Background: an optimization exercise with open tools, aiming at small area. Do not read the settings as production practice. In this exercise RTL edits were held to simulation tests only and were not proved equivalent to the original. Some runs may be left out. An edit can pass the tests and still lose a function that they never use.

**flow/design.v**
```verilog
`timescale 1ns / 1ps
module pe #(
    parameter DATA_WIDTH = 8,
    parameter ACC_WIDTH = 32
)(
    input  logic                    clk,
    input  logic                    reset,
    input  logic                    enable,         
    input  logic signed [DATA_WIDTH-1:0]  in_a,
    input  logic signed [DATA_WIDTH-1:0]  in_b,
    output logic signed [DATA_WIDTH-1:0]  out_a,
    output logic signed [DATA_WIDTH-1:0]  out_b,
    output logic signed [ACC_WIDTH-1:0]   out_c
);
    logic signed [DATA_WIDTH-1:0] a_reg;
    logic signed [DATA_WIDTH-1:0] b_reg;
    logic signed [2*DATA_WIDTH-1:0] mult_result;
    logic signed [ACC_WIDTH-1:0] mult_extended;   
    always_ff @(posedge clk) begin
        if (reset) begin
            a_reg       <= '0;
            b_reg       <= '0;
            mult_result <= '0;
            mult_extended <= '0;
            out_a       <= '0;
            out_b       <= '0;
            out_c       <= '0;
        end else if (enable) begin
            a_reg <= in_a;
            b_reg <= in_b;
            out_a <= a_reg;
            out_b <= b_reg;
            mult_result <= a_reg * b_reg;
            mult_extended <= {{(ACC_WIDTH-2*DATA_WIDTH){mult_result[2*DATA_WIDTH-1]}}, mult_result};
            out_c <= mult_extended;
        end
    end
endmodule
`timescale 1ns / 1ps
module Systolic #(
    parameter ARRAY_SIZE = 4,
    parameter DATA_WIDTH = 8,
    parameter ACC_WIDTH = 32
)(
    input  logic clk,
    input  logic reset,
    input  logic enable,  
    input  logic signed [DATA_WIDTH-1:0] a1, a2, a3, a4,
    input  logic signed [DATA_WIDTH-1:0] b1, b2, b3, b4,
    output logic signed [ACC_WIDTH-1:0]  c1, c2, c3, c4,
    output logic signed [ACC_WIDTH-1:0]  c5, c6, c7, c8,
    output logic signed [ACC_WIDTH-1:0]  c9, c10, c11, c12,
    output logic signed [ACC_WIDTH-1:0]  c13, c14, c15, c16
);
    logic signed [DATA_WIDTH-1:0] a_bus [ARRAY_SIZE-1:0][ARRAY_SIZE-1:0];
    logic signed [DATA_WIDTH-1:0] b_bus [ARRAY_SIZE-1:0][ARRAY_SIZE-1:0];
    logic signed [ACC_WIDTH-1:0]  c_bus [ARRAY_SIZE-1:0][ARRAY_SIZE-1:0];
    logic signed [DATA_WIDTH-1:0] a_input [ARRAY_SIZE-1:0];
    logic signed [DATA_WIDTH-1:0] b_input [ARRAY_SIZE-1:0];
    logic signed [DATA_WIDTH-1:0] a_skew [ARRAY_SIZE-1:0][ARRAY_SIZE-1:0];
    logic signed [DATA_WIDTH-1:0] b_skew [ARRAY_SIZE-1:0][ARRAY_SIZE-1:0];
    logic signed [ACC_WIDTH-1:0] c_output [ARRAY_SIZE-1:0][ARRAY_SIZE-1:0];
    logic reset_sync1, reset_sync2;
    always_ff @(posedge clk) begin
        reset_sync1 <= reset;
        reset_sync2 <= reset_sync1;
    end
    always_ff @(posedge clk) begin
        if (reset_sync2) begin
            for (int i = 0; i < ARRAY_SIZE; i++) begin
                a_input[i] <= '0;
                b_input[i] <= '0;
                for (int k = 0; k < ARRAY_SIZE; k++) begin
                    a_skew[i][k] <= '0;
                    b_skew[i][k] <= '0;
                end
            end
        end else if (enable) begin
            a_input[0] <= a1;
            a_input[1] <= a2;
            a_input[2] <= a3;
            a_input[3] <= a4;
            b_input[0] <= b1;
            b_input[1] <= b2;
            b_input[2] <= b3;
            b_input[3] <= b4;
            for (int i = 0; i < ARRAY_SIZE; i++) begin
                a_skew[i][0] <= a_input[i];
                for (int k = 1; k < ARRAY_SIZE; k++) begin
                    a_skew[i][k] <= a_skew[i][k-1];
                end
            end
            for (int j = 0; j < ARRAY_SIZE; j++) begin
                b_skew[j][0] <= b_input[j];
                for (int k = 1; k < ARRAY_SIZE; k++) begin
                    b_skew[j][k] <= b_skew[j][k-1];
                end
            end
        end
    end
    always_ff @(posedge clk) begin
        if (reset_sync2) begin
            for (int i = 0; i < ARRAY_SIZE; i++)
                for (int k = 0; k < ARRAY_SIZE; k++)
                    c_output[i][k] <= '0;
        end else if (enable) begin
            for (int i = 0; i < ARRAY_SIZE; i++)
                for (int k = 0; k < ARRAY_SIZE; k++)
                    c_output[i][k] <= c_bus[i][k];
        end
    end
    assign c1  = c_output[0][0]; assign c2  = c_output[0][1]; assign c3  = c_output[0][2]; assign c4  = c_output[0][3];
    assign c5  = c_output[1][0]; assign c6  = c_output[1][1]; assign c7  = c_output[1][2]; assign c8  = c_output[1][3];
    assign c9  = c_output[2][0]; assign c10 = c_output[2][1]; assign c11 = c_output[2][2]; assign c12 = c_output[2][3];
    assign c13 = c_output[3][0]; assign c14 = c_output[3][1]; assign c15 = c_output[3][2]; assign c16 = c_output[3][3];
    genvar i, j;
    generate
        for (i = 0; i < ARRAY_SIZE; i = i + 1) begin : ROW
            for (j = 0; j < ARRAY_SIZE; j = j + 1) begin : COL
                logic signed [DATA_WIDTH-1:0] pe_in_a;
                logic signed [DATA_WIDTH-1:0] pe_in_b;
                always_comb begin
                    if (j == 0) begin
                        pe_in_a = a_skew[i][i]; 
                    end else begin
                        pe_in_a = a_bus[i][j-1];
                    end
                    if (i == 0) begin
                        pe_in_b = b_skew[j][j]; 
                    end else begin
                        pe_in_b = b_bus[i-1][j];
                    end
                end
                pe #(
                    .DATA_WIDTH(DATA_WIDTH),
                    .ACC_WIDTH(ACC_WIDTH)
                ) pe_inst (
                    .clk(clk),
                    .reset(reset_sync2),
                    .enable(enable),
                    .in_a(pe_in_a),
                    .in_b(pe_in_b),
                    .out_a(a_bus[i][j]),
                    .out_b(b_bus[i][j]),
                    .out_c(c_bus[i][j])
                );
            end
        end
    endgenerate
endmodule
`timescale 1ns / 1ps
module systolic_top #(
    parameter ARRAY_SIZE = 4,
    parameter DATA_WIDTH = 8,
    parameter ACC_WIDTH = 32
)(
    input  logic                         clk,
    input  logic                         reset,
    input  logic                         enable,         
    input  logic [ARRAY_SIZE*DATA_WIDTH-1:0] a_in,
    input  logic [ARRAY_SIZE*DATA_WIDTH-1:0] b_in,
    output logic [ARRAY_SIZE*ARRAY_SIZE*ACC_WIDTH-1:0] c_out
);
    Systolic #(
        .ARRAY_SIZE(ARRAY_SIZE),
        .DATA_WIDTH(DATA_WIDTH),
        .ACC_WIDTH(ACC_WIDTH)
    ) u_systolic (
        .clk   (clk),
        .reset (reset),
        .enable(enable),
        .a1    (a_in[0*DATA_WIDTH +: DATA_WIDTH]),
        .a2    (a_in[1*DATA_WIDTH +: DATA_WIDTH]),
        .a3    (a_in[2*DATA_WIDTH +: DATA_WIDTH]),
        .a4    (a_in[3*DATA_WIDTH +: DATA_WIDTH]),
        .b1    (b_in[0*DATA_WIDTH +: DATA_WIDTH]),
        .b2    (b_in[1*DATA_WIDTH +: DATA_WIDTH]),
        .b3    (b_in[2*DATA_WIDTH +: DATA_WIDTH]),
        .b4    (b_in[3*DATA_WIDTH +: DATA_WIDTH]),
        .c1    (c_out[0*ACC_WIDTH +: ACC_WIDTH]), .c2  (c_out[1*ACC_WIDTH +: ACC_WIDTH]), .c3  (c_out[2*ACC_WIDTH +: ACC_WIDTH]), .c4  (c_out[3*ACC_WIDTH +: ACC_WIDTH]),
        .c5    (c_out[4*ACC_WIDTH +: ACC_WIDTH]), .c6  (c_out[5*ACC_WIDTH +: ACC_WIDTH]), .c7  (c_out[6*ACC_WIDTH +: ACC_WIDTH]), .c8  (c_out[7*ACC_WIDTH +: ACC_WIDTH]),
        .c9    (c_out[8*ACC_WIDTH +: ACC_WIDTH]), .c10 (c_out[9*ACC_WIDTH +: ACC_WIDTH]), .c11 (c_out[10*ACC_WIDTH +: ACC_WIDTH]), .c12 (c_out[11*ACC_WIDTH +: ACC_WIDTH]),
        .c13   (c_out[12*ACC_WIDTH +: ACC_WIDTH]), .c14 (c_out[13*ACC_WIDTH +: ACC_WIDTH]), .c15 (c_out[14*ACC_WIDTH +: ACC_WIDTH]), .c16 (c_out[15*ACC_WIDTH +: ACC_WIDTH])
    );
endmodule
`timescale 1ns / 1ps
module accumulator_bank #(
    parameter ROWS = 4,
    parameter COLS = 4,
    parameter ACC_WIDTH = 32
)(
    input  logic clk,
    input  logic reset,
    input  logic enable,
    input  logic clear,
    input  logic [ROWS*COLS*ACC_WIDTH-1:0]  partial_sums,
    output logic [ROWS*COLS*ACC_WIDTH-1:0]  accumulated_sums,
    output logic overflow_flag
);
    logic signed [ACC_WIDTH-1:0] accum_regs [ROWS-1:0][COLS-1:0];
    logic signed [ACC_WIDTH:0] accum_temp [ROWS-1:0][COLS-1:0];
    logic overflow_detected [ROWS-1:0][COLS-1:0];
    logic any_overflow;
    always_comb begin
        for (int i = 0; i < ROWS; i++) begin
            for (int j = 0; j < COLS; j++) begin
                accum_temp[i][j] = {partial_sums[(i*COLS+j)*ACC_WIDTH+ACC_WIDTH-1], partial_sums[(i*COLS+j)*ACC_WIDTH +: ACC_WIDTH]} +
                                   {accum_regs[i][j][ACC_WIDTH-1], accum_regs[i][j]};
            end
        end
    end
    always_ff @(posedge clk) begin
        if (reset) begin
            for (int i = 0; i < ROWS; i++)
                for (int j = 0; j < COLS; j++) begin
                    accum_regs[i][j] <= '0;
                    overflow_detected[i][j] <= 1'b0;
                end
        end else if (clear) begin
            for (int i = 0; i < ROWS; i++)
                for (int j = 0; j < COLS; j++) begin
                    accum_regs[i][j] <= '0;
                    overflow_detected[i][j] <= 1'b0;
                end
        end else if (enable) begin
            for (int i = 0; i < ROWS; i++) begin
                for (int j = 0; j < COLS; j++) begin
                    if (accum_temp[i][j][ACC_WIDTH] != accum_temp[i][j][ACC_WIDTH-1]) begin
                        overflow_detected[i][j] <= 1'b1;
                        if (accum_temp[i][j][ACC_WIDTH]) begin
                            accum_regs[i][j] <= {1'b1, {(ACC_WIDTH-1){1'b0}}};
                        end else begin
                            accum_regs[i][j] <= {1'b0, {(ACC_WIDTH-1){1'b1}}};
                        end
                    end else begin
                        accum_regs[i][j] <= accum_temp[i][j][ACC_WIDTH-1:0];
                    end
                end
            end
        end
    end
    always_comb begin
        any_overflow = 1'b0;
        for (int i = 0; i < ROWS; i++) begin
            for (int j = 0; j < COLS; j++) begin
                any_overflow |= overflow_detected[i][j];
            end
        end
    end
    genvar gi, gj;
    generate
        for (gi = 0; gi < ROWS; gi = gi + 1) begin : OUT_ROW
            for (gj = 0; gj < COLS; gj = gj + 1) begin : OUT_COL
                assign accumulated_sums[(gi*COLS+gj)*ACC_WIDTH +: ACC_WIDTH] = accum_regs[gi][gj];
            end
        end
    endgenerate
    assign overflow_flag = any_overflow;
endmodule
`timescale 1ns / 1ps
module systolic_accum4 #(
    parameter ARRAY_SIZE = 4,
    parameter DATA_WIDTH = 8,
    parameter ACC_WIDTH = 32
)(
    input  logic clk,
    input  logic reset,
    input  logic enable,
    input  logic [ARRAY_SIZE*DATA_WIDTH-1:0] a_in,
    input  logic [ARRAY_SIZE*DATA_WIDTH-1:0] b_in,
    input  logic accum_clear,
    input  logic accum_enable,
    output logic [ARRAY_SIZE*ARRAY_SIZE*ACC_WIDTH-1:0] accum_out,
    output logic systolic_valid,
    output logic accum_overflow
);
    logic [ARRAY_SIZE*ARRAY_SIZE*ACC_WIDTH-1:0] systolic_out;
    logic systolic_valid_reg;
    systolic_top #(
        .ARRAY_SIZE(ARRAY_SIZE),
        .DATA_WIDTH(DATA_WIDTH),
        .ACC_WIDTH(ACC_WIDTH)
    ) u_systolic (
        .clk    (clk),
        .reset  (reset),
        .enable (enable),
        .a_in   (a_in),
        .b_in   (b_in),
        .c_out  (systolic_out)
    );
    always_ff @(posedge clk) begin
        if (reset)
            systolic_valid_reg <= 1'b0;
        else
            systolic_valid_reg <= enable;
    end
    assign systolic_valid = systolic_valid_reg;
    accumulator_bank #(
        .ROWS(ARRAY_SIZE),
        .COLS(ARRAY_SIZE),
        .ACC_WIDTH(ACC_WIDTH)
    ) u_accumulator (
        .clk             (clk),
        .reset           (reset),
        .enable          (accum_enable & systolic_valid_reg),
        .clear           (accum_clear),
        .partial_sums    (systolic_out),
        .accumulated_sums(accum_out),
        .overflow_flag   (accum_overflow)
    );
endmodule
```
**flow/run.sh**
```bash
#!/bin/bash
# synth_recipe.tcl (not shown) runs the flow's synth.tcl, then flattens the netlist and writes it again
# the make line also repeats each setting of config.mk as NAME=value (left out here)
make -C /OpenROAD-flow-scripts/flow DESIGN_CONFIG=/design/flow/config.mk WORK_HOME=/design/flow/orfs CLKGATE_MAP_FILE= SYNTH_SCRIPT=/design/flow/synth_recipe.tcl finish
```
**flow/config.mk**
```make
export PLATFORM = sky130hd
export DESIGN_NAME = systolic_accum4
export DESIGN_NICKNAME = systolic_accum4
export VERILOG_FILES = /design/flow/design.v
export SDC_FILE = /design/flow/constraint.sdc
export NUM_CORES = 4
export LEC_CHECK = 0
export CAP_MARGIN = 20
export CORE_MARGIN = 2
export CORE_UTILIZATION = 40
export SLEW_MARGIN = 20
```
**flow/constraint.sdc**
```tcl
create_clock -name core_clock -period 5.5 [get_ports {clk}]
set_input_delay 1.1000 -clock core_clock [delete_from_list [all_inputs] [get_ports {clk}]]
set_output_delay 1.1000 -clock core_clock [all_outputs]
set_load 0.01 [all_outputs]
```
run_1/ff_map.png
Other sequential cells in the stronger grey, the rest of the logic in the fainter grey.
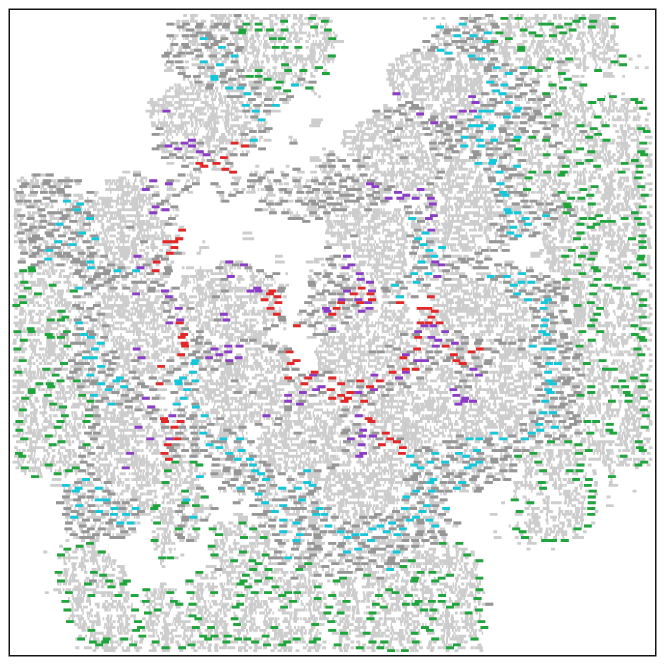
colour	signal	flops
red	u_systolic.u_systolic.ROW.COL.pe_inst.out_b	96
green	u_accumulator.accum_regs	512
purple	u_systolic.u_systolic.ROW.COL.pe_inst.b_reg	128
cyan	u_systolic.u_systolic.ROW.COL.pe_inst.mult_extended	256
not coloured	1235

run_1/m1.png
The bar under the picture is 200 um long. Supply wires on this layer in grey.
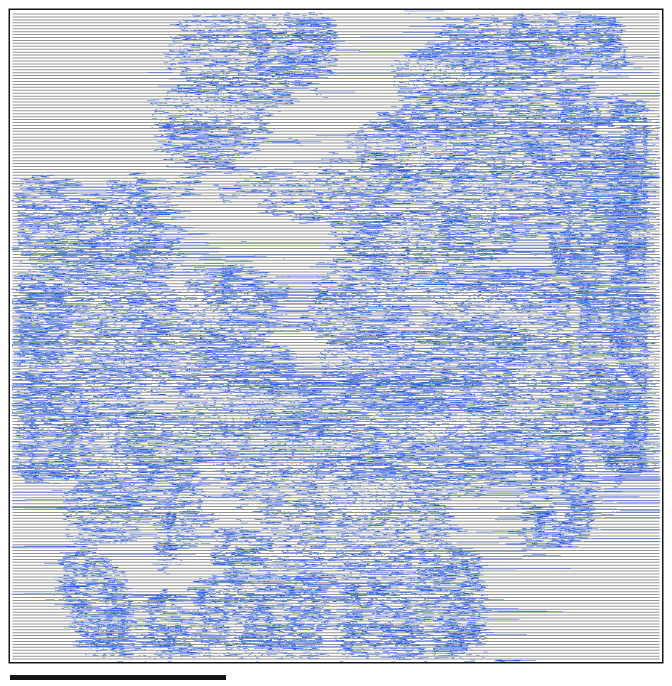
share of all routed wire	46%
longest straight run	145 um
nets with wire on the layer	17299
main direction	horizontal
wire length on this layer	172 mm

==> run_results.csv, run 1 <==
group,metric,value,unit
outcome,status,"finished clean",
critical_path,arrival,5.79,ns
floorplan,die_x,605,um
placed_design,dp_hpwl,272000,um
detailed_routing,wl_met2,175000,um
detailed_routing,dr.pass1.iters,6,
floorplan,num_rows,220,
timing,whs,0.323,ns
detailed_routing,dr_total_vias,107000,
detailed_routing,viasPerCell,5.06,
cts,ctsRootBufferMaster,"clkbuf_16",
critical_path,endpoint_kind,"flop",
synthesis,synth_area,0.144,mm^2
layout,fin_area,0.164,mm^2
synthesis,synth_seq_cells,2227,
timing,maxSlewViolCount,0,
placed_design,port_buffers,582,
synthesis,synth_area_leaders,"dfxtp_1 31%, fa_1 12%, mux2i_1 11%",
grt,grt_first_pass_wirelength,588000,um
synthesis,synth-seq-area-share,0.309,
floorplan,core,0.359,mm^2
grt,grt_max_degree,206,
floorplan,start_util,0.402,
synthesis,synth_nets,18000,
layout,areaGrowthSynthToFinish,13.8,%
timing,tightestPinTransition,1.20,ns
timing,fin_crit_sh,0.910,
cts,htree_levels,5,
placed_design,dp.cells,20700,
timing,period_needed,5.00,ns
synthesis,synth-edff-count,0,
detailed_routing,routed.top_layer,"met5",
min_path,hold_class,"flop to flop",
timing,fin_skew,0.0416,ns
cts,numCtsBuffers,275,
floorplan,num_io_pins,583,
grt,grt_overflow,0,
grt,antenna_found_initial,26,
floorplan,dieArea,0.366,mm^2
detailed_routing,wl_met3,13400,um
detailed_routing,drt-initial-drc-count,6141,
timing,slew_headroom,0.202,
layout,drive_above_1_share,0.0454,
grt,grt.total_usage,0.198,
synthesis,synth_top_cell_by_area,"dfxtp_1",
cts,post_cts_buffers,0,
detailed_routing,totalWireLength,371000,um
placed_design,place_area,0.155,mm^2
synthesis,yosys-top-cells-count,"2227 x dfxtp_1, 2052 x nor2_1, 1545 x mux2i_1, 1471 x inv_1, 1277 x a21oi_1",
cts,cts_hold_buffers,0,
synthesis,synth_most_common_cell,"dfxtp_1",
synthesis,yosysTopAreaCellShare,0.309,
synthesis,yosysWarnings,20,
cts,path_clk_slew,0.06,ns
layout,regMostFlops,"u_accumulator.accum_regs",
critical_path,path_max_fanout,10,
detailed_routing,wl_per_cell,17.5,um
placed_design,dpl_worst_slack,0.522,ns
detailed_routing,met1Wirelength,172000,um
timing,finalSetupViolCount,0,
synthesis,async_flop_share,0,
synthesis,synthCells,16100,
cts,cts_buffer_depth,4,
detailed_routing,drc,0,
critical_path,start_kind,"flop",
placed_design,place_congestion,0.882,
timing,fmax,200,MHz
critical_path,crit_type,"flop to flop",
critical_path,cp.required,6.29,ns
layout,fin_util,0.457,
grt,grt_pass1_vias,104000,
timing,rsz0062_at_grt,"no",
timing,timing.final.ws_setup,0.496,ns
synthesis,ys.flop_type,"dfxtp_1",
synthesis,syn_area_per_cell,8.99,um^2
cts,insertion_delay,0.90,ns
run,drv_cap,0,
floorplan,chipHeight,605,um
cts,cts-resized-gates,0,
layout,final-instance-count-excl-fill,21200,
cts,cts_tree,"built",
layout,final_nets,18200,
synthesis,ys_types,117,
detailed_routing,ant_nets,0,
timing,finalHoldViolCount,0,
run_1/ir_map.png
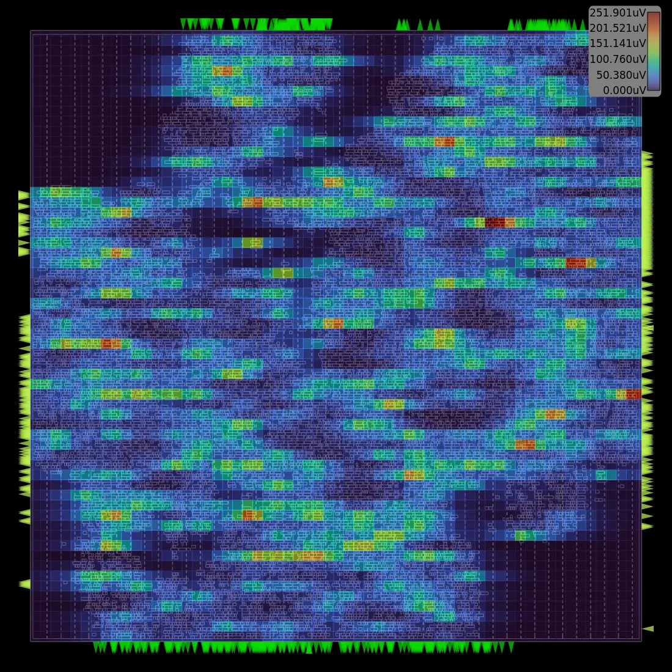

run_1/clock_nets.png
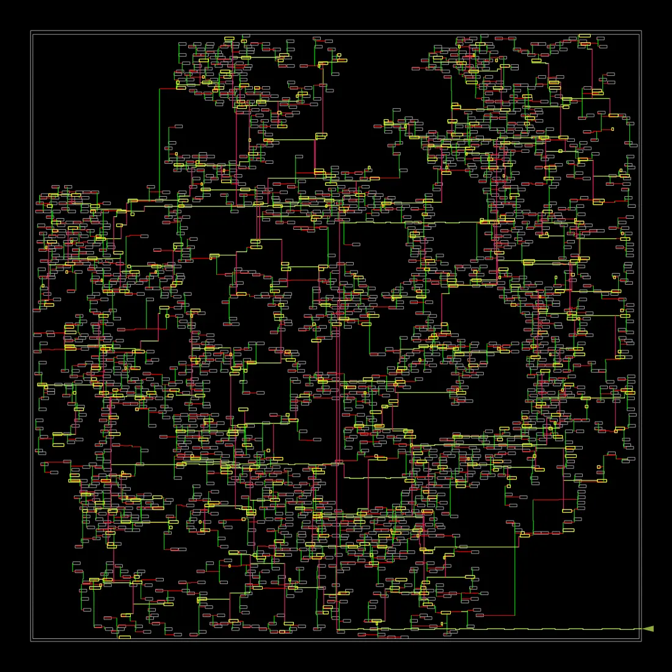
total clock sinks: 2227
clock buffers: 351

[run 1: path summary, 6_finish.rpt]
path | slack [ns] | startpoint | endpoint | cells after the start
worst max-delay path | 0.50 | flop | flop | 20
worst min-delay path | 0.32 | u_systolic.u_systolic.reset_sync1 | u_systolic.u_systolic.reset_sync2 | 0
worst max register to register | 0.50 | flop | flop | 20
worst min register to register | 0.32 | u_systolic.u_systolic.reset_sync1 | u_systolic.u_systolic.reset_sync2 | 0
[run 1: critical path: stages (launching register included)]
cell and delay (ns):
dfxtp_1 0.43, and2_1 0.24, fa_1 0.53, inv_1 0.05, fa_1 0.54, inv_1 0.05
fa_1 0.51, inv_1 0.06, fa_1 0.48, inv_1 0.04, ha_1 0.28, inv_1 0.09
o21ai_0 0.09, a21oi_1 0.24, o21bai_1 0.09, a21oi_1 0.22, nor2b_1 0.07, o21a_1 0.18
o41ai_1 0.33, xnor2_1 0.12, a211oi_1 0.25
[run 1: cell type report]
cell class,count,area [um^2]
tap,4773,5970
multi-input combinational,11500,91200
clock inverter,132,1810
clock buffer,351,7660
fill,34600,195000
inverter,1474,5540
timing repair buffer,744,7490
antenna,11,27.5
sequential,2227,44600
[run 1: kinds of logic (layout without fill, tap and decap cells)]
group | count (synthesis) | in the layout | share of synthesized area
other | 0 | 11 | 0
buffers and inverters | 2320 | 2701 | 0.0612
adders and majority gates | 2040 | 2040 | 0.220
and+or+nand+nor | 4013 | 4013 | 0.128
AOI/OAI and AO/OA | 3187 | 3187 | 0.130
muxes | 1562 | 1562 | 0.108
xor gates and xnor gates | 717 | 717 | 0.0439
DFF | 2227 | 2227 | 0.309
[run 1: placed cells by master, fill, tap and decap left out, drive strengths merged, types with 351 or more instances in the layout]
cell              n
a21oi          1281
and2            697
clkbuf          351
clkdlybuf4s50   581
dfxtp          2227
fa              896
ha              976
inv            1491
mux2i          1546
nand2           556
nor2           2055
o21ai           998
xnor2           513
[run 1: routing by layer]
metal	global-route usage	vias to the layer above
met5	0	-
met4	0.0573	2
met3	0.0256	474
met2	0.331	1616
met1	0.266	51200
li1	-	54200
## Run 2: files that changed since run 1, shown whole
==> flow/design.v <==
`timescale 1ns / 1ps
module systolic_accum4 #(
    parameter ARRAY_SIZE = 4,
    parameter DATA_WIDTH = 8,
    parameter ACC_WIDTH = 32
)(
    input  logic clk,
    input  logic reset,
    input  logic enable,
    input  logic [ARRAY_SIZE*DATA_WIDTH-1:0] a_in,
    input  logic [ARRAY_SIZE*DATA_WIDTH-1:0] b_in,
    input  logic accum_clear,
    input  logic accum_enable,
    output logic [ARRAY_SIZE*ARRAY_SIZE*ACC_WIDTH-1:0] accum_out,
    output logic systolic_valid,
    output logic accum_overflow
);
    logic reset_sync1, reset_sync2;
    logic systolic_valid_reg;
    logic [4:0] step_count;
    always_ff @(posedge clk) begin
        reset_sync1 <= reset;
        reset_sync2 <= reset_sync1;
        systolic_valid_reg <= reset ? 1'b0 : enable;
    end
    always_ff @(posedge clk) begin
        if (reset_sync2)
            step_count <= '0;
        else if (enable && !step_count[4])
            step_count <= step_count + 5'd1;
    end
    assign systolic_valid = systolic_valid_reg;
    wire accum_clr = reset | accum_clear;
    wire accum_go  = accum_enable & systolic_valid_reg;
    logic [15*8-1:0] a_dly [4];
    logic [15*8-1:0] b_dly [4];
    genvar k;
    generate
        for (k = 0; k < 4; k++) begin : LINE
            localparam int LEN = k + 12;
            logic [LEN*8-1:0] a_sr, b_sr;
            always_ff @(posedge clk) begin
                if (enable) begin
                    a_sr <= {a_sr[(LEN-1)*8-1:0], a_in[8*k +: 8]};
                    b_sr <= {b_sr[(LEN-1)*8-1:0], b_in[8*k +: 8]};
                end
            end
            if (LEN < 15) begin : PAD
                assign a_dly[k] = {{(15-LEN)*8{1'b0}}, a_sr};
                assign b_dly[k] = {{(15-LEN)*8{1'b0}}, b_sr};
            end else begin : NOPAD
                assign a_dly[k] = a_sr;
                assign b_dly[k] = b_sr;
            end
        end
    endgenerate
    logic [15:0] ovf_flags;
    genvar i, j;
    generate
        for (i = 0; i < 4; i++) begin : ROW
            for (j = 0; j < 4; j++) begin : COL
                localparam int DA = i + 2*j + 7;
                localparam int DB = j + 2*i + 7;
                localparam int DMAX = (DA > DB) ? DA : DB;
                logic [15:0] prod;
                wire  [15:0] prod_next;
                mul8s u_mul (
                    .a(a_dly[i][8*(DA-2) +: 8]),
                    .b(b_dly[j][8*(DB-2) +: 8]),
                    .p(prod_next)
                );
                always_ff @(posedge clk)
                    prod <= prod_next;
                acc_sat u_acc (
                    .clk  (clk),
                    .clr  (accum_clr),
                    .go   (accum_go & (step_count >= DMAX)),
                    .p    (prod),
                    .acc  (accum_out[32*(4*i+j) +: 32]),
                    .flag (ovf_flags[4*i+j])
                );
            end
        end
    endgenerate
    assign accum_overflow = |ovf_flags;
endmodule
module acc_sat (
    input  logic        clk,
    input  logic        clr,
    input  logic        go,
    input  logic [15:0] p,
    output logic [31:0] acc,
    output logic        flag
);
    wire [15:0] lo_sum;
    wire        c16;
    add16 u_add (.a(acc[15:0]), .b(p), .s(lo_sum), .co(c16));
    logic [15:0] ones_below, zeros_below;
    always_comb begin
        ones_below[0]  = 1'b1;
        zeros_below[0] = 1'b1;
        for (int k = 1; k < 16; k++) begin
            ones_below[k]  = ones_below[k-1]  &  acc[16+k-1];
            zeros_below[k] = zeros_below[k-1] & ~acc[16+k-1];
        end
    end
    wire is_max = ones_below[15]  & ~acc[31];    
    wire is_min = zeros_below[15] &  acc[31];    
    wire inc    = go &  c16 & ~p[15];
    wire dec    = go & ~c16 &  p[15];
    wire ovf_hi = inc & is_max;
    wire ovf_lo = dec & is_min;
    wire inc_ok = inc & ~is_max;
    wire dec_ok = dec & ~is_min;
    logic [31:0] acc_next;
    always_comb begin
        for (int k = 0; k < 16; k++)
            acc_next[k] = ~clr & (((go ? lo_sum[k] : acc[k]) | ovf_hi) & ~ovf_lo);
        for (int k = 0; k < 16; k++)
            acc_next[16+k] = ~clr & (acc[16+k] ^ ((inc_ok & ones_below[k]) | (dec_ok & zeros_below[k])));
    end
    always_ff @(posedge clk) begin
        acc  <= acc_next;
        flag <= ~clr & (flag | ovf_hi | ovf_lo);
    end
endmodule
module mul8s (
    input  logic [7:0]  a,
    input  logic [7:0]  b,
    output logic [15:0] p
);
    wire w0 = (a[0] & b[0]);
    wire w1 = (a[0] & b[1]);
    wire w2 = (a[0] & b[2]);
    wire w3 = (a[0] & b[3]);
    wire w4 = (a[0] & b[4]);
    wire w5 = (a[0] & b[5]);
    wire w6 = (a[0] & b[6]);
    wire w7 = ~(a[0] & b[7]);
    wire w8 = (a[1] & b[0]);
    wire w9 = (a[1] & b[1]);
    wire w10 = (a[1] & b[2]);
    wire w11 = (a[1] & b[3]);
    wire w12 = (a[1] & b[4]);
    wire w13 = (a[1] & b[5]);
    wire w14 = (a[1] & b[6]);
    wire w15 = ~(a[1] & b[7]);
    wire w16 = (a[2] & b[0]);
    wire w17 = (a[2] & b[1]);
    wire w18 = (a[2] & b[2]);
    wire w19 = (a[2] & b[3]);
    wire w20 = (a[2] & b[4]);
    wire w21 = (a[2] & b[5]);
    wire w22 = (a[2] & b[6]);
    wire w23 = ~(a[2] & b[7]);
    wire w24 = (a[3] & b[0]);
    wire w25 = (a[3] & b[1]);
    wire w26 = (a[3] & b[2]);
    wire w27 = (a[3] & b[3]);
    wire w28 = (a[3] & b[4]);
    wire w29 = (a[3] & b[5]);
    wire w30 = (a[3] & b[6]);
    wire w31 = ~(a[3] & b[7]);
    wire w32 = (a[4] & b[0]);
    wire w33 = (a[4] & b[1]);
    wire w34 = (a[4] & b[2]);
    wire w35 = (a[4] & b[3]);
    wire w36 = (a[4] & b[4]);
    wire w37 = (a[4] & b[5]);
    wire w38 = (a[4] & b[6]);
    wire w39 = ~(a[4] & b[7]);
    wire w40 = (a[5] & b[0]);
    wire w41 = (a[5] & b[1]);
    wire w42 = (a[5] & b[2]);
    wire w43 = (a[5] & b[3]);
    wire w44 = (a[5] & b[4]);
    wire w45 = (a[5] & b[5]);
    wire w46 = (a[5] & b[6]);
    wire w47 = ~(a[5] & b[7]);
    wire w48 = (a[6] & b[0]);
    wire w49 = (a[6] & b[1]);
    wire w50 = (a[6] & b[2]);
    wire w51 = (a[6] & b[3]);
    wire w52 = (a[6] & b[4]);
    wire w53 = (a[6] & b[5]);
    wire w54 = (a[6] & b[6]);
    wire w55 = ~(a[6] & b[7]);
    wire w56 = ~(a[7] & b[0]);
    wire w57 = ~(a[7] & b[1]);
    wire w58 = ~(a[7] & b[2]);
    wire w59 = ~(a[7] & b[3]);
    wire w60 = ~(a[7] & b[4]);
    wire w61 = ~(a[7] & b[5]);
    wire w62 = ~(a[7] & b[6]);
    wire w63 = (a[7] & b[7]);
    wire w64 = w16 ^ w2 ^ w9;
    wire w65 = (w16 & w2) | (w16 & w9) | (w2 & w9);
    wire w66 = w10 ^ w17 ^ w24;
    wire w67 = (w10 & w17) | (w10 & w24) | (w17 & w24);
    wire w68 = w3 ^ w65 ^ w66;
    wire w69 = (w3 & w65) | (w3 & w66) | (w65 & w66);
    wire w70 = w11 ^ w18 ^ w25;
    wire w71 = (w11 & w18) | (w11 & w25) | (w18 & w25);
    wire w72 = w32 ^ w4 ^ w67;
    wire w73 = (w32 & w4) | (w32 & w67) | (w4 & w67);
    wire w74 = w70 ^ w69 ^ w72;
    wire w75 = (w70 & w69) | (w70 & w72) | (w69 & w72);
    wire w76 = w12 ^ w19 ^ w26;
    wire w77 = (w12 & w19) | (w12 & w26) | (w19 & w26);
    wire w78 = w33 ^ w40 ^ w5;
    wire w79 = (w33 & w40) | (w33 & w5) | (w40 & w5);
    wire w80 = w71 ^ w76 ^ w78;
    wire w81 = (w71 & w76) | (w71 & w78) | (w76 & w78);
    wire w82 = w73 ^ w80 ^ w75;
    wire w83 = (w73 & w80) | (w73 & w75) | (w80 & w75);
    wire w84 = w13 ^ w20 ^ w27;
    wire w85 = (w13 & w20) | (w13 & w27) | (w20 & w27);
    wire w86 = w34 ^ w41 ^ w48;
    wire w87 = (w34 & w41) | (w34 & w48) | (w41 & w48);
    wire w88 = w6 ^ w77 ^ w79;
    wire w89 = (w6 & w77) | (w6 & w79) | (w77 & w79);
    wire w90 = w84 ^ w86 ^ w81;
    wire w91 = (w84 & w86) | (w84 & w81) | (w86 & w81);
    wire w92 = w88 ^ w90 ^ w83;
    wire w93 = (w88 & w90) | (w88 & w83) | (w90 & w83);
    wire w94 = w14 ^ w21 ^ w28;
    wire w95 = (w14 & w21) | (w14 & w28) | (w21 & w28);
    wire w96 = w35 ^ w42 ^ w49;
    wire w97 = (w35 & w42) | (w35 & w49) | (w42 & w49);
    wire w98 = w56 ^ w7 ^ w85;
    wire w99 = (w56 & w7) | (w56 & w85) | (w7 & w85);
    wire w100 = w87 ^ w94 ^ w96;
    wire w101 = (w87 & w94) | (w87 & w96) | (w94 & w96);
    wire w102 = w89 ^ w98 ^ w100;
    wire w103 = (w89 & w98) | (w89 & w100) | (w98 & w100);
    wire w104 = w91 ^ w102 ^ w93;
    wire w105 = (w91 & w102) | (w91 & w93) | (w102 & w93);
    wire w106 = ~(w15 ^ w22);
    wire w107 = w15 | w22;
    wire w108 = w29 ^ w36 ^ w43;
    wire w109 = (w29 & w36) | (w29 & w43) | (w36 & w43);
    wire w110 = w50 ^ w57 ^ w106;
    wire w111 = (w50 & w57) | (w50 & w106) | (w57 & w106);
    wire w112 = w95 ^ w97 ^ w108;
    wire w113 = (w95 & w97) | (w95 & w108) | (w97 & w108);
    wire w114 = w110 ^ w99 ^ w101;
    wire w115 = (w110 & w99) | (w110 & w101) | (w99 & w101);
    wire w116 = w112 ^ w103 ^ w114;
    wire w117 = (w112 & w103) | (w112 & w114) | (w103 & w114);
    wire w118 = w23 ^ w30 ^ w37;
    wire w119 = (w23 & w30) | (w23 & w37) | (w30 & w37);
    wire w120 = w44 ^ w51 ^ w58;
    wire w121 = (w44 & w51) | (w44 & w58) | (w51 & w58);
    wire w122 = w107 ^ w109 ^ w118;
    wire w123 = (w107 & w109) | (w107 & w118) | (w109 & w118);
    wire w124 = w120 ^ w111 ^ w113;
    wire w125 = (w120 & w111) | (w120 & w113) | (w111 & w113);
    wire w126 = w122 ^ w115 ^ w124;
    wire w127 = (w122 & w115) | (w122 & w124) | (w115 & w124);
    wire w128 = w31 ^ w38 ^ w45;
    wire w129 = (w31 & w38) | (w31 & w45) | (w38 & w45);
    wire w130 = w52 ^ w59 ^ w119;
    wire w131 = (w52 & w59) | (w52 & w119) | (w59 & w119);
    wire w132 = w121 ^ w128 ^ w123;
    wire w133 = (w121 & w128) | (w121 & w123) | (w128 & w123);
    wire w134 = w130 ^ w125 ^ w132;
    wire w135 = (w130 & w125) | (w130 & w132) | (w125 & w132);
    wire w136 = w39 ^ w46 ^ w53;
    wire w137 = (w39 & w46) | (w39 & w53) | (w46 & w53);
    wire w138 = w60 ^ w129 ^ w136;
    wire w139 = (w60 & w129) | (w60 & w136) | (w129 & w136);
    wire w140 = w131 ^ w138 ^ w133;
    wire w141 = (w131 & w138) | (w131 & w133) | (w138 & w133);
    wire w142 = w47 ^ w54 ^ w61;
    wire w143 = (w47 & w54) | (w47 & w61) | (w54 & w61);
    wire w144 = w137 ^ w142 ^ w139;
    wire w145 = (w137 & w142) | (w137 & w139) | (w142 & w139);
    wire w146 = w55 ^ w62 ^ w143;
    wire w147 = (w55 & w62) | (w55 & w143) | (w62 & w143);
    wire w148 = w1 ^ w8;
    wire w149 = w1 & w8;
    wire w150 = w64 ^ w149;
    wire w151 = w64 & w149;
    wire w152 = w68 ^ w151;
    wire w153 = w68 & w151;
    wire w154 = w74 ^ w153;
    wire w155 = w74 & w153;
    wire w156 = w82 ^ w155;
    wire w157 = w82 & w155;
    wire w158 = w92 ^ w157;
    wire w159 = w92 & w157;
    wire w160 = w104 ^ w159;
    wire w161 = w104 & w159;
    wire w162 = w116 ^ w105 ^ w161;
    wire w163 = (w116 & w105) | (w116 & w161) | (w105 & w161);
    wire w164 = w117 ^ w126 ^ w163;
    wire w165 = (w117 & w126) | (w117 & w163) | (w126 & w163);
    wire w166 = w127 ^ w134;
    wire w167 = w127 & w134;
    wire w168 = w166 ^ w165;
    wire w169 = w135 ^ w140 ^ w167;
    wire w170 = (w135 & w140) | (w135 & w167) | (w140 & w167);
    wire w171 = w169 ^ (w165 & w166);
    wire w172 = w166 & w169;
    wire w173 = w144 ^ w141 ^ w170;
    wire w174 = (w144 & w141) | (w144 & w170) | (w141 & w170);
    wire w175 = w173 ^ (w165 & w172);
    wire w176 = w172 & w173;
    wire w177 = w146 ^ w145 ^ w174;
    wire w178 = (w146 & w145) | (w146 & w174) | (w145 & w174);
    wire w179 = w177 ^ (w165 & w176);
    wire w180 = w176 & w177;
    wire w181 = w63 ^ w147 ^ w178;
    wire w182 = (w63 & w147) | (w63 & w178) | (w147 & w178);
    wire w183 = w181 ^ (w165 & w180);
    wire w184 = w180 & w181;
    wire w185 = 1'b1 ^ w182;
    wire w186 = w185 ^ (w165 & w184);
    assign p = {w186, w183, w179, w175, w171, w168, w164, w162, w160, w158, w156, w154, w152, w150, w148, w0};
endmodule
module add16 (
    input  logic [15:0] a,
    input  logic [15:0] b,
    output logic [15:0] s,
    output logic co
);
    wire w0 = a[0] ^ b[0];
    wire w1 = a[0] & b[0];
    wire w2 = a[1] ^ b[1] ^ w1;
    wire w3 = (a[1] & b[1]) | (a[1] & w1) | (b[1] & w1);
    wire w4 = a[2] ^ b[2] ^ w3;
    wire w5 = (a[2] & b[2]) | (a[2] & w3) | (b[2] & w3);
    wire w6 = a[3] ^ b[3] ^ w5;
    wire w7 = (a[3] & b[3]) | (a[3] & w5) | (b[3] & w5);
    wire w8 = a[4] ^ b[4] ^ w7;
    wire w9 = (a[4] & b[4]) | (a[4] & w7) | (b[4] & w7);
    wire w10 = a[5] ^ b[5] ^ w9;
    wire w11 = (a[5] & b[5]) | (a[5] & w9) | (b[5] & w9);
    wire w12 = a[6] ^ b[6];
    wire w13 = a[6] & b[6];
    wire w14 = a[7] ^ b[7] ^ w13;
    wire w15 = (a[7] & b[7]) | (a[7] & w13) | (b[7] & w13);
    wire w16 = a[8] ^ b[8] ^ w15;
    wire w17 = (a[8] & b[8]) | (a[8] & w15) | (b[8] & w15);
    wire w18 = a[9] ^ b[9] ^ w17;
    wire w19 = (a[9] & b[9]) | (a[9] & w17) | (b[9] & w17);
    wire w20 = a[10] ^ b[10] ^ w19;
    wire w21 = (a[10] & b[10]) | (a[10] & w19) | (b[10] & w19);
    wire w22 = w12 ^ w11;
    wire w23 = w14 ^ (w11 & w12);
    wire w24 = w12 & w14;
    wire w25 = w16 ^ (w11 & w24);
    wire w26 = w24 & w16;
    wire w27 = w18 ^ (w11 & w26);
    wire w28 = w26 & w18;
    wire w29 = w20 ^ (w11 & w28);
    wire w30 = w28 & w20;
    wire w31 = w21 | (w11 & w30);
    wire w32 = a[11] ^ b[11];
    wire w33 = a[11] & b[11];
    wire w34 = a[12] ^ b[12] ^ w33;
    wire w35 = (a[12] & b[12]) | (a[12] & w33) | (b[12] & w33);
    wire w36 = a[13] ^ b[13] ^ w35;
    wire w37 = (a[13] & b[13]) | (a[13] & w35) | (b[13] & w35);
    wire w38 = a[14] ^ b[14] ^ w37;
    wire w39 = (a[14] & b[14]) | (a[14] & w37) | (b[14] & w37);
    wire w40 = a[15] ^ b[15] ^ w39;
    wire w41 = (a[15] & b[15]) | (a[15] & w39) | (b[15] & w39);
    wire w42 = w32 ^ w31;
    wire w43 = w34 ^ (w31 & w32);
    wire w44 = w32 & w34;
    wire w45 = w36 ^ (w31 & w44);
    wire w46 = w44 & w36;
    wire w47 = w38 ^ (w31 & w46);
    wire w48 = w46 & w38;
    wire w49 = w40 ^ (w31 & w48);
    wire w50 = w48 & w40;
    wire w51 = w41 | (w31 & w50);
    assign s = {w49, w47, w45, w43, w42, w29, w27, w25, w23, w22, w10, w8, w6, w4, w2, w0};
    assign co = w51;
endmodule
run_2/gates.png
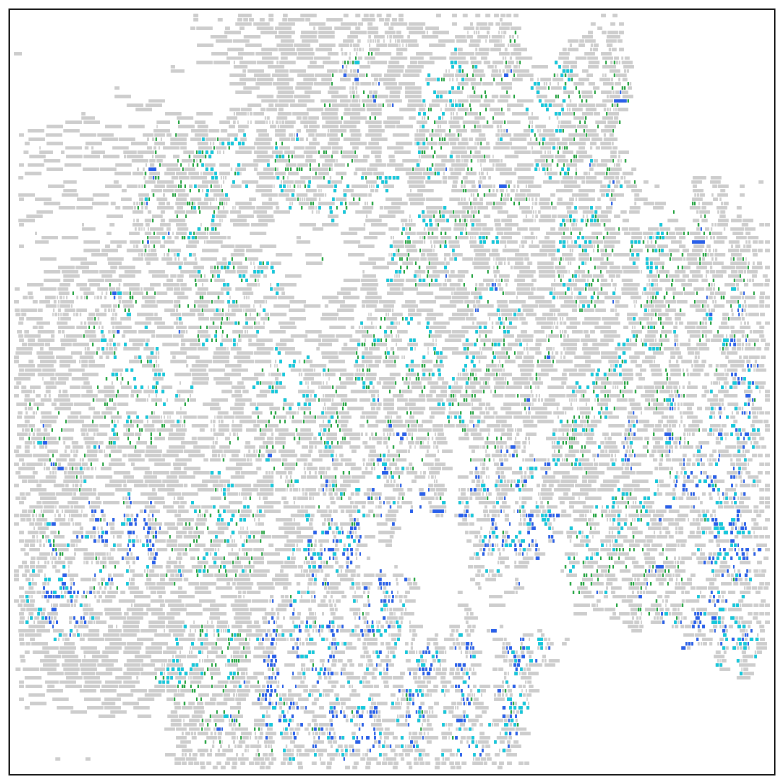
colour	family	cells	most used
cyan	and/or cells	953	and2_1
blue	nor cells	662	nor3_1
green	inv cells	1097	inv_1
most common cell after layout, fill and taps aside: inv_1
final std cells w/o fill: 12.2k
multi-input combinational area share: 0.423

run_2/m1.png
The bar under the picture is 100 um long. Supply wires on this layer in grey.
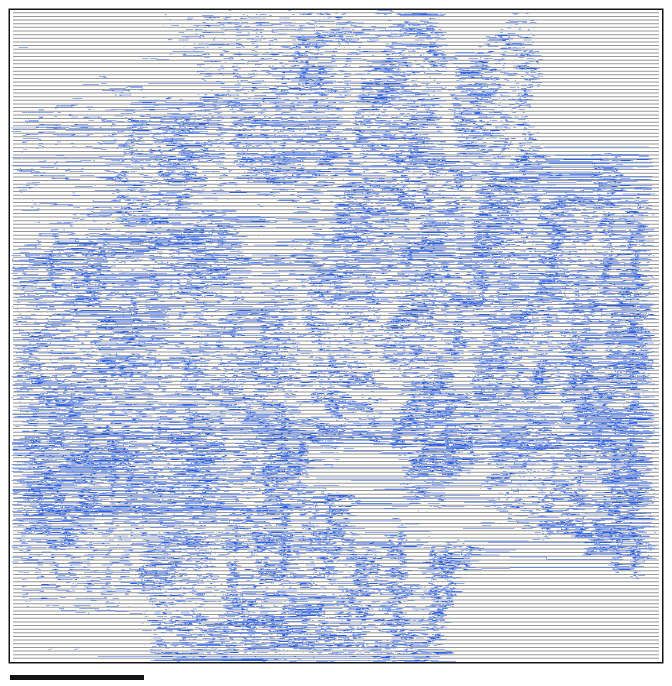
share of all routed wire	42%
longest straight run	255 um
routed wire length: 256000 um
Vias: 63.0k

run_2/clock_nets.png
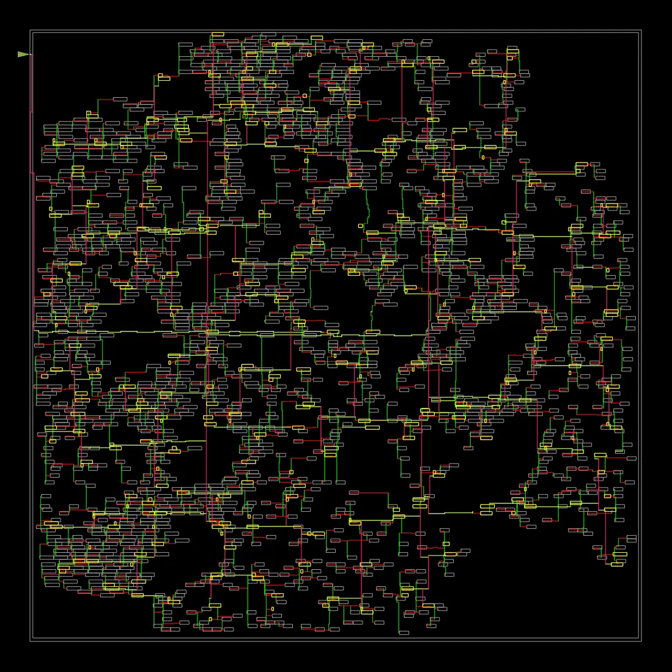
clk_skew: 0.0679 ns
later-pin clock latency in the skew report: 0.86 ns
Seq cells: 1656

run_2/ff_map.png
Other sequential cells in the stronger grey, the rest of the logic in the fainter grey.
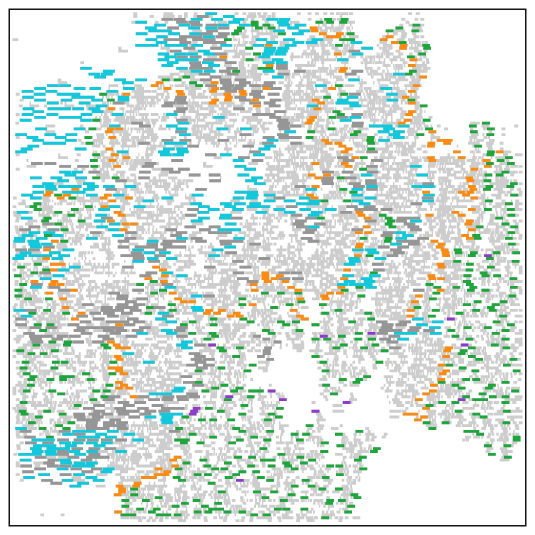
colour	signal	flops
cyan	LINE.b_sr	432
orange	ROW.COL.prod	256
green	ROW.COL.u_acc.acc	512
purple	ROW.COL.u_acc.flag	16
Layout Utilization: 0.473
Reg area: 0.0418 mm^2
sequential share of cell area: 0.381

==> run_results.csv, run 2 <==
group,metric,value,unit
outcome,status,"finished clean",
placed_design,dp.cells,11800,
grt,grt_overflow,0,
floorplan,num_io_pins,583,
synthesis,synth-edff-count,864,
detailed_routing,ant_nets,0,
synthesis,synth_area,0.0930,mm^2
critical_path,cp_slowest_cell,"fa_1",
detailed_routing,wl_met3,16200,um
placed_design,dpl_worst_slack,0.335,ns
grt,grt_pass1_vias,63600,
floorplan,num_rows,177,
grt,top_usage_layer,"met2",
synthesis,synth-seq-area-share,0.449,
synthesis,synthCells,8269,
synthesis,async_flop_share,0,
min_path,hold_class,"flop to flop",
critical_path,cp.required,6.28,ns
synthesis,synth_most_common_cell,"inv_1",
run,drv_cap,0,
timing,period_needed,5.14,ns
grt,antenna_found_initial,7,
grt,met2_usage,0.348,
layout,final_cell_mix,"1097 x inv_1, 1007 x nand2_1, 960 x fa_1",
cts,ctsRootBufferMaster,"clkbuf_16",
timing,finalHoldViolCount,0,
critical_path,crit_type,"flop to flop",
critical_path,crit_path_cell_trace,"nand2_1 -> fa_1 -> inv_1 -> fa_1 -> fa_1 -> fa_1 -> inv_1 -> fa_1 -> inv_1 -> fa_1 -> ha_1 -> fa_1 -> fa_1 -> nand3_1 -> or2_2 -> nor2_1 -> nand2_1 -> xor2_1",
grt,grt.total_usage,0.216,
floorplan,chipHeight,486,um
grt,grt_first_pass_wirelength,390000,um
floorplan,core,0.232,mm^2
critical_path,cpPeakStageDelay,0.55,ns
detailed_routing,dr.pass1.iters,6,
critical_path,arrival,5.92,ns
cts,numCtsBuffers,189,
synthesis,ys.flop_type,"edfxtp_1",
synthesis,yosysTopAreaCellShare,0.279,
cts,cts-resized-gates,0,
synthesis,yosysWarnings,6,
layout,nFillCells,20900,
placed_design,dp_hpwl,196000,um
critical_path,endpoint_kind,"flop",
timing,tightestPinTransition,1.10,ns
layout,areaGrowthSynthToFinish,18.0,%
synthesis,yosys-top-cells-count,"1097 x inv_1, 1008 x nand2_1, 960 x fa_1, 864 x edfxtp_1, 792 x dfxtp_1",
critical_path,r2r_setup_slack,0.36,ns
timing,finalSetupViolCount,0,
floorplan,start_util,0.401,
layout,drive_above_1_share,0.0610,
critical_path,reg2regPathDepth,18,
grt,use_met3,0.0442,
detailed_routing,routed.top_layer,"met5",
detailed_routing,drc,0,
synthesis,synth_area_leaders,"edfxtp_1 28%, fa_1 21%, dfxtp_1 17%",
cts,post_cts_buffers,0,
-- run 2: cell count changes after synthesis, moves of 297 or more --
cell      delta
o21ai_0    -773
ha_1       -732
a21o_1     -297
nand2_1    +454
mux2i_1   -1351
nor2_1    -1830
edfxtp_1   +864
dfxtp_1   -1435
a21oi_1   -1035
clkbuf_1   -485
xnor2_1    -444
inv_1      -374
-- run 2: cells by family (layout without fill, tap and decap cells) --
logic type / count (synthesis) / in the layout / share of synthesized area
AOI/OAI and AO/OA: 872 / 872 / 0.0602
buffers and inverters: 1312 / 2174 / 0.0535
DFF: 1656 / 1656 / 0.449
adders and majority gates: 1204 / 1204 / 0.239
and+or+nand+nor: 2854 / 2854 / 0.160
other: 0 / 3 / 0
muxes: 194 / 194 / 0.0209
xor gates and xnor gates: 177 / 177 / 0.0167
-- run 2: worst max path at each step --
stage | end | cells past startpoint | slack, ns | from
2_1_floorplan | ROW[2].COL[0].prod[15] | 18 | 0.73 | LINE[2].a_sr[59]
5_1_grt | ROW[2].COL[0].prod[15] | 18 | 0.04 | LINE[2].a_sr[59]
6_report | ROW[1].COL[1].prod[15] | 18 | 0.36 | LINE[1].b_sr[64]
4_1_cts | ROW[1].COL[1].prod[15] | 18 | 0.35 | LINE[1].b_sr[64]
3_5_place_dp | ROW[1].COL[1].prod[15] | 18 | 0.34 | LINE[1].a_sr[66]
3_3_place_gp | ROW[2].COL[0].prod[15] | 18 | 0.41 | LINE[2].a_sr[59]
-- run 2: worst register-to-register path: stages, from the launching register on --
cell      delay (ns)
edfxtp_1        0.52
nand2_1         0.14
fa_1            0.55
inv_1           0.06
fa_1            0.44
fa_1            0.43
fa_1            0.44
inv_1           0.09
fa_1            0.17
inv_1           0.05
fa_1            0.50
ha_1            0.22
fa_1            0.45
fa_1            0.45
nand3_1         0.11
or2_2           0.14
nor2_1          0.05
nand2_1         0.08
xor2_1          0.15
-- run 2: cell type report --
| class | instances | area [um^2] | area share |
|---|---|---|---|
| antenna | 3 | 7.51 | 0.0000684 |
| clock buffer | 255 | 5310 | 0.0484 |
| clock inverter | 104 | 1320 | 0.0120 |
| inverter | 1097 | 4120 | 0.0375 |
| multi-input combinational | 5301 | 46400 | 0.423 |
| sequential | 1656 | 41800 | 0.381 |
| tap | 3043 | 3810 | 0.0347 |
| timing repair buffer | 718 | 6960 | 0.0634 |
==> run 3: a larger rewrite; changed files in full <==
==> flow/design.v <==
`timescale 1ns / 1ps
module systolic_accum4 #(
    parameter ARRAY_SIZE = 4,
    parameter DATA_WIDTH = 8,
    parameter ACC_WIDTH = 32
)(
    input  logic clk,
    input  logic reset,
    input  logic enable,
    input  logic [ARRAY_SIZE*DATA_WIDTH-1:0] a_in,
    input  logic [ARRAY_SIZE*DATA_WIDTH-1:0] b_in,
    input  logic accum_clear,
    input  logic accum_enable,
    output logic [ARRAY_SIZE*ARRAY_SIZE*ACC_WIDTH-1:0] accum_out,
    output logic systolic_valid,
    output logic accum_overflow
);
    logic reset_sync1, reset_sync2;
    logic systolic_valid_reg;
    logic [4:0] step_count;
    always_ff @(posedge clk) begin
        reset_sync1 <= reset;
        reset_sync2 <= reset_sync1;
        systolic_valid_reg <= reset ? 1'b0 : enable;
    end
    always_ff @(posedge clk) begin
        if (reset_sync2)
            step_count <= '0;
        else if (enable && !step_count[4])
            step_count <= step_count + 5'd1;
    end
    assign systolic_valid = systolic_valid_reg;
    wire accum_clr = reset | accum_clear;
    wire accum_go  = accum_enable & systolic_valid_reg;
    logic [15*8-1:0] a_dly [4];
    logic [15*8-1:0] b_dly [4];
    genvar k;
    generate
        for (k = 0; k < 4; k++) begin : LINE
            localparam int LEN = k + 12;
            logic [LEN*8-1:0] a_sr, b_sr;
            always_ff @(posedge clk) begin
                if (enable) begin
                    a_sr <= {a_sr[(LEN-1)*8-1:0], a_in[8*k +: 8]};
                    b_sr <= {b_sr[(LEN-1)*8-1:0], b_in[8*k +: 8]};
                end
            end
            if (LEN < 15) begin : PAD
                assign a_dly[k] = {{(15-LEN)*8{1'b0}}, a_sr};
                assign b_dly[k] = {{(15-LEN)*8{1'b0}}, b_sr};
            end else begin : NOPAD
                assign a_dly[k] = a_sr;
                assign b_dly[k] = b_sr;
            end
        end
    endgenerate
    logic [15:0] ovf_flags;
    genvar i, j;
    generate
        for (i = 0; i < 4; i++) begin : ROW
            for (j = 0; j < 4; j++) begin : COL
                localparam int DA = i + 2*j + 7;
                localparam int DB = j + 2*i + 7;
                localparam int DMAX = (DA > DB) ? DA : DB;
                logic [15:0] prod;
                wire  [15:0] prod_next;
                mul8s u_mul (
                    .a(a_dly[i][8*(DA-2) +: 8]),
                    .b(b_dly[j][8*(DB-2) +: 8]),
                    .p(prod_next)
                );
                always_ff @(posedge clk)
                    prod <= prod_next;
                acc_sat u_acc (
                    .clk  (clk),
                    .clr  (accum_clr),
                    .go   (accum_go & (step_count >= DMAX)),
                    .p    (prod),
                    .acc  (accum_out[32*(4*i+j) +: 32]),
                    .flag (ovf_flags[4*i+j])
                );
            end
        end
    endgenerate
    assign accum_overflow = |ovf_flags;
endmodule
module acc_sat (
    input  logic        clk,
    input  logic        clr,
    input  logic        go,
    input  logic [15:0] p,
    output logic [31:0] acc,
    output logic        flag
);
    wire [15:0] lo_sum;
    wire        c16;
    add16 u_add (.a(acc[15:0]), .b(p), .s(lo_sum), .co(c16));
    logic [15:0] ones_below, zeros_below;
    always_comb begin
        ones_below[0]  = 1'b1;
        zeros_below[0] = 1'b1;
        for (int k = 1; k < 16; k++) begin
            ones_below[k]  = ones_below[k-1]  &  acc[16+k-1];
            zeros_below[k] = zeros_below[k-1] & ~acc[16+k-1];
        end
    end
    wire is_max = ones_below[15]  & ~acc[31];    
    wire is_min = zeros_below[15] &  acc[31];    
    wire inc    = go &  c16 & ~p[15];
    wire dec    = go & ~c16 &  p[15];
    wire ovf_hi = inc & is_max;
    wire ovf_lo = dec & is_min;
    wire inc_ok = inc & ~is_max;
    wire dec_ok = dec & ~is_min;
    logic [31:0] acc_next;
    always_comb begin
        for (int k = 0; k < 16; k++)
            acc_next[k] = ~clr & (((go ? lo_sum[k] : acc[k]) | ovf_hi) & ~ovf_lo);
        for (int k = 0; k < 16; k++)
            acc_next[16+k] = ~clr & (acc[16+k] ^ ((inc_ok & ones_below[k]) | (dec_ok & zeros_below[k])));
    end
    always_ff @(posedge clk) begin
        acc  <= acc_next;
        flag <= ~clr & (flag | ovf_hi | ovf_lo);
    end
endmodule
module mul8s (
    input  logic [7:0]  a,
    input  logic [7:0]  b,
    output logic [15:0] p
);
    wire w0 = (a[0] & b[0]);
    wire w1 = (a[0] & b[1]);
    wire w2 = (a[0] & b[2]);
    wire w3 = (a[0] & b[3]);
    wire w4 = (a[0] & b[4]);
    wire w5 = (a[0] & b[5]);
    wire w6 = (a[0] & b[6]);
    wire w7 = ~(a[0] & b[7]);
    wire w8 = (a[1] & b[0]);
    wire w9 = (a[1] & b[1]);
    wire w10 = (a[1] & b[2]);
    wire w11 = (a[1] & b[3]);
    wire w12 = (a[1] & b[4]);
    wire w13 = (a[1] & b[5]);
    wire w14 = (a[1] & b[6]);
    wire w15 = ~(a[1] & b[7]);
    wire w16 = (a[2] & b[0]);
    wire w17 = (a[2] & b[1]);
    wire w18 = (a[2] & b[2]);
    wire w19 = (a[2] & b[3]);
    wire w20 = (a[2] & b[4]);
    wire w21 = (a[2] & b[5]);
    wire w22 = (a[2] & b[6]);
    wire w23 = ~(a[2] & b[7]);
    wire w24 = (a[3] & b[0]);
    wire w25 = (a[3] & b[1]);
    wire w26 = (a[3] & b[2]);
    wire w27 = (a[3] & b[3]);
    wire w28 = (a[3] & b[4]);
    wire w29 = (a[3] & b[5]);
    wire w30 = (a[3] & b[6]);
    wire w31 = ~(a[3] & b[7]);
    wire w32 = (a[4] & b[0]);
    wire w33 = (a[4] & b[1]);
    wire w34 = (a[4] & b[2]);
    wire w35 = (a[4] & b[3]);
    wire w36 = (a[4] & b[4]);
    wire w37 = (a[4] & b[5]);
    wire w38 = (a[4] & b[6]);
    wire w39 = ~(a[4] & b[7]);
    wire w40 = (a[5] & b[0]);
    wire w41 = (a[5] & b[1]);
    wire w42 = (a[5] & b[2]);
    wire w43 = (a[5] & b[3]);
    wire w44 = (a[5] & b[4]);
    wire w45 = (a[5] & b[5]);
    wire w46 = (a[5] & b[6]);
    wire w47 = ~(a[5] & b[7]);
    wire w48 = (a[6] & b[0]);
    wire w49 = (a[6] & b[1]);
    wire w50 = (a[6] & b[2]);
    wire w51 = (a[6] & b[3]);
    wire w52 = (a[6] & b[4]);
    wire w53 = (a[6] & b[5]);
    wire w54 = (a[6] & b[6]);
    wire w55 = ~(a[6] & b[7]);
    wire w56 = ~(a[7] & b[0]);
    wire w57 = ~(a[7] & b[1]);
    wire w58 = ~(a[7] & b[2]);
    wire w59 = ~(a[7] & b[3]);
    wire w60 = ~(a[7] & b[4]);
    wire w61 = ~(a[7] & b[5]);
    wire w62 = ~(a[7] & b[6]);
    wire w63 = (a[7] & b[7]);
    wire w64, w65;
    fa_cell u_w64 (.a(w16), .b(w2), .c(w9), .s(w64), .co(w65));
    wire w66, w67;
    fa_cell u_w66 (.a(w10), .b(w17), .c(w24), .s(w66), .co(w67));
    wire w68, w69;
    fa_cell u_w68 (.a(w3), .b(w65), .c(w66), .s(w68), .co(w69));
    wire w70, w71;
    fa_cell u_w70 (.a(w11), .b(w18), .c(w25), .s(w70), .co(w71));
    wire w72, w73;
    fa_cell u_w72 (.a(w32), .b(w4), .c(w67), .s(w72), .co(w73));
    wire w74, w75;
    fa_cell u_w74 (.a(w70), .b(w69), .c(w72), .s(w74), .co(w75));
    wire w76, w77;
    fa_cell u_w76 (.a(w12), .b(w19), .c(w26), .s(w76), .co(w77));
    wire w78, w79;
    fa_cell u_w78 (.a(w33), .b(w40), .c(w5), .s(w78), .co(w79));
    wire w80, w81;
    fa_cell u_w80 (.a(w71), .b(w76), .c(w78), .s(w80), .co(w81));
    wire w82, w83;
    fa_cell u_w82 (.a(w73), .b(w80), .c(w75), .s(w82), .co(w83));
    wire w84, w85;
    fa_cell u_w84 (.a(w13), .b(w20), .c(w27), .s(w84), .co(w85));
    wire w86, w87;
    fa_cell u_w86 (.a(w34), .b(w41), .c(w48), .s(w86), .co(w87));
    wire w88, w89;
    fa_cell u_w88 (.a(w6), .b(w77), .c(w79), .s(w88), .co(w89));
    wire w90, w91;
    fa_cell u_w90 (.a(w84), .b(w86), .c(w81), .s(w90), .co(w91));
    wire w92, w93;
    fa_cell u_w92 (.a(w88), .b(w90), .c(w83), .s(w92), .co(w93));
    wire w94, w95;
    fa_cell u_w94 (.a(w14), .b(w21), .c(w28), .s(w94), .co(w95));
    wire w96, w97;
    fa_cell u_w96 (.a(w35), .b(w42), .c(w49), .s(w96), .co(w97));
    wire w98, w99;
    fa_cell u_w98 (.a(w56), .b(w7), .c(w85), .s(w98), .co(w99));
    wire w100, w101;
    fa_cell u_w100 (.a(w87), .b(w94), .c(w96), .s(w100), .co(w101));
    wire w102, w103;
    fa_cell u_w102 (.a(w89), .b(w98), .c(w100), .s(w102), .co(w103));
    wire w104, w105;
    fa_cell u_w104 (.a(w91), .b(w102), .c(w93), .s(w104), .co(w105));
    wire w106 = ~(w15 ^ w22);
    wire w107 = w15 | w22;
    wire w108, w109;
    fa_cell u_w108 (.a(w29), .b(w36), .c(w43), .s(w108), .co(w109));
    wire w110, w111;
    fa_cell u_w110 (.a(w50), .b(w57), .c(w106), .s(w110), .co(w111));
    wire w112, w113;
    fa_cell u_w112 (.a(w95), .b(w97), .c(w108), .s(w112), .co(w113));
    wire w114, w115;
    fa_cell u_w114 (.a(w110), .b(w99), .c(w101), .s(w114), .co(w115));
    wire w116, w117;
    fa_cell u_w116 (.a(w112), .b(w103), .c(w114), .s(w116), .co(w117));
    wire w118, w119;
    fa_cell u_w118 (.a(w23), .b(w30), .c(w37), .s(w118), .co(w119));
    wire w120, w121;
    fa_cell u_w120 (.a(w44), .b(w51), .c(w58), .s(w120), .co(w121));
    wire w122, w123;
    fa_cell u_w122 (.a(w107), .b(w109), .c(w118), .s(w122), .co(w123));
    wire w124, w125;
    fa_cell u_w124 (.a(w120), .b(w111), .c(w113), .s(w124), .co(w125));
    wire w126, w127;
    fa_cell u_w126 (.a(w122), .b(w115), .c(w124), .s(w126), .co(w127));
    wire w128, w129;
    fa_cell u_w128 (.a(w31), .b(w38), .c(w45), .s(w128), .co(w129));
    wire w130, w131;
    fa_cell u_w130 (.a(w52), .b(w59), .c(w119), .s(w130), .co(w131));
    wire w132, w133;
    fa_cell u_w132 (.a(w121), .b(w128), .c(w123), .s(w132), .co(w133));
    wire w134, w135;
    fa_cell u_w134 (.a(w130), .b(w125), .c(w132), .s(w134), .co(w135));
    wire w136, w137;
    fa_cell u_w136 (.a(w39), .b(w46), .c(w53), .s(w136), .co(w137));
    wire w138, w139;
    fa_cell u_w138 (.a(w60), .b(w129), .c(w136), .s(w138), .co(w139));
    wire w140, w141;
    fa_cell u_w140 (.a(w131), .b(w138), .c(w133), .s(w140), .co(w141));
    wire w142, w143;
    fa_cell u_w142 (.a(w47), .b(w54), .c(w61), .s(w142), .co(w143));
    wire w144, w145;
    fa_cell u_w144 (.a(w137), .b(w142), .c(w139), .s(w144), .co(w145));
    wire w146, w147;
    fa_cell u_w146 (.a(w55), .b(w62), .c(w143), .s(w146), .co(w147));
    wire w148, w149;
    ha_cell u_w148 (.a(w1), .b(w8), .s(w148), .co(w149));
    wire w150, w151;
    ha_cell u_w150 (.a(w64), .b(w149), .s(w150), .co(w151));
    wire w152, w153;
    ha_cell u_w152 (.a(w68), .b(w151), .s(w152), .co(w153));
    wire w154, w155;
    ha_cell u_w154 (.a(w74), .b(w153), .s(w154), .co(w155));
    wire w156, w157;
    ha_cell u_w156 (.a(w82), .b(w155), .s(w156), .co(w157));
    wire w158, w159;
    ha_cell u_w158 (.a(w92), .b(w157), .s(w158), .co(w159));
    wire w160, w161;
    ha_cell u_w160 (.a(w104), .b(w159), .s(w160), .co(w161));
    wire w162, w163;
    fa_cell u_w162 (.a(w116), .b(w105), .c(w161), .s(w162), .co(w163));
    wire w164, w165;
    fa_cell u_w164 (.a(w117), .b(w126), .c(w163), .s(w164), .co(w165));
    wire w166, w167;
    ha_cell u_w166 (.a(w127), .b(w134), .s(w166), .co(w167));
    wire w168 = w166 ^ w165;
    wire w169, w170;
    fa_cell u_w169 (.a(w135), .b(w140), .c(w167), .s(w169), .co(w170));
    wire w171 = w169 ^ (w165 & w166);
    wire w172 = w166 & w169;
    wire w173, w174;
    fa_cell u_w173 (.a(w144), .b(w141), .c(w170), .s(w173), .co(w174));
    wire w175 = w173 ^ (w165 & w172);
    wire w176 = w172 & w173;
    wire w177, w178;
    fa_cell u_w177 (.a(w146), .b(w145), .c(w174), .s(w177), .co(w178));
    wire w179 = w177 ^ (w165 & w176);
    wire w180 = w176 & w177;
    wire w181, w182;
    fa_cell u_w181 (.a(w63), .b(w147), .c(w178), .s(w181), .co(w182));
    wire w183 = w181 ^ (w165 & w180);
    wire w184 = w180 & w181;
    wire w185 = 1'b1 ^ w182;
    wire w186 = w185 ^ (w165 & w184);
    assign p = {w186, w183, w179, w175, w171, w168, w164, w162, w160, w158, w156, w154, w152, w150, w148, w0};
endmodule
module add16 (
    input  logic [15:0] a,
    input  logic [15:0] b,
    output logic [15:0] s,
    output logic co
);
    wire w0, w1;
    ha_cell u_w0 (.a(a[0]), .b(b[0]), .s(w0), .co(w1));
    wire w2, w3;
    fa_cell u_w2 (.a(a[1]), .b(b[1]), .c(w1), .s(w2), .co(w3));
    wire w4, w5;
    fa_cell u_w4 (.a(a[2]), .b(b[2]), .c(w3), .s(w4), .co(w5));
    wire w6, w7;
    fa_cell u_w6 (.a(a[3]), .b(b[3]), .c(w5), .s(w6), .co(w7));
    wire w8, w9;
    fa_cell u_w8 (.a(a[4]), .b(b[4]), .c(w7), .s(w8), .co(w9));
    wire w10, w11;
    fa_cell u_w10 (.a(a[5]), .b(b[5]), .c(w9), .s(w10), .co(w11));
    wire w12, w13;
    ha_cell u_w12 (.a(a[6]), .b(b[6]), .s(w12), .co(w13));
    wire w14, w15;
    fa_cell u_w14 (.a(a[7]), .b(b[7]), .c(w13), .s(w14), .co(w15));
    wire w16, w17;
    fa_cell u_w16 (.a(a[8]), .b(b[8]), .c(w15), .s(w16), .co(w17));
    wire w18, w19;
    fa_cell u_w18 (.a(a[9]), .b(b[9]), .c(w17), .s(w18), .co(w19));
    wire w20, w21;
    fa_cell u_w20 (.a(a[10]), .b(b[10]), .c(w19), .s(w20), .co(w21));
    wire w22 = w12 ^ w11;
    wire w23 = w14 ^ (w11 & w12);
    wire w24 = w12 & w14;
    wire w25 = w16 ^ (w11 & w24);
    wire w26 = w24 & w16;
    wire w27 = w18 ^ (w11 & w26);
    wire w28 = w26 & w18;
    wire w29 = w20 ^ (w11 & w28);
    wire w30 = w28 & w20;
    wire w31 = w21 | (w11 & w30);
    wire w32, w33;
    ha_cell u_w32 (.a(a[11]), .b(b[11]), .s(w32), .co(w33));
    wire w34, w35;
    fa_cell u_w34 (.a(a[12]), .b(b[12]), .c(w33), .s(w34), .co(w35));
    wire w36, w37;
    fa_cell u_w36 (.a(a[13]), .b(b[13]), .c(w35), .s(w36), .co(w37));
    wire w38, w39;
    fa_cell u_w38 (.a(a[14]), .b(b[14]), .c(w37), .s(w38), .co(w39));
    wire w40, w41;
    fa_cell u_w40 (.a(a[15]), .b(b[15]), .c(w39), .s(w40), .co(w41));
    wire w42 = w32 ^ w31;
    wire w43 = w34 ^ (w31 & w32);
    wire w44 = w32 & w34;
    wire w45 = w36 ^ (w31 & w44);
    wire w46 = w44 & w36;
    wire w47 = w38 ^ (w31 & w46);
    wire w48 = w46 & w38;
    wire w49 = w40 ^ (w31 & w48);
    wire w50 = w48 & w40;
    wire w51 = w41 | (w31 & w50);
    assign s = {w49, w47, w45, w43, w42, w29, w27, w25, w23, w22, w10, w8, w6, w4, w2, w0};
    assign co = w51;
endmodule
module fa_cell (input logic a, input logic b, input logic c, output logic s, output logic co);
    assign s  = a ^ b ^ c;
    assign co = (a & b) | (a & c) | (b & c);
endmodule
module ha_cell (input logic a, input logic b, output logic s, output logic co);
    assign s  = a ^ b;
    assign co = a & b;
endmodule
==> flow/config.mk <==
export PLATFORM = sky130hd
export DESIGN_NAME = systolic_accum4
export DESIGN_NICKNAME = systolic_accum4
export VERILOG_FILES = /design/flow/design.v
export SDC_FILE = /design/flow/constraint.sdc
export NUM_CORES = 4
export LEC_CHECK = 0
export CAP_MARGIN = 20
export CORE_MARGIN = 2
export CORE_UTILIZATION = 40
export SLEW_MARGIN = 20
export SYNTH_HIERARCHICAL = 1
export SYNTH_MINIMUM_KEEP_SIZE = 0
run_3/ir_map.png
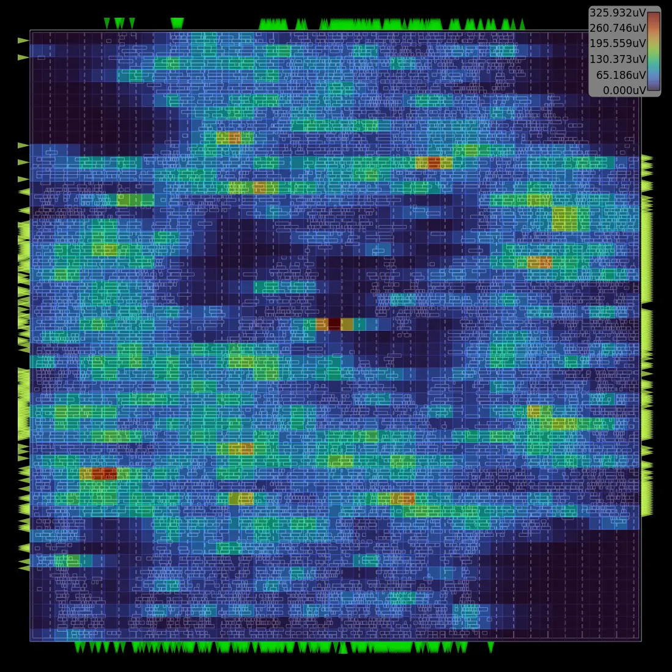

run_3/gates.png
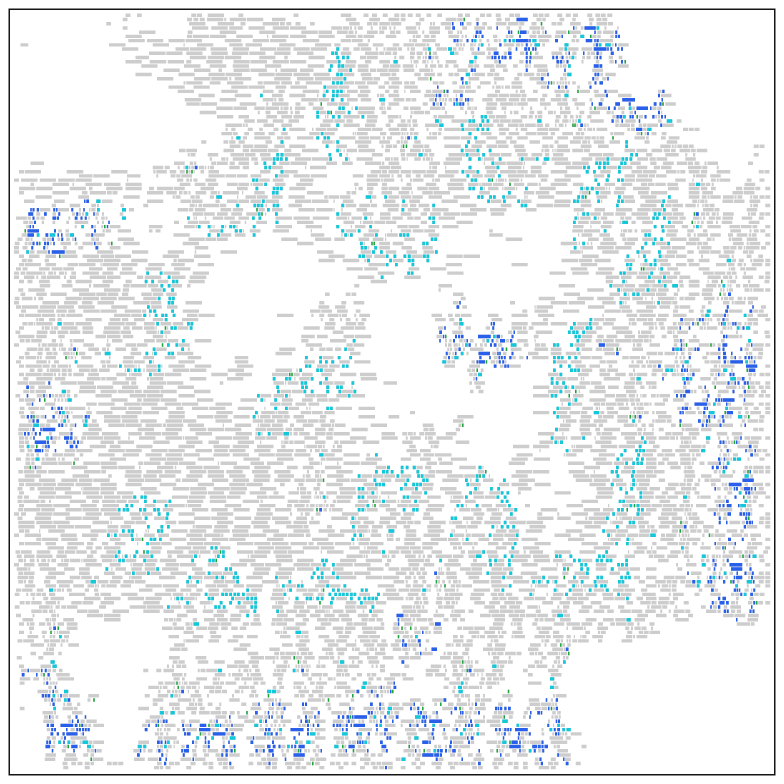
colour	family	cells	most used
cyan	and/or cells	1010	and2_1
blue	nor cells	801	nor3_1
green	inv cells	147	inv_1

run_3/ff_map.png
Other sequential cells in the stronger grey, the rest of the logic in the fainter grey.
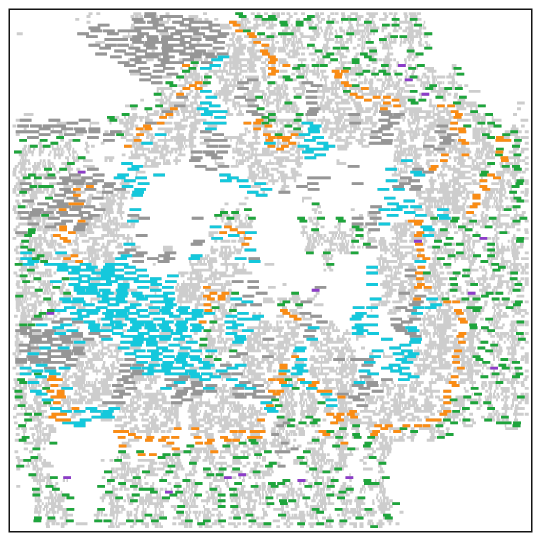
colour	signal	flops
cyan	LINE.b_sr	432
green	ROW.COL.u_acc.acc	512
orange	ROW.COL.prod	256
purple	ROW.COL.u_acc.flag	16
not coloured	440
sequential share of cell area: 0.389
Layout Utilization: 0.452

run_3/m1.png
The bar under the picture is 100 um long. Supply wires on this layer in grey.
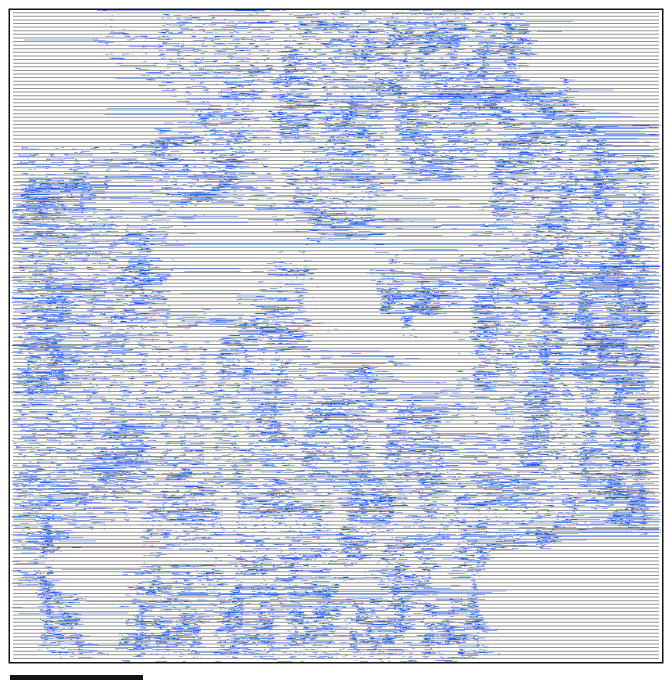
longest straight run	244 um
wire length on this layer	92.1 mm
share of all routed wire	43%
Vias: 57.0k
routed wire length: 216000 um
met1 Track Usage GR: 0.227

==> run_results.csv, run 3 <==
group,metric,value,unit
placed_design,dp_hpwl,164000,um
critical_path,r2r_setup_slack,0.55,ns
layout,reg.largest.list,"ROW.COL.u_acc.acc (512), LINE.a_sr (432), LINE.b_sr (432)",
synthesis,yosys-top-cells-count,"960 x fa_1, 864 x edfxtp_1, 816 x and2_1, 792 x dfxtp_1, 528 x buf_4",
detailed_routing,met1Wirelength,92100,um
floorplan,dieArea,0.242,mm^2
timing,finalHoldViolCount,0,
critical_path,cp.required,6.16,ns
min_path,hp-start,"reset_sync1",
timing,fin_crit_sh,0.900,
floorplan,start_util,0.401,
critical_path,r2r_start,"ROW[2].COL[0].u_acc.acc[0]",
critical_path,path_max_fanout,16,
grt,top_usage_layer,"met2",
synthesis,synth_area,0.0951,mm^2
layout,layout_commonest_cell,"fa_1",
synthesis,synth-edff-count,864,
cts,cts-resized-gates,0,
timing,rsz0062_at_grt,"no",
cts,insertion_delay,0.87,ns
layout,largest_reg_flops,512,
cts,ctsRootBufferMaster,"clkbuf_16",
floorplan,core,0.237,mm^2
synthesis,synth_nets,8902,
critical_path,start_kind,"flop",
cts,htree_levels,4,
synthesis,synth_seq_cells,1656,
critical_path,endpoint_kind,"flop",
floorplan,chipHeight,492,um
layout,final_nets,9073,
grt,grt.total_usage,0.178,
critical_path,cpPeakStageDelay,0.58,ns
critical_path,cp_slowest_cell,"a21o_1",
synthesis,synth_most_common_cell,"fa_1",
cts,cts_buffer_depth,3,
synthesis,synthCells,7629,
min_path,whs_path_depth,0,
layout,drive_above_1_share,0.0762,
timing,tightestPinTransition,0.906,ns
cts,post_cts_buffers,0,
critical_path,arrival,5.61,ns
layout,areaGrowthSynthToFinish,12.8,%
critical_path,reg2reg_to,"ROW[2].COL[0].u_acc.acc[13]",
cts,cts_sinks,1656,
timing,setup_tns,0,ns
critical_path,crit_type,"flop to flop",
critical_path,path_delay_family,"adder cells",
floorplan,die_x,492,um
critical_path,crit_path_cell_trace,"ha_1 -> fa_1 -> fa_1 -> fa_1 -> fa_1 -> fa_1 -> nand4_2 -> o31a_1 -> o21bai_1 -> and3b_1 -> nand3_1 -> nor2_1 -> a21o_1 -> a21oi_1",
floorplan,num_rows,179,
synthesis,synth-seq-area-share,0.439,
synthesis,synth_area_leaders,"edfxtp_1 27%, fa_1 20%, dfxtp_1 17%",
critical_path,path_common_cell,"fa_1",
placed_design,port_buffers,582,
detailed_routing,wl_met3,9740,um
detailed_routing,drc,0,
synthesis,ys.flop_type,"edfxtp_1",
timing,whs,0.321,ns
timing,slew_headroom,0.394,
detailed_routing,drt-initial-drc-count,3086,
layout,nFillCells,21300,
critical_path,crit_buf_inv,0,
layout,regMostFlops,"ROW.COL.u_acc.acc",
detailed_routing,routed.top_layer,"met5",
floorplan,num_io_pins,583,
timing,finalSetupViolCount,0,
timing,maxSlewViolCount,0,
cts,numCtsBuffers,185,
layout,final_cell_mix,"960 x fa_1, 864 x edfxtp_1, 816 x and2_1",
placed_design,place_congestion,0.867,
outcome,status,"finished clean",
critical_path,reg2regPathDepth,14,
grt,grt_max_degree,136,
grt,use_met3,0.0337,
synthesis,async_flop_share,0,
run,drv_cap,0,
timing,period_needed,4.95,ns
cts,cts_tree,"built",
timing,fmax,202,MHz
detailed_routing,viasPerCell,5.12,
cts,cts_hold_buffers,0,
detailed_routing,dr.pass1.iters,6,
synthesis,synth_top_cell_by_area,"edfxtp_1",
synthesis,ys_types,57,
synthesis,yosysTopAreaCellShare,0.273,
grt,grt_overflow,0,
grt,met2_usage,0.298,
grt,grt_first_pass_wirelength,341000,um
grt,grt_pass1_vias,59300,
detailed_routing,ant_nets,0,
detailed_routing,wl_per_cell,19.4,um
timing,fin_skew,0.0598,ns
grt,antenna_found_initial,5,
detailed_routing,wl_met2,105000,um
synthesis,yosysWarnings,12,
min_path,hold_class,"flop to flop",
-- run 3: changes by cell type in the layout (fill, tap and decap cells not counted), moves of 79 or more --
cell and delta:
inv_1 -950, o21ai_0 -79, xnor2_1 +80, or3_1 -130, nand2_1 -638, buf_4 -79, a21oi_1 +115, nor3_1 +135
and2_1 +228, nand3_1 +88, a31oi_1 -124
-- run 3: per-stage QoR --
stage                     instance area (um^2)  std cells   util  setup slack [ns]
after detailed placement                101000      10800  0.426             0.565
after global routing                    107000      11100  0.452             0.246
after global placement                  101000      10800  0.426             0.610
after floorplan                          95100       7629      -             0.816
final                                   107000      11100  0.452             0.551
after CTS                               107000      11100  0.452             0.522
-- run 3: cell type report --
type | instances | area [um^2] | share of cell area
multi-input cells | 5167 | 48200 | 0.449
flip-flops and latches | 1656 | 41800 | 0.389
repair buffers | 643 | 6430 | 0.0599
clock buffers | 255 | 5220 | 0.0487
well taps | 3167 | 3960 | 0.0369
clock inverters | 93 | 1170 | 0.0109
inverters | 147 | 552 | 0.00514
diodes | 2 | 5.00 | 0.0000466
-- run 3: worst max path at each step --
stage | slack [ns] | end | startpoint | cells after the start
final | 0.55 | ROW[2].COL[0].u_acc.acc[13] | ROW[2].COL[0].u_acc.acc[0] | 14
after global routing | 0.25 | ROW[2].COL[0].u_acc.acc[13] | ROW[2].COL[0].u_acc.acc[0] | 14
after CTS | 0.52 | ROW[2].COL[0].u_acc.acc[12] | ROW[2].COL[0].u_acc.acc[0] | 14
after floorplan | 0.82 | ROW[0].COL[0].prod[11] | LINE[0].a_sr[41] | 13
after global placement | 0.61 | ROW[2].COL[1].prod[15] | LINE[2].a_sr[73] | 13
after detailed placement | 0.57 | ROW[0].COL[0].prod[11] | LINE[0].a_sr[41] | 12
-- run 3: cell families after synthesis --
logic type,count (synthesis),synth area share
AND/OR/NAND/NOR,2539,0.157
flip-flops,1656,0.439
adder cells (fa/ha/maj),1204,0.234
AO/OA/AOI/OAI,877,0.0596
buffers and inverters,806,0.0548
multiplexers,321,0.0344
XOR/XNOR,226,0.0208
--- run 4 (diff from run 3) ---
--- a/flow/design.v
+++ b/flow/design.v
@@ -55,5 +55,6 @@
         end
     endgenerate
-    logic [15:0] ovf_flags;
+    logic [15:0] ovf_now;
+    logic [3:0]  ovf_flags;
     genvar i, j;
     generate
@@ -78,7 +79,9 @@
                     .p    (prod),
                     .acc  (accum_out[32*(4*i+j) +: 32]),
-                    .flag (ovf_flags[4*i+j])
+                    .ovf  (ovf_now[4*i+j])
                 );
             end
+            always_ff @(posedge clk)
+                ovf_flags[i] <= ~accum_clr & (ovf_flags[i] | (|ovf_now[4*i +: 4]));
         end
     endgenerate
@@ -91,5 +94,5 @@
     input  logic [15:0] p,
     output logic [31:0] acc,
-    output logic        flag
+    output logic        ovf      
 );
     wire [15:0] lo_sum;
@@ -120,8 +123,7 @@
             acc_next[16+k] = ~clr & (acc[16+k] ^ ((inc_ok & ones_below[k]) | (dec_ok & zeros_below[k])));
     end
-    always_ff @(posedge clk) begin
-        acc  <= acc_next;
-        flag <= ~clr & (flag | ovf_hi | ovf_lo);
-    end
+    assign ovf = ovf_hi | ovf_lo;
+    always_ff @(posedge clk)
+        acc <= acc_next;
 endmodule
 module mul8s (
@@ -338,7 +340,7 @@
     fa_cell u_w10 (.a(a[5]), .b(b[5]), .c(w9), .s(w10), .co(w11));
     wire w12, w13;
-    ha_cell u_w12 (.a(a[6]), .b(b[6]), .s(w12), .co(w13));
+    fa_cell u_w12 (.a(a[6]), .b(b[6]), .c(w11), .s(w12), .co(w13));
     wire w14, w15;
-    fa_cell u_w14 (.a(a[7]), .b(b[7]), .c(w13), .s(w14), .co(w15));
+    ha_cell u_w14 (.a(a[7]), .b(b[7]), .s(w14), .co(w15));
     wire w16, w17;
     fa_cell u_w16 (.a(a[8]), .b(b[8]), .c(w15), .s(w16), .co(w17));
@@ -347,18 +349,18 @@
     wire w20, w21;
     fa_cell u_w20 (.a(a[10]), .b(b[10]), .c(w19), .s(w20), .co(w21));
-    wire w22 = w12 ^ w11;
-    wire w23 = w14 ^ (w11 & w12);
-    wire w24 = w12 & w14;
-    wire w25 = w16 ^ (w11 & w24);
-    wire w26 = w24 & w16;
-    wire w27 = w18 ^ (w11 & w26);
+    wire w22, w23;
+    fa_cell u_w22 (.a(a[11]), .b(b[11]), .c(w21), .s(w22), .co(w23));
+    wire w24 = w14 ^ w13;
+    wire w25 = w16 ^ (w13 & w14);
+    wire w26 = w14 & w16;
+    wire w27 = w18 ^ (w13 & w26);
     wire w28 = w26 & w18;
-    wire w29 = w20 ^ (w11 & w28);
+    wire w29 = w20 ^ (w13 & w28);
     wire w30 = w28 & w20;
-    wire w31 = w21 | (w11 & w30);
-    wire w32, w33;
-    ha_cell u_w32 (.a(a[11]), .b(b[11]), .s(w32), .co(w33));
+    wire w31 = w22 ^ (w13 & w30);
+    wire w32 = w30 & w22;
+    wire w33 = w23 | (w13 & w32);
     wire w34, w35;
-    fa_cell u_w34 (.a(a[12]), .b(b[12]), .c(w33), .s(w34), .co(w35));
+    ha_cell u_w34 (.a(a[12]), .b(b[12]), .s(w34), .co(w35));
     wire w36, w37;
     fa_cell u_w36 (.a(a[13]), .b(b[13]), .c(w35), .s(w36), .co(w37));
@@ -367,16 +369,14 @@
     wire w40, w41;
     fa_cell u_w40 (.a(a[15]), .b(b[15]), .c(w39), .s(w40), .co(w41));
-    wire w42 = w32 ^ w31;
-    wire w43 = w34 ^ (w31 & w32);
-    wire w44 = w32 & w34;
-    wire w45 = w36 ^ (w31 & w44);
-    wire w46 = w44 & w36;
-    wire w47 = w38 ^ (w31 & w46);
-    wire w48 = w46 & w38;
-    wire w49 = w40 ^ (w31 & w48);
-    wire w50 = w48 & w40;
-    wire w51 = w41 | (w31 & w50);
-    assign s = {w49, w47, w45, w43, w42, w29, w27, w25, w23, w22, w10, w8, w6, w4, w2, w0};
-    assign co = w51;
+    wire w42 = w34 ^ w33;
+    wire w43 = w36 ^ (w33 & w34);
+    wire w44 = w34 & w36;
+    wire w45 = w38 ^ (w33 & w44);
+    wire w46 = w44 & w38;
+    wire w47 = w40 ^ (w33 & w46);
+    wire w48 = w46 & w40;
+    wire w49 = w41 | (w33 & w48);
+    assign s = {w47, w45, w43, w42, w31, w29, w27, w25, w24, w12, w10, w8, w6, w4, w2, w0};
+    assign co = w49;
 endmodule
 module fa_cell (input logic a, input logic b, input logic c, output logic s, output logic co);
--- a/flow/config.mk
+++ b/flow/config.mk
@@ -8,5 +8,8 @@
 export CAP_MARGIN = 20
 export CORE_MARGIN = 2
-export CORE_UTILIZATION = 40
+export CORE_UTILIZATION = 60
+export CTS_CLUSTER_DIAMETER = 100
+export CTS_CLUSTER_SIZE = 25
+export PLACE_DENSITY = 0.75
 export SLEW_MARGIN = 20
 export SYNTH_HIERARCHICAL = 1
run_4/ir_map.png
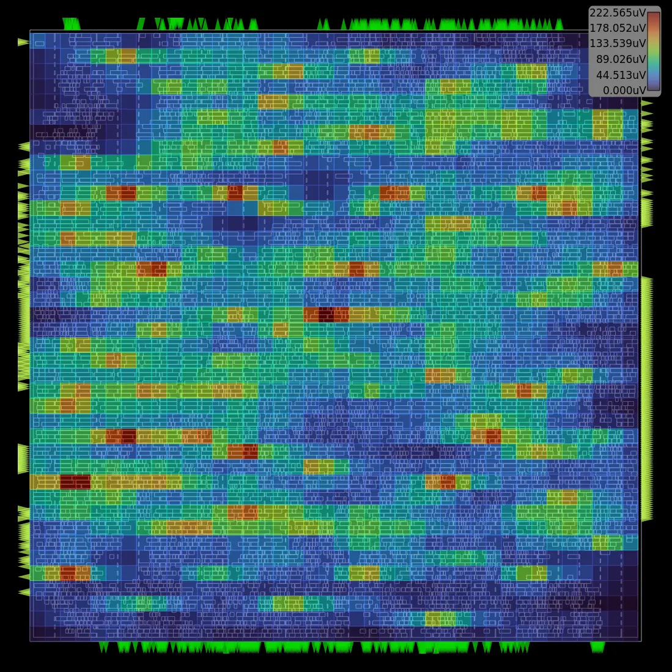

run_4/ff_map.png
Other sequential cells in the stronger grey, the rest of the logic in the fainter grey.
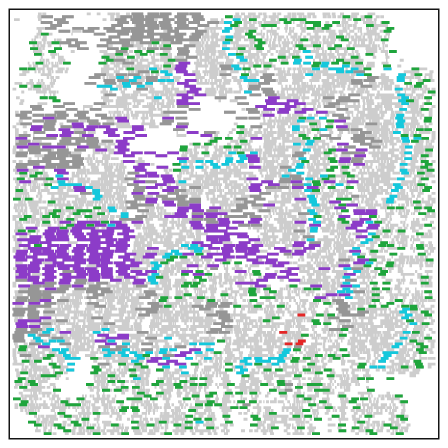
colour	signal	flops
cyan	ROW.COL.prod	256
red	step_count	5
green	ROW.COL.u_acc.acc	512
purple	LINE.b_sr	432
not coloured	439

run_4/m1.png
The bar under the picture is 100 um long. Supply wires on this layer in grey.
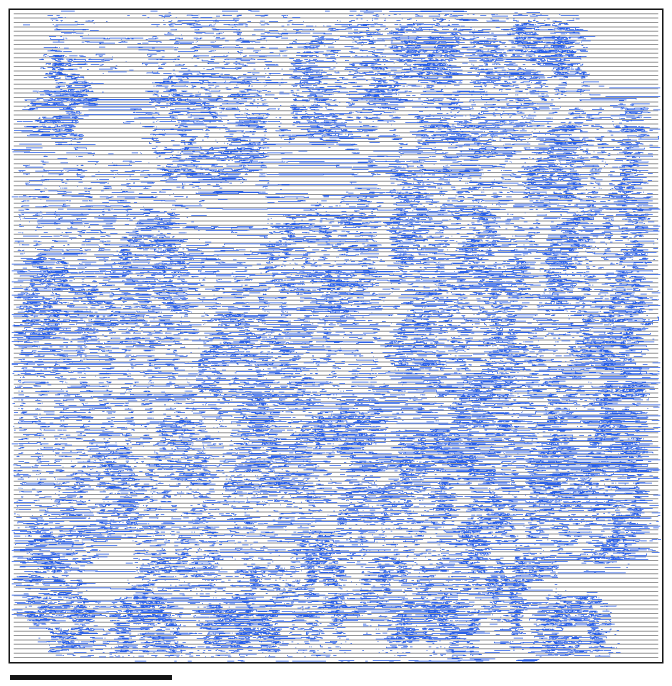
nets with wire on the layer	8190
share of all routed wire	41%

run_4/gates.png
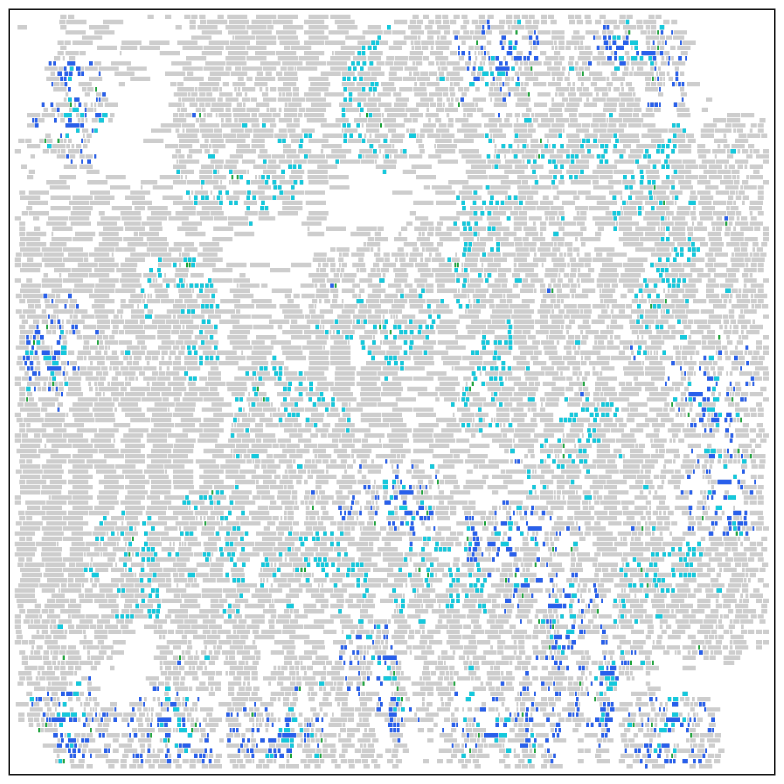
colour	family	cells	most used	where
cyan	and/or cells	1028	and2_1	spread over the die
blue	nor cells	742	nor3_1	spread over the die
green	inv cells	116	inv_1	spread over the die
most common cell after layout, fill and taps aside: fa_1
multi-input combinational area share: 0.475

==> run_results.csv, run 4 <==
group,metric,value,unit
layout,drive_above_1_share,0.0594,
timing,whs,0.384,ns
synthesis,yosysWarnings,12,
cts,post_cts_buffers,0,
cts,cts_sinks,1644,
floorplan,core,0.158,mm^2
grt,grt_pass1_vias,58500,
synthesis,synthCells,7576,
critical_path,crit_type,"flop to flop",
critical_path,cp.required,6.08,ns
synthesis,synth_top_family_by_area,"adder cells",
synthesis,yosysTopAreaCellShare,0.273,
detailed_routing,ant_nets,0,
timing,finalHoldViolCount,0,
cts,numCtsBuffers,77,
detailed_routing,dr_total_vias,56900,
outcome,status,"finished clean",
grt,grt_first_pass_wirelength,324000,um
cts,insertion_delay,0.75,ns
synthesis,synthAdderAreaFrac,0.234,
critical_path,endpoint_kind,"flop",
layout,largest_reg_flops,512,
timing,slew_headroom,0.328,
timing,timing.final.ws_setup,0.366,ns
floorplan,dieArea,0.162,mm^2
timing,finalSetupViolCount,0,
timing,setup_tns,0,ns
floorplan,chipHeight,402,um
layout,final_cell_mix,"960 x fa_1, 864 x edfxtp_1, 800 x and2_1",
placed_design,dp_hpwl,155000,um
critical_path,path_common_cell,"fa_1",
floorplan,start_util,0.603,
detailed_routing,viasPerCell,5.86,
synthesis,synth_nets,8849,
critical_path,cpPeakStageDelay,0.48,ns
synthesis,synthMuxAreaShare,0.0362,
layout,regMostFlops,"ROW.COL.u_acc.acc",
synthesis,synth-edff-count,864,
synthesis,synth_most_common_cell,"fa_1",
timing,fin_crit_sh,0.933,
detailed_routing,dr.pass1.iters,7,
cts,cts_tree,"built",
cts,ctsRootBufferMaster,"clkbuf_16",
timing,period_needed,5.13,ns
synthesis,synth-seq-area-share,0.437,
placed_design,dpl_worst_slack,0.379,ns
placed_design,port_buffers,582,
floorplan,num_rows,146,
layout,fin_util,0.643,
layout,areaGrowthSynthToFinish,6.66,%
synthesis,async_flop_share,0,
cts,cts-resized-gates,0,
run,drv_cap,0,
synthesis,synth_area_leaders,"edfxtp_1 27%, fa_1 20%, dfxtp_1 16%",
synthesis,ys.flop_type,"edfxtp_1",
synthesis,yosys-top-cells-count,"960 x fa_1, 864 x edfxtp_1, 800 x and2_1, 780 x dfxtp_1, 544 x buf_4",
critical_path,crit_buf_inv,0,
cts,cts_hold_buffers,0,
grt,antenna_found_initial,3,
run 4: cell types whose count changed in the layout (fill, tap and decap cells not counted), sizes merged, moves of 34 or more:
cell	previous run	this run
a311oi	0	34
a31o	0	48
a32oi	0	48
nor2b	52	98
nand3	209	160
clkbuf	255	126
nor3	369	262
inv	155	119
clkinv	62	11
run 4: layout make-up:
type / count / area (um^2)
fill: 11900 / 56400
multi-input combinational: 5092 / 48100
sequential: 1644 / 41600
timing repair buffer: 638 / 6310
tap: 2072 / 2590
clock buffer: 126 / 2120
inverter: 116 / 435
clock inverter: 16 / 269
antenna: 1 / 2.50
run 4: per-layer routing:
layer,vias to the layer above,global-route usage,wire length (um)
li1,26100,-,-
met1,28900,0.327,82800
met2,1587,0.429,101000
met3,328,0.0454,11200
met4,4,0.0858,7690
met5,-,0,26
run 4: kinds of logic (layout without fill, tap and decap cells):
family          Yosys count  after routing
mux                     336            336
other cells               0              1
fa+ha+maj              1204           1204
flops                  1644           1644
buf+inv                 840            896
xor+xnor                226            226
simple gates           2477           2477
compound gates          849            849
run 4: metrics by stage:
stage	instance area (um^2)	std cells
floorplan	95100	7576
global placement	99000	9562
detailed placement	99000	9562
CTS	101000	9704
global route	101000	9705
finish	101000	9705
run 4: worst paths after layout:
path	from	to	slack (ns)	cells past startpoint
worst min register to register	reset_sync1	reset_sync2	0.38	0
worst max register to register	ROW[2].COL[0].u_acc.acc[0]	ROW[2].COL[0].u_acc.acc[3]	0.37	15
worst max-delay path	ROW[2].COL[0].u_acc.acc[0]	ROW[2].COL[0].u_acc.acc[3]	0.37	15
worst min-delay path	reset_sync1	reset_sync2	0.38	0
run 4: worst reg2reg max path: stages, from the launching register on:
cell and delay (ns):
dfxtp_1 0.34, ha_1 0.21, fa_1 0.39, fa_1 0.40, fa_1 0.40, fa_1 0.39, fa_1 0.38, fa_1 0.44
nand4_1 0.17, o21ai_2 0.11, a31o_2 0.29, nor4bb_1 0.34, nand4_1 0.18, or2_2 0.37, nand2b_1 0.48, a21oi_1 0.10
--- run 5 (diff from run 4) ---
==> flow/flow/run.sh (new file) <==
#!/bin/bash
set -o pipefail
export BUFFER_PORTS_ARGS="-buffer_cell sky130_fd_sc_hd__buf_1"
bash standard.sh > standard.log 2>&1
==> flow/standard.sh (new file) <==
#!/bin/bash
# synth_recipe.tcl (not shown) runs the flow's synth.tcl, then flattens the netlist and writes it again
# the make line also repeats each setting of config.mk as NAME=value (left out here)
make -C /OpenROAD-flow-scripts/flow DESIGN_CONFIG=/design/flow/config.mk WORK_HOME=/design/flow/orfs CLKGATE_MAP_FILE= SYNTH_SCRIPT=/design/flow/synth_recipe.tcl "${@:-finish}"
removed: flow/run.sh
run_5/ir_map.png
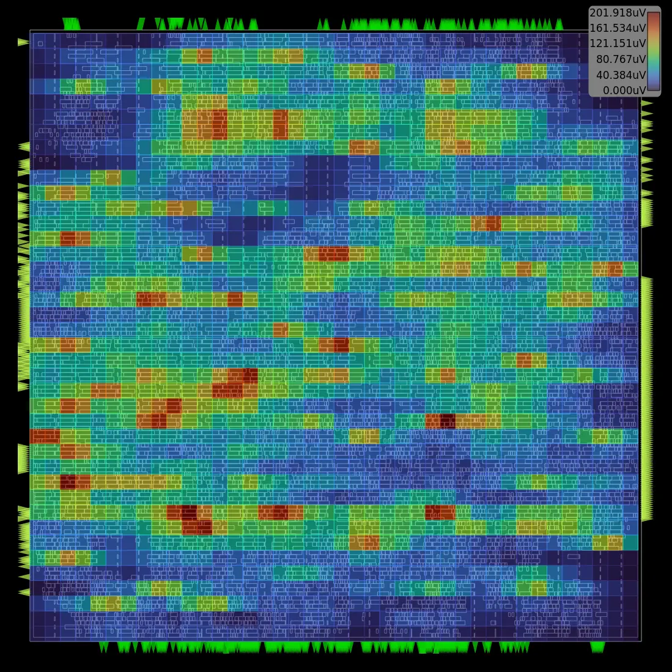

run_5/clock_nets.png
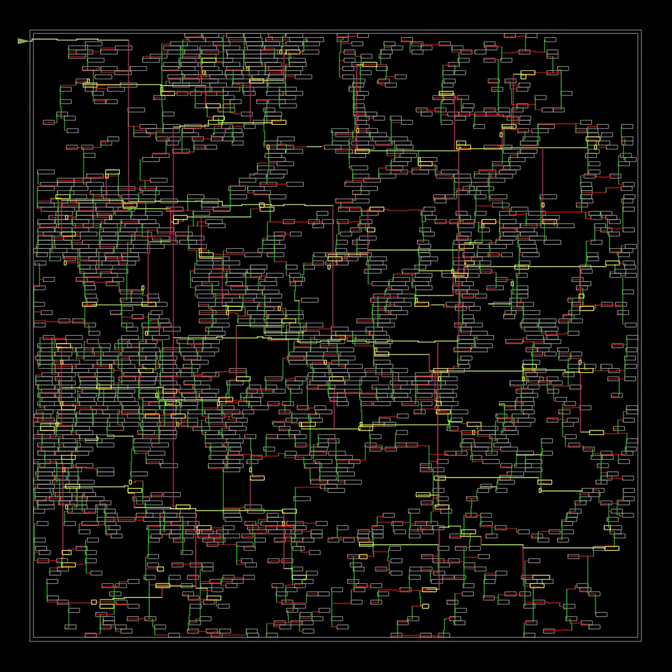
total clock sinks: 1644
clk_skew: 0.0437 ns
Seq cells: 1644
clock buffers: 127

run_5/ff_map.png
Other sequential cells in the stronger grey, the rest of the logic in the fainter grey.
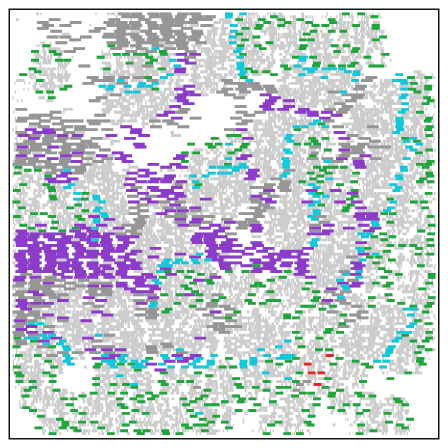
colour	signal	flops
green	ROW.COL.u_acc.acc	512
purple	LINE.b_sr	432
red	step_count	5
cyan	ROW.COL.prod	256
not coloured	439

run_5/m1.png
The bar under the picture is 100 um long. Supply wires on this layer in grey.
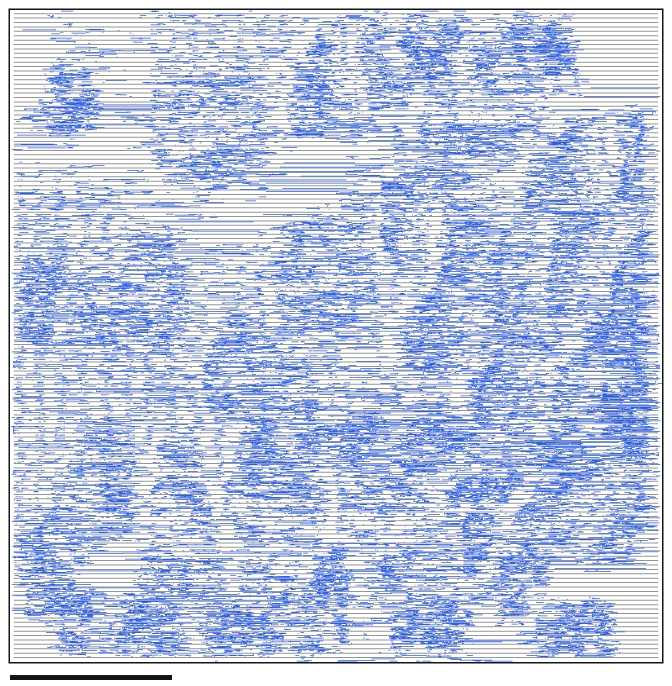
main direction	horizontal
wire length on this layer	81.5 mm
longest straight run	131 um
nets with wire on the layer	8101
share of all routed wire	41%

==> run_results.csv, run 5 <==
group,metric,value,unit
outcome,status,"finished clean",
timing,setup_tns,0,ns
synthesis,async_flop_share,0,
cts,insertion_delay,0.73,ns
synthesis,synth-edff-count,864,
floorplan,dieArea,0.162,mm^2
floorplan,num_rows,146,
cts,cts_tree,"built",
critical_path,endpoint_kind,"flop",
critical_path,crit_type,"flop to flop",
critical_path,cpPeakStageDelay,0.55,ns
synthesis,synthAdderAreaFrac,0.234,
grt,grt_pass1_vias,57700,
layout,areaGrowthSynthToFinish,2.87,%
layout,layout_commonest_cell,"fa_1",
critical_path,worst-path-stages,15,
synthesis,yosys-top-cells-count,"960 x fa_1, 864 x edfxtp_1, 800 x and2_1, 780 x dfxtp_1, 544 x buf_4",
critical_path,crit_buf_inv,0,
synthesis,synthCells,7576,
critical_path,cp.required,6.06,ns
grt,grt_first_pass_wirelength,322000,um
floorplan,core,0.158,mm^2
cts,post_cts_buffers,0,
floorplan,chipHeight,402,um
critical_path,path_common_cell,"fa_1",
detailed_routing,dr_total_vias,56500,
placed_design,port_buffers,582,
layout,regMostFlops,"ROW.COL.u_acc.acc",
synthesis,yosysWarnings,12,
synthesis,synth_top_family_by_area,"adder cells",
grt,antenna_found_initial,3,
placed_design,dp_hpwl,154000,um
run,drv_cap,0,
synthesis,yosysTopAreaCellShare,0.273,
floorplan,start_util,0.603,
layout,largest_reg_flops,512,
synthesis,synth_most_common_cell,"fa_1",
cts,cts_hold_buffers,0,
timing,finalHoldViolCount,0,
detailed_routing,viasPerCell,5.83,
-- run 5: worst register-to-register path, cell delays in order (launching register included) --
cell	delay, ns
dfxtp_1	0.35
ha_1	0.21
fa_1	0.37
fa_1	0.39
fa_1	0.39
fa_1	0.40
fa_1	0.39
fa_1	0.44
nand4_1	0.16
o21ai_2	0.10
a31o_2	0.31
nor4bb_1	0.32
nand4_1	0.16
or2_2	0.36
nand2b_1	0.55
a21oi_1	0.11
-- run 5: layout make-up --
type,count,area [um^2]
clock inverters,16,210
fillers,12200,60000
diodes,1,2.50
repair buffers,634,2720
inverters,116,435
flip-flops and latches,1644,41600
multi-input cells,5092,48100
well taps,2072,2590
clock buffers,127,2180
-- run 5: stage by stage --
step | util | worst slack [ns] | instances | area, um^2
after detailed placement | 0.605 | 0.357 | 9558 | 95400
after global placement | 0.605 | 0.478 | 9558 | 95400
after CTS | 0.620 | 0.345 | 9701 | 97800
after floorplan | - | 0.816 | 7576 | 95100
after global routing | 0.620 | 0.0537 | 9702 | 97800
final | 0.620 | 0.356 | 9702 | 97800
-- run 5: worst paths after layout --
kind	slack [ns]	end	from
max	0.36	ROW[1].COL[1].u_acc.acc[6]	ROW[1].COL[1].u_acc.acc[0]
min	0.34	reset_sync2	reset_sync1
max reg2reg	0.36	ROW[1].COL[1].u_acc.acc[6]	ROW[1].COL[1].u_acc.acc[0]
min reg2reg	0.34	reset_sync2	reset_sync1
-- run 5: routing by layer --
| layer | up-vias | wire (um) | share of wire | global-route usage |
|---|---|---|---|---|
| met3 | 307 | 12400 | 0.062 | 0.0495 |
| li1 | 26100 | - | - | - |
| met4 | 4 | 7770 | 0.039 | 0.0921 |
| met5 | - | 26 | 0.00013 | 0 |
| met2 | 1498 | 99400 | 0.49 | 0.421 |
| met1 | 28700 | 81500 | 0.41 | 0.323 |
-- run 5: cells by family after synthesis --
| family | after synthesis |
|---|---|
| adder cells (fa/ha/maj) | 1204 |
| flip-flops | 1644 |
| XOR/XNOR | 226 |
| multiplexers | 336 |
| AND/OR/NAND/NOR | 2477 |
| AO/OA/AOI/OAI | 849 |
| buffers and inverters | 840 |
--- run 6 (diff from run 5) ---
==> flow/flow/run.sh (replaced) <==
#!/bin/bash
set -o pipefail
export BUFFER_PORTS_ARGS="-buffer_cell sky130_fd_sc_hd__buf_1"
export RECOVER_POWER=100
bash standard.sh > standard.log 2>&1
run_6/ff_map.png
Other sequential cells in the stronger grey, the rest of the logic in the fainter grey.
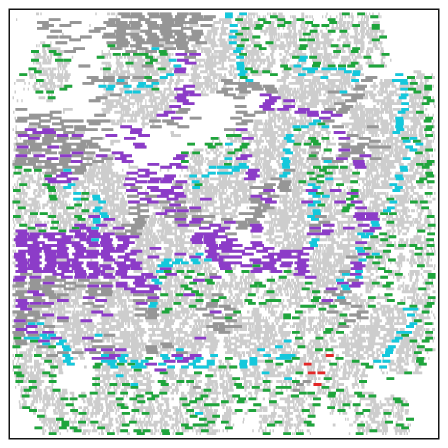
colour	signal	flops
red	step_count	5
purple	LINE.b_sr	432
cyan	ROW.COL.prod	256
green	ROW.COL.u_acc.acc	512
not coloured	439

run_6/ir_map.png
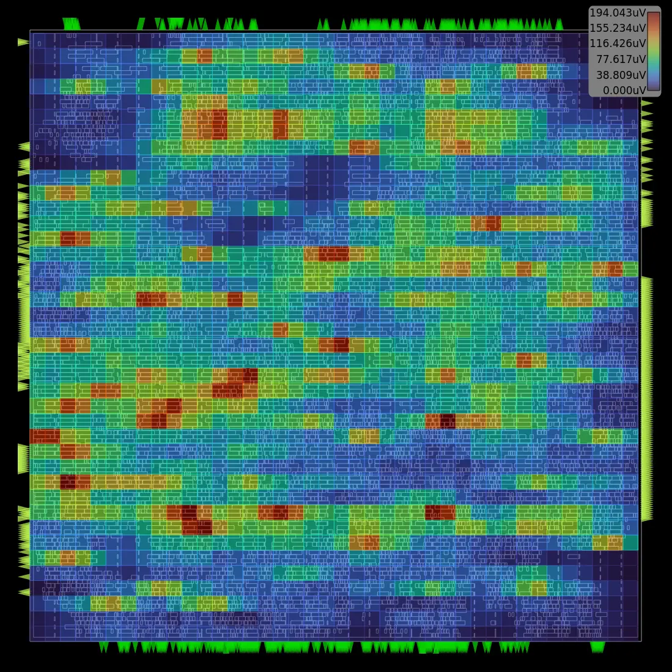

run_6/m1.png
The bar under the picture is 100 um long. Supply wires on this layer in grey.
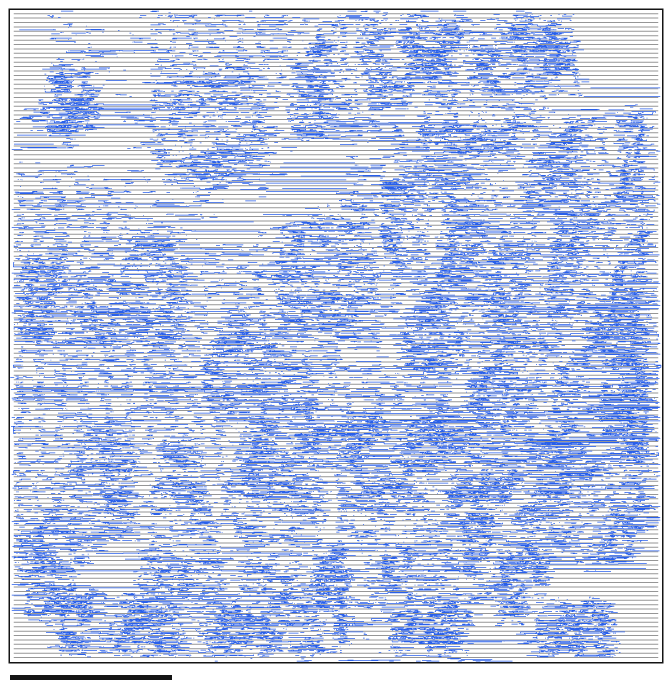
nets with wire on the layer	8101
main direction	horizontal
wire length on this layer	82.0 mm
share of all routed wire	41%
longest straight run	131 um
Vias: 56.6k
met1 Track Usage GR: 0.323

run_6/gates.png
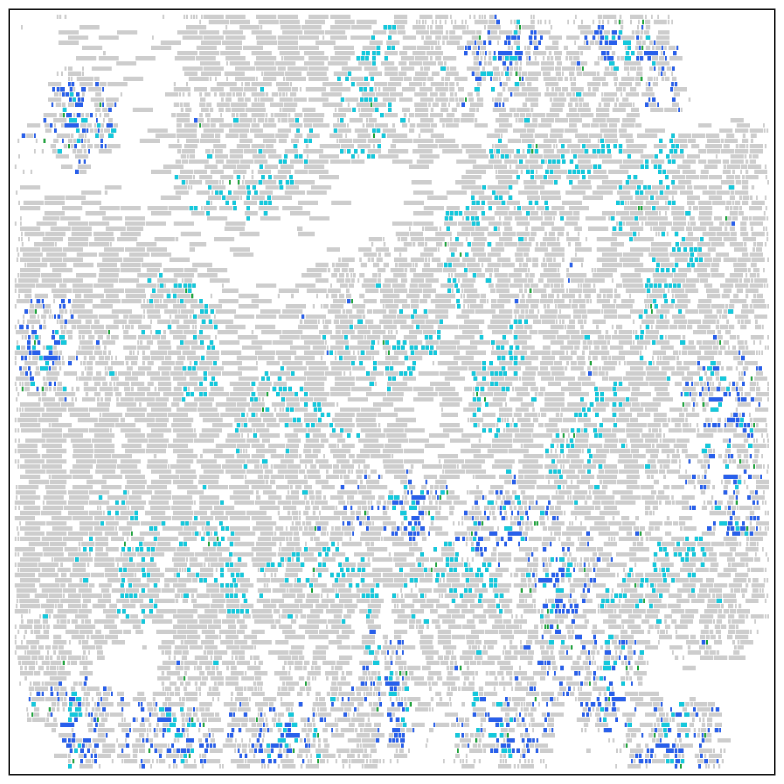
colour	family	cells	most used	where
blue	nor cells	742	nor3_1	spread over the die
green	inv cells	116	inv_1	spread over the die
cyan	and/or cells	1028	and2_1	spread over the die
final std cells w/o fill: 9702
multi-input combinational area share: 0.492

==> run_results.csv, run 6 <==
group,metric,value,unit
critical_path,endpoint,"ROW[1].COL[3].u_acc.acc[10]",
critical_path,path_max_fanout,16,
grt,grt_overflow,0,
cts,path_clk_slew,0.10,ns
detailed_routing,wl_met3,12100,um
floorplan,chipHeight,402,um
cts,insertion_delay,0.73,ns
detailed_routing,routed.top_layer,"met5",
timing,period_needed,5.25,ns
detailed_routing,dr.pass1.iters,9,
critical_path,arrival,5.83,ns
outcome,checkFailReasons,"capacitance limit, slew limit",
layout,final_nets,8839,
critical_path,reg2reg_to,"ROW[1].COL[3].u_acc.acc[10]",
timing,fin_crit_sh,0.955,
layout,regArea,0.0416,mm^2
detailed_routing,wl_met2,99500,um
cts,cts_hold_buffers,0,
synthesis,synth_area_leaders,"edfxtp_1 27%, fa_1 20%, dfxtp_1 16%",
layout,regMostFlops,"ROW.COL.u_acc.acc",
grt,use_met3,0.0495,
synthesis,ys.flop_type,"edfxtp_1",
grt,grt_max_degree,127,
timing,maxSlewViolCount,571,
layout,largest_reg_flops,512,
timing,tightestPinTransition,3.20,ns
outcome,status,"failed layout checks",
critical_path,endpoint_kind,"flop",
grt,grt_pass1_vias,57700,
critical_path,path_delay_family,"adder cells",
critical_path,crit_buf_inv,1,
run,drv_cap,7,
floorplan,start_util,0.603,
layout,drive_above_1_share,0.0515,
synthesis,synth_seq_cells,1644,
grt,met2_usage,0.421,
min_path,hp-start,"reset_sync1",
layout,layout_commonest_cell,"fa_1",
cts,cts_buffer_depth,3,
detailed_routing,viasPerCell,5.83,
critical_path,r2r_setup_slack,0.25,ns
layout,nFillCells,12300,
critical_path,path_common_cell,"fa_1",
layout,fin_area,0.0975,mm^2
critical_path,cpPeakStageDelay,0.44,ns
critical_path,crit_type,"flop to flop",
detailed_routing,drc,0,
synthesis,syn_area_per_cell,12.6,um^2
floorplan,num_rows,146,
floorplan,dieArea,0.162,mm^2
cts,cts-resized-gates,0,
timing,whs,0.337,ns
synthesis,ys_types,64,
placed_design,place_congestion,0.932,
layout,areaGrowthSynthToFinish,2.51,%
grt,top_usage_layer,"met2",
synthesis,synth-edff-count,864,
min_path,hold_class,"flop to flop",
detailed_routing,ant_nets,0,
synthesis,synth_nets,8849,
grt,grt.total_usage,0.250,
layout,reg.largest.list,"ROW.COL.u_acc.acc (512), LINE.a_sr (432), LINE.b_sr (432)",
grt,grt_first_pass_wirelength,322000,um
cts,htree_levels,3,
floorplan,core,0.158,mm^2
synthesis,yosysTopAreaCellShare,0.273,
detailed_routing,wl_per_cell,20.8,um
critical_path,cp_slowest_cell,"fa_1",
cts,post_cts_buffers,0,
cts,cts_sinks,1644,
timing,finalHoldViolCount,0,
synthesis,async_flop_share,0,
synthesis,yosys-top-cells-count,"960 x fa_1, 864 x edfxtp_1, 800 x and2_1, 780 x dfxtp_1, 544 x buf_4",
cts,numCtsBuffers,78,
critical_path,r2r_start,"ROW[1].COL[3].u_acc.acc[0]",
critical_path,worst-path-stages,16,
critical_path,cp.required,6.07,ns
timing,fin_skew,0.0400,ns
critical_path,startpoint,"ROW[1].COL[3].u_acc.acc[0]",
placed_design,port_buffers,582,
timing,setup_tns,0,ns
layout,fin_util,0.618,
placed_design,place_area,0.0954,mm^2
synthesis,synthCells,7576,
grt,antenna_found_initial,3,
synthesis,yosysWarnings,12,
floorplan,num_io_pins,583,
placed_design,dp_hpwl,154000,um
critical_path,start_kind,"flop",
synthesis,synth_most_common_cell,"fa_1",
detailed_routing,met1Wirelength,82000,um
layout,final_cell_mix,"960 x fa_1, 864 x edfxtp_1, 780 x dfxtp_1",
detailed_routing,totalWireLength,201000,um
layout,multiInputGateArea,0.0480,mm^2
cts,cts_tree,"built",
-- run 6: cell counts after synthesis --
Identical to the previous run, type by type.
-- run 6: layout make-up --
type                            instances  area share
Antenna cell                            1   0.0000257
Clock buffer                          127      0.0223
Clock inverter                         16     0.00216
Inverter                              116     0.00447
Multi-Input combinational cell       5092       0.492
Sequential cell                      1644       0.426
Tap cell                             2072      0.0266
Timing Repair Buffer                  634      0.0259
-- run 6: logic make-up after synthesis --
group                      share of synthesized area
DFF                                            0.437
and+or+nand+nor                                0.155
xor gates and xnor gates                      0.0208
adders and majority gates                      0.234
AOI/OAI and AO/OA                             0.0593
buffers and inverters                         0.0575
muxes                                         0.0362
-- run 6: per-module statistics from Yosys, one instance, submodules excluded --
| module | times used | cells inside | area, um^2 |
|---|---|---|---|
| systolic_accum4 | 1 | 1192 | 31700 |
| acc_sat | 16 | 197 | 1740 |
| mul8s | 16 | 93 | 592 |
| add16 | 16 | 38 | 293 |
| fa_cell | 960 | 1 | 20.0 |
| ha_cell | 176 | 1 | 12.5 |
-- run 6: how the worst min path moves through the flow --
| stage | slack [ns] | cells after the start | end |
|---|---|---|---|
| final | 0.34 | 0 | reset_sync2 |
| after global routing | 0.36 | 0 | reset_sync2 |
| after CTS | 0.34 | 0 | reset_sync2 |
| after detailed placement | 0.31 | 0 | reset_sync2 |
| after global placement | 0.31 | 0 | reset_sync2 |
| after floorplan | 0.31 | 0 | reset_sync2 |
-- run 6: metrics by stage --
stage               setup WS (ns)  std cells
global route               0.0374       9702
CTS                         0.345       9701
global placement            0.478       9558
detailed placement          0.357       9558
floorplan                   0.816       7576
finish                      0.249       9702
-- run 6: worst reg2reg max path, cell delays in order (launching register included) --
cell      delay (ns)
dfxtp_1         0.34
ha_1            0.22
fa_1            0.39
fa_1            0.40
fa_1            0.40
fa_1            0.40
fa_1            0.41
fa_1            0.44
nand4_1         0.15
o21ai_0         0.21
a31o_1          0.38
nor4bb_1        0.32
nand4_1         0.18
or2_2           0.39
nand2b_1        0.08
clkbuf_2        0.35
a21oi_1         0.10

==> screenshots <==
Clock nets.
(a)
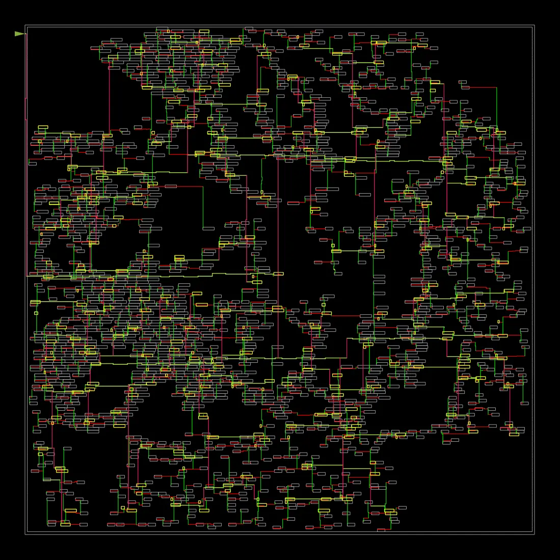
(b)
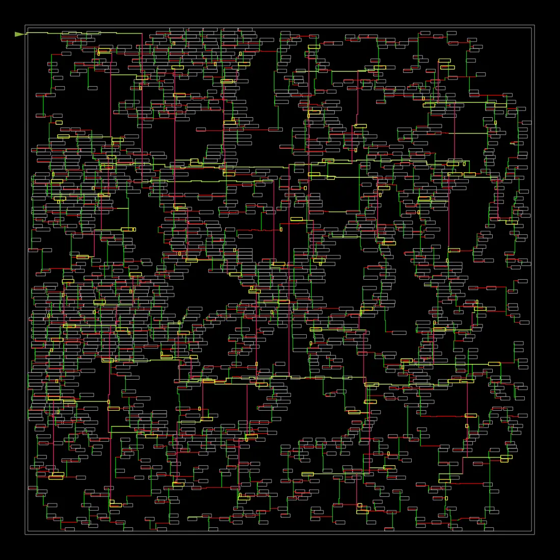
- most clock buffers: (a)
(b) is run 4.
(a) is run 3.

[static timing again, ports no longer ideal]
In the flow no input, the clock included, has a driving cell. The finished layouts below were timed again as built, in two steps. Step 1 (the two cells are an assumption about what drives the block):
set clk [get_ports {clk}]
set_driving_cell -lib_cell sky130_fd_sc_hd__clkbuf_16 $clk
set_driving_cell -lib_cell sky130_fd_sc_hd__buf_2 [delete_from_list [all_inputs] $clk]
Step 2, shift: input delay + t, output delay - t, t = (earliest + latest rising clock arrival at the registers) / 2. This alone moves slack from input paths to output paths. Three values: no drivers, after step 1, after step 2; two values: the first two.
run | t, ns | setup slack, ns | worst setup path at the end | worst data-port slew with drivers (ns)
run 1 | 0.999 | 0.496 / 0.496 / 0.496 | register to register | 0.22
run 2 | 0.918 | 0.360 / 0.360 / 0.360 | register to register | 0.14
run 3 | 0.929 | 0.551 / 0.551 / 0.551 | register to register | 0.10
run 4 | 0.811 | 0.366 / 0.366 / 0.366 | register to register | 0.09
run 5 | 0.784 | 0.356 / 0.356 / 0.356 | register to register | 0.11
run 6 | 0.784 | 0.249 / 0.249 / -0.037 | input to register | 0.11
The setup slack of run 6, which loses most, moves by 0.000 ns with the drivers and by -0.286 ns with both steps.
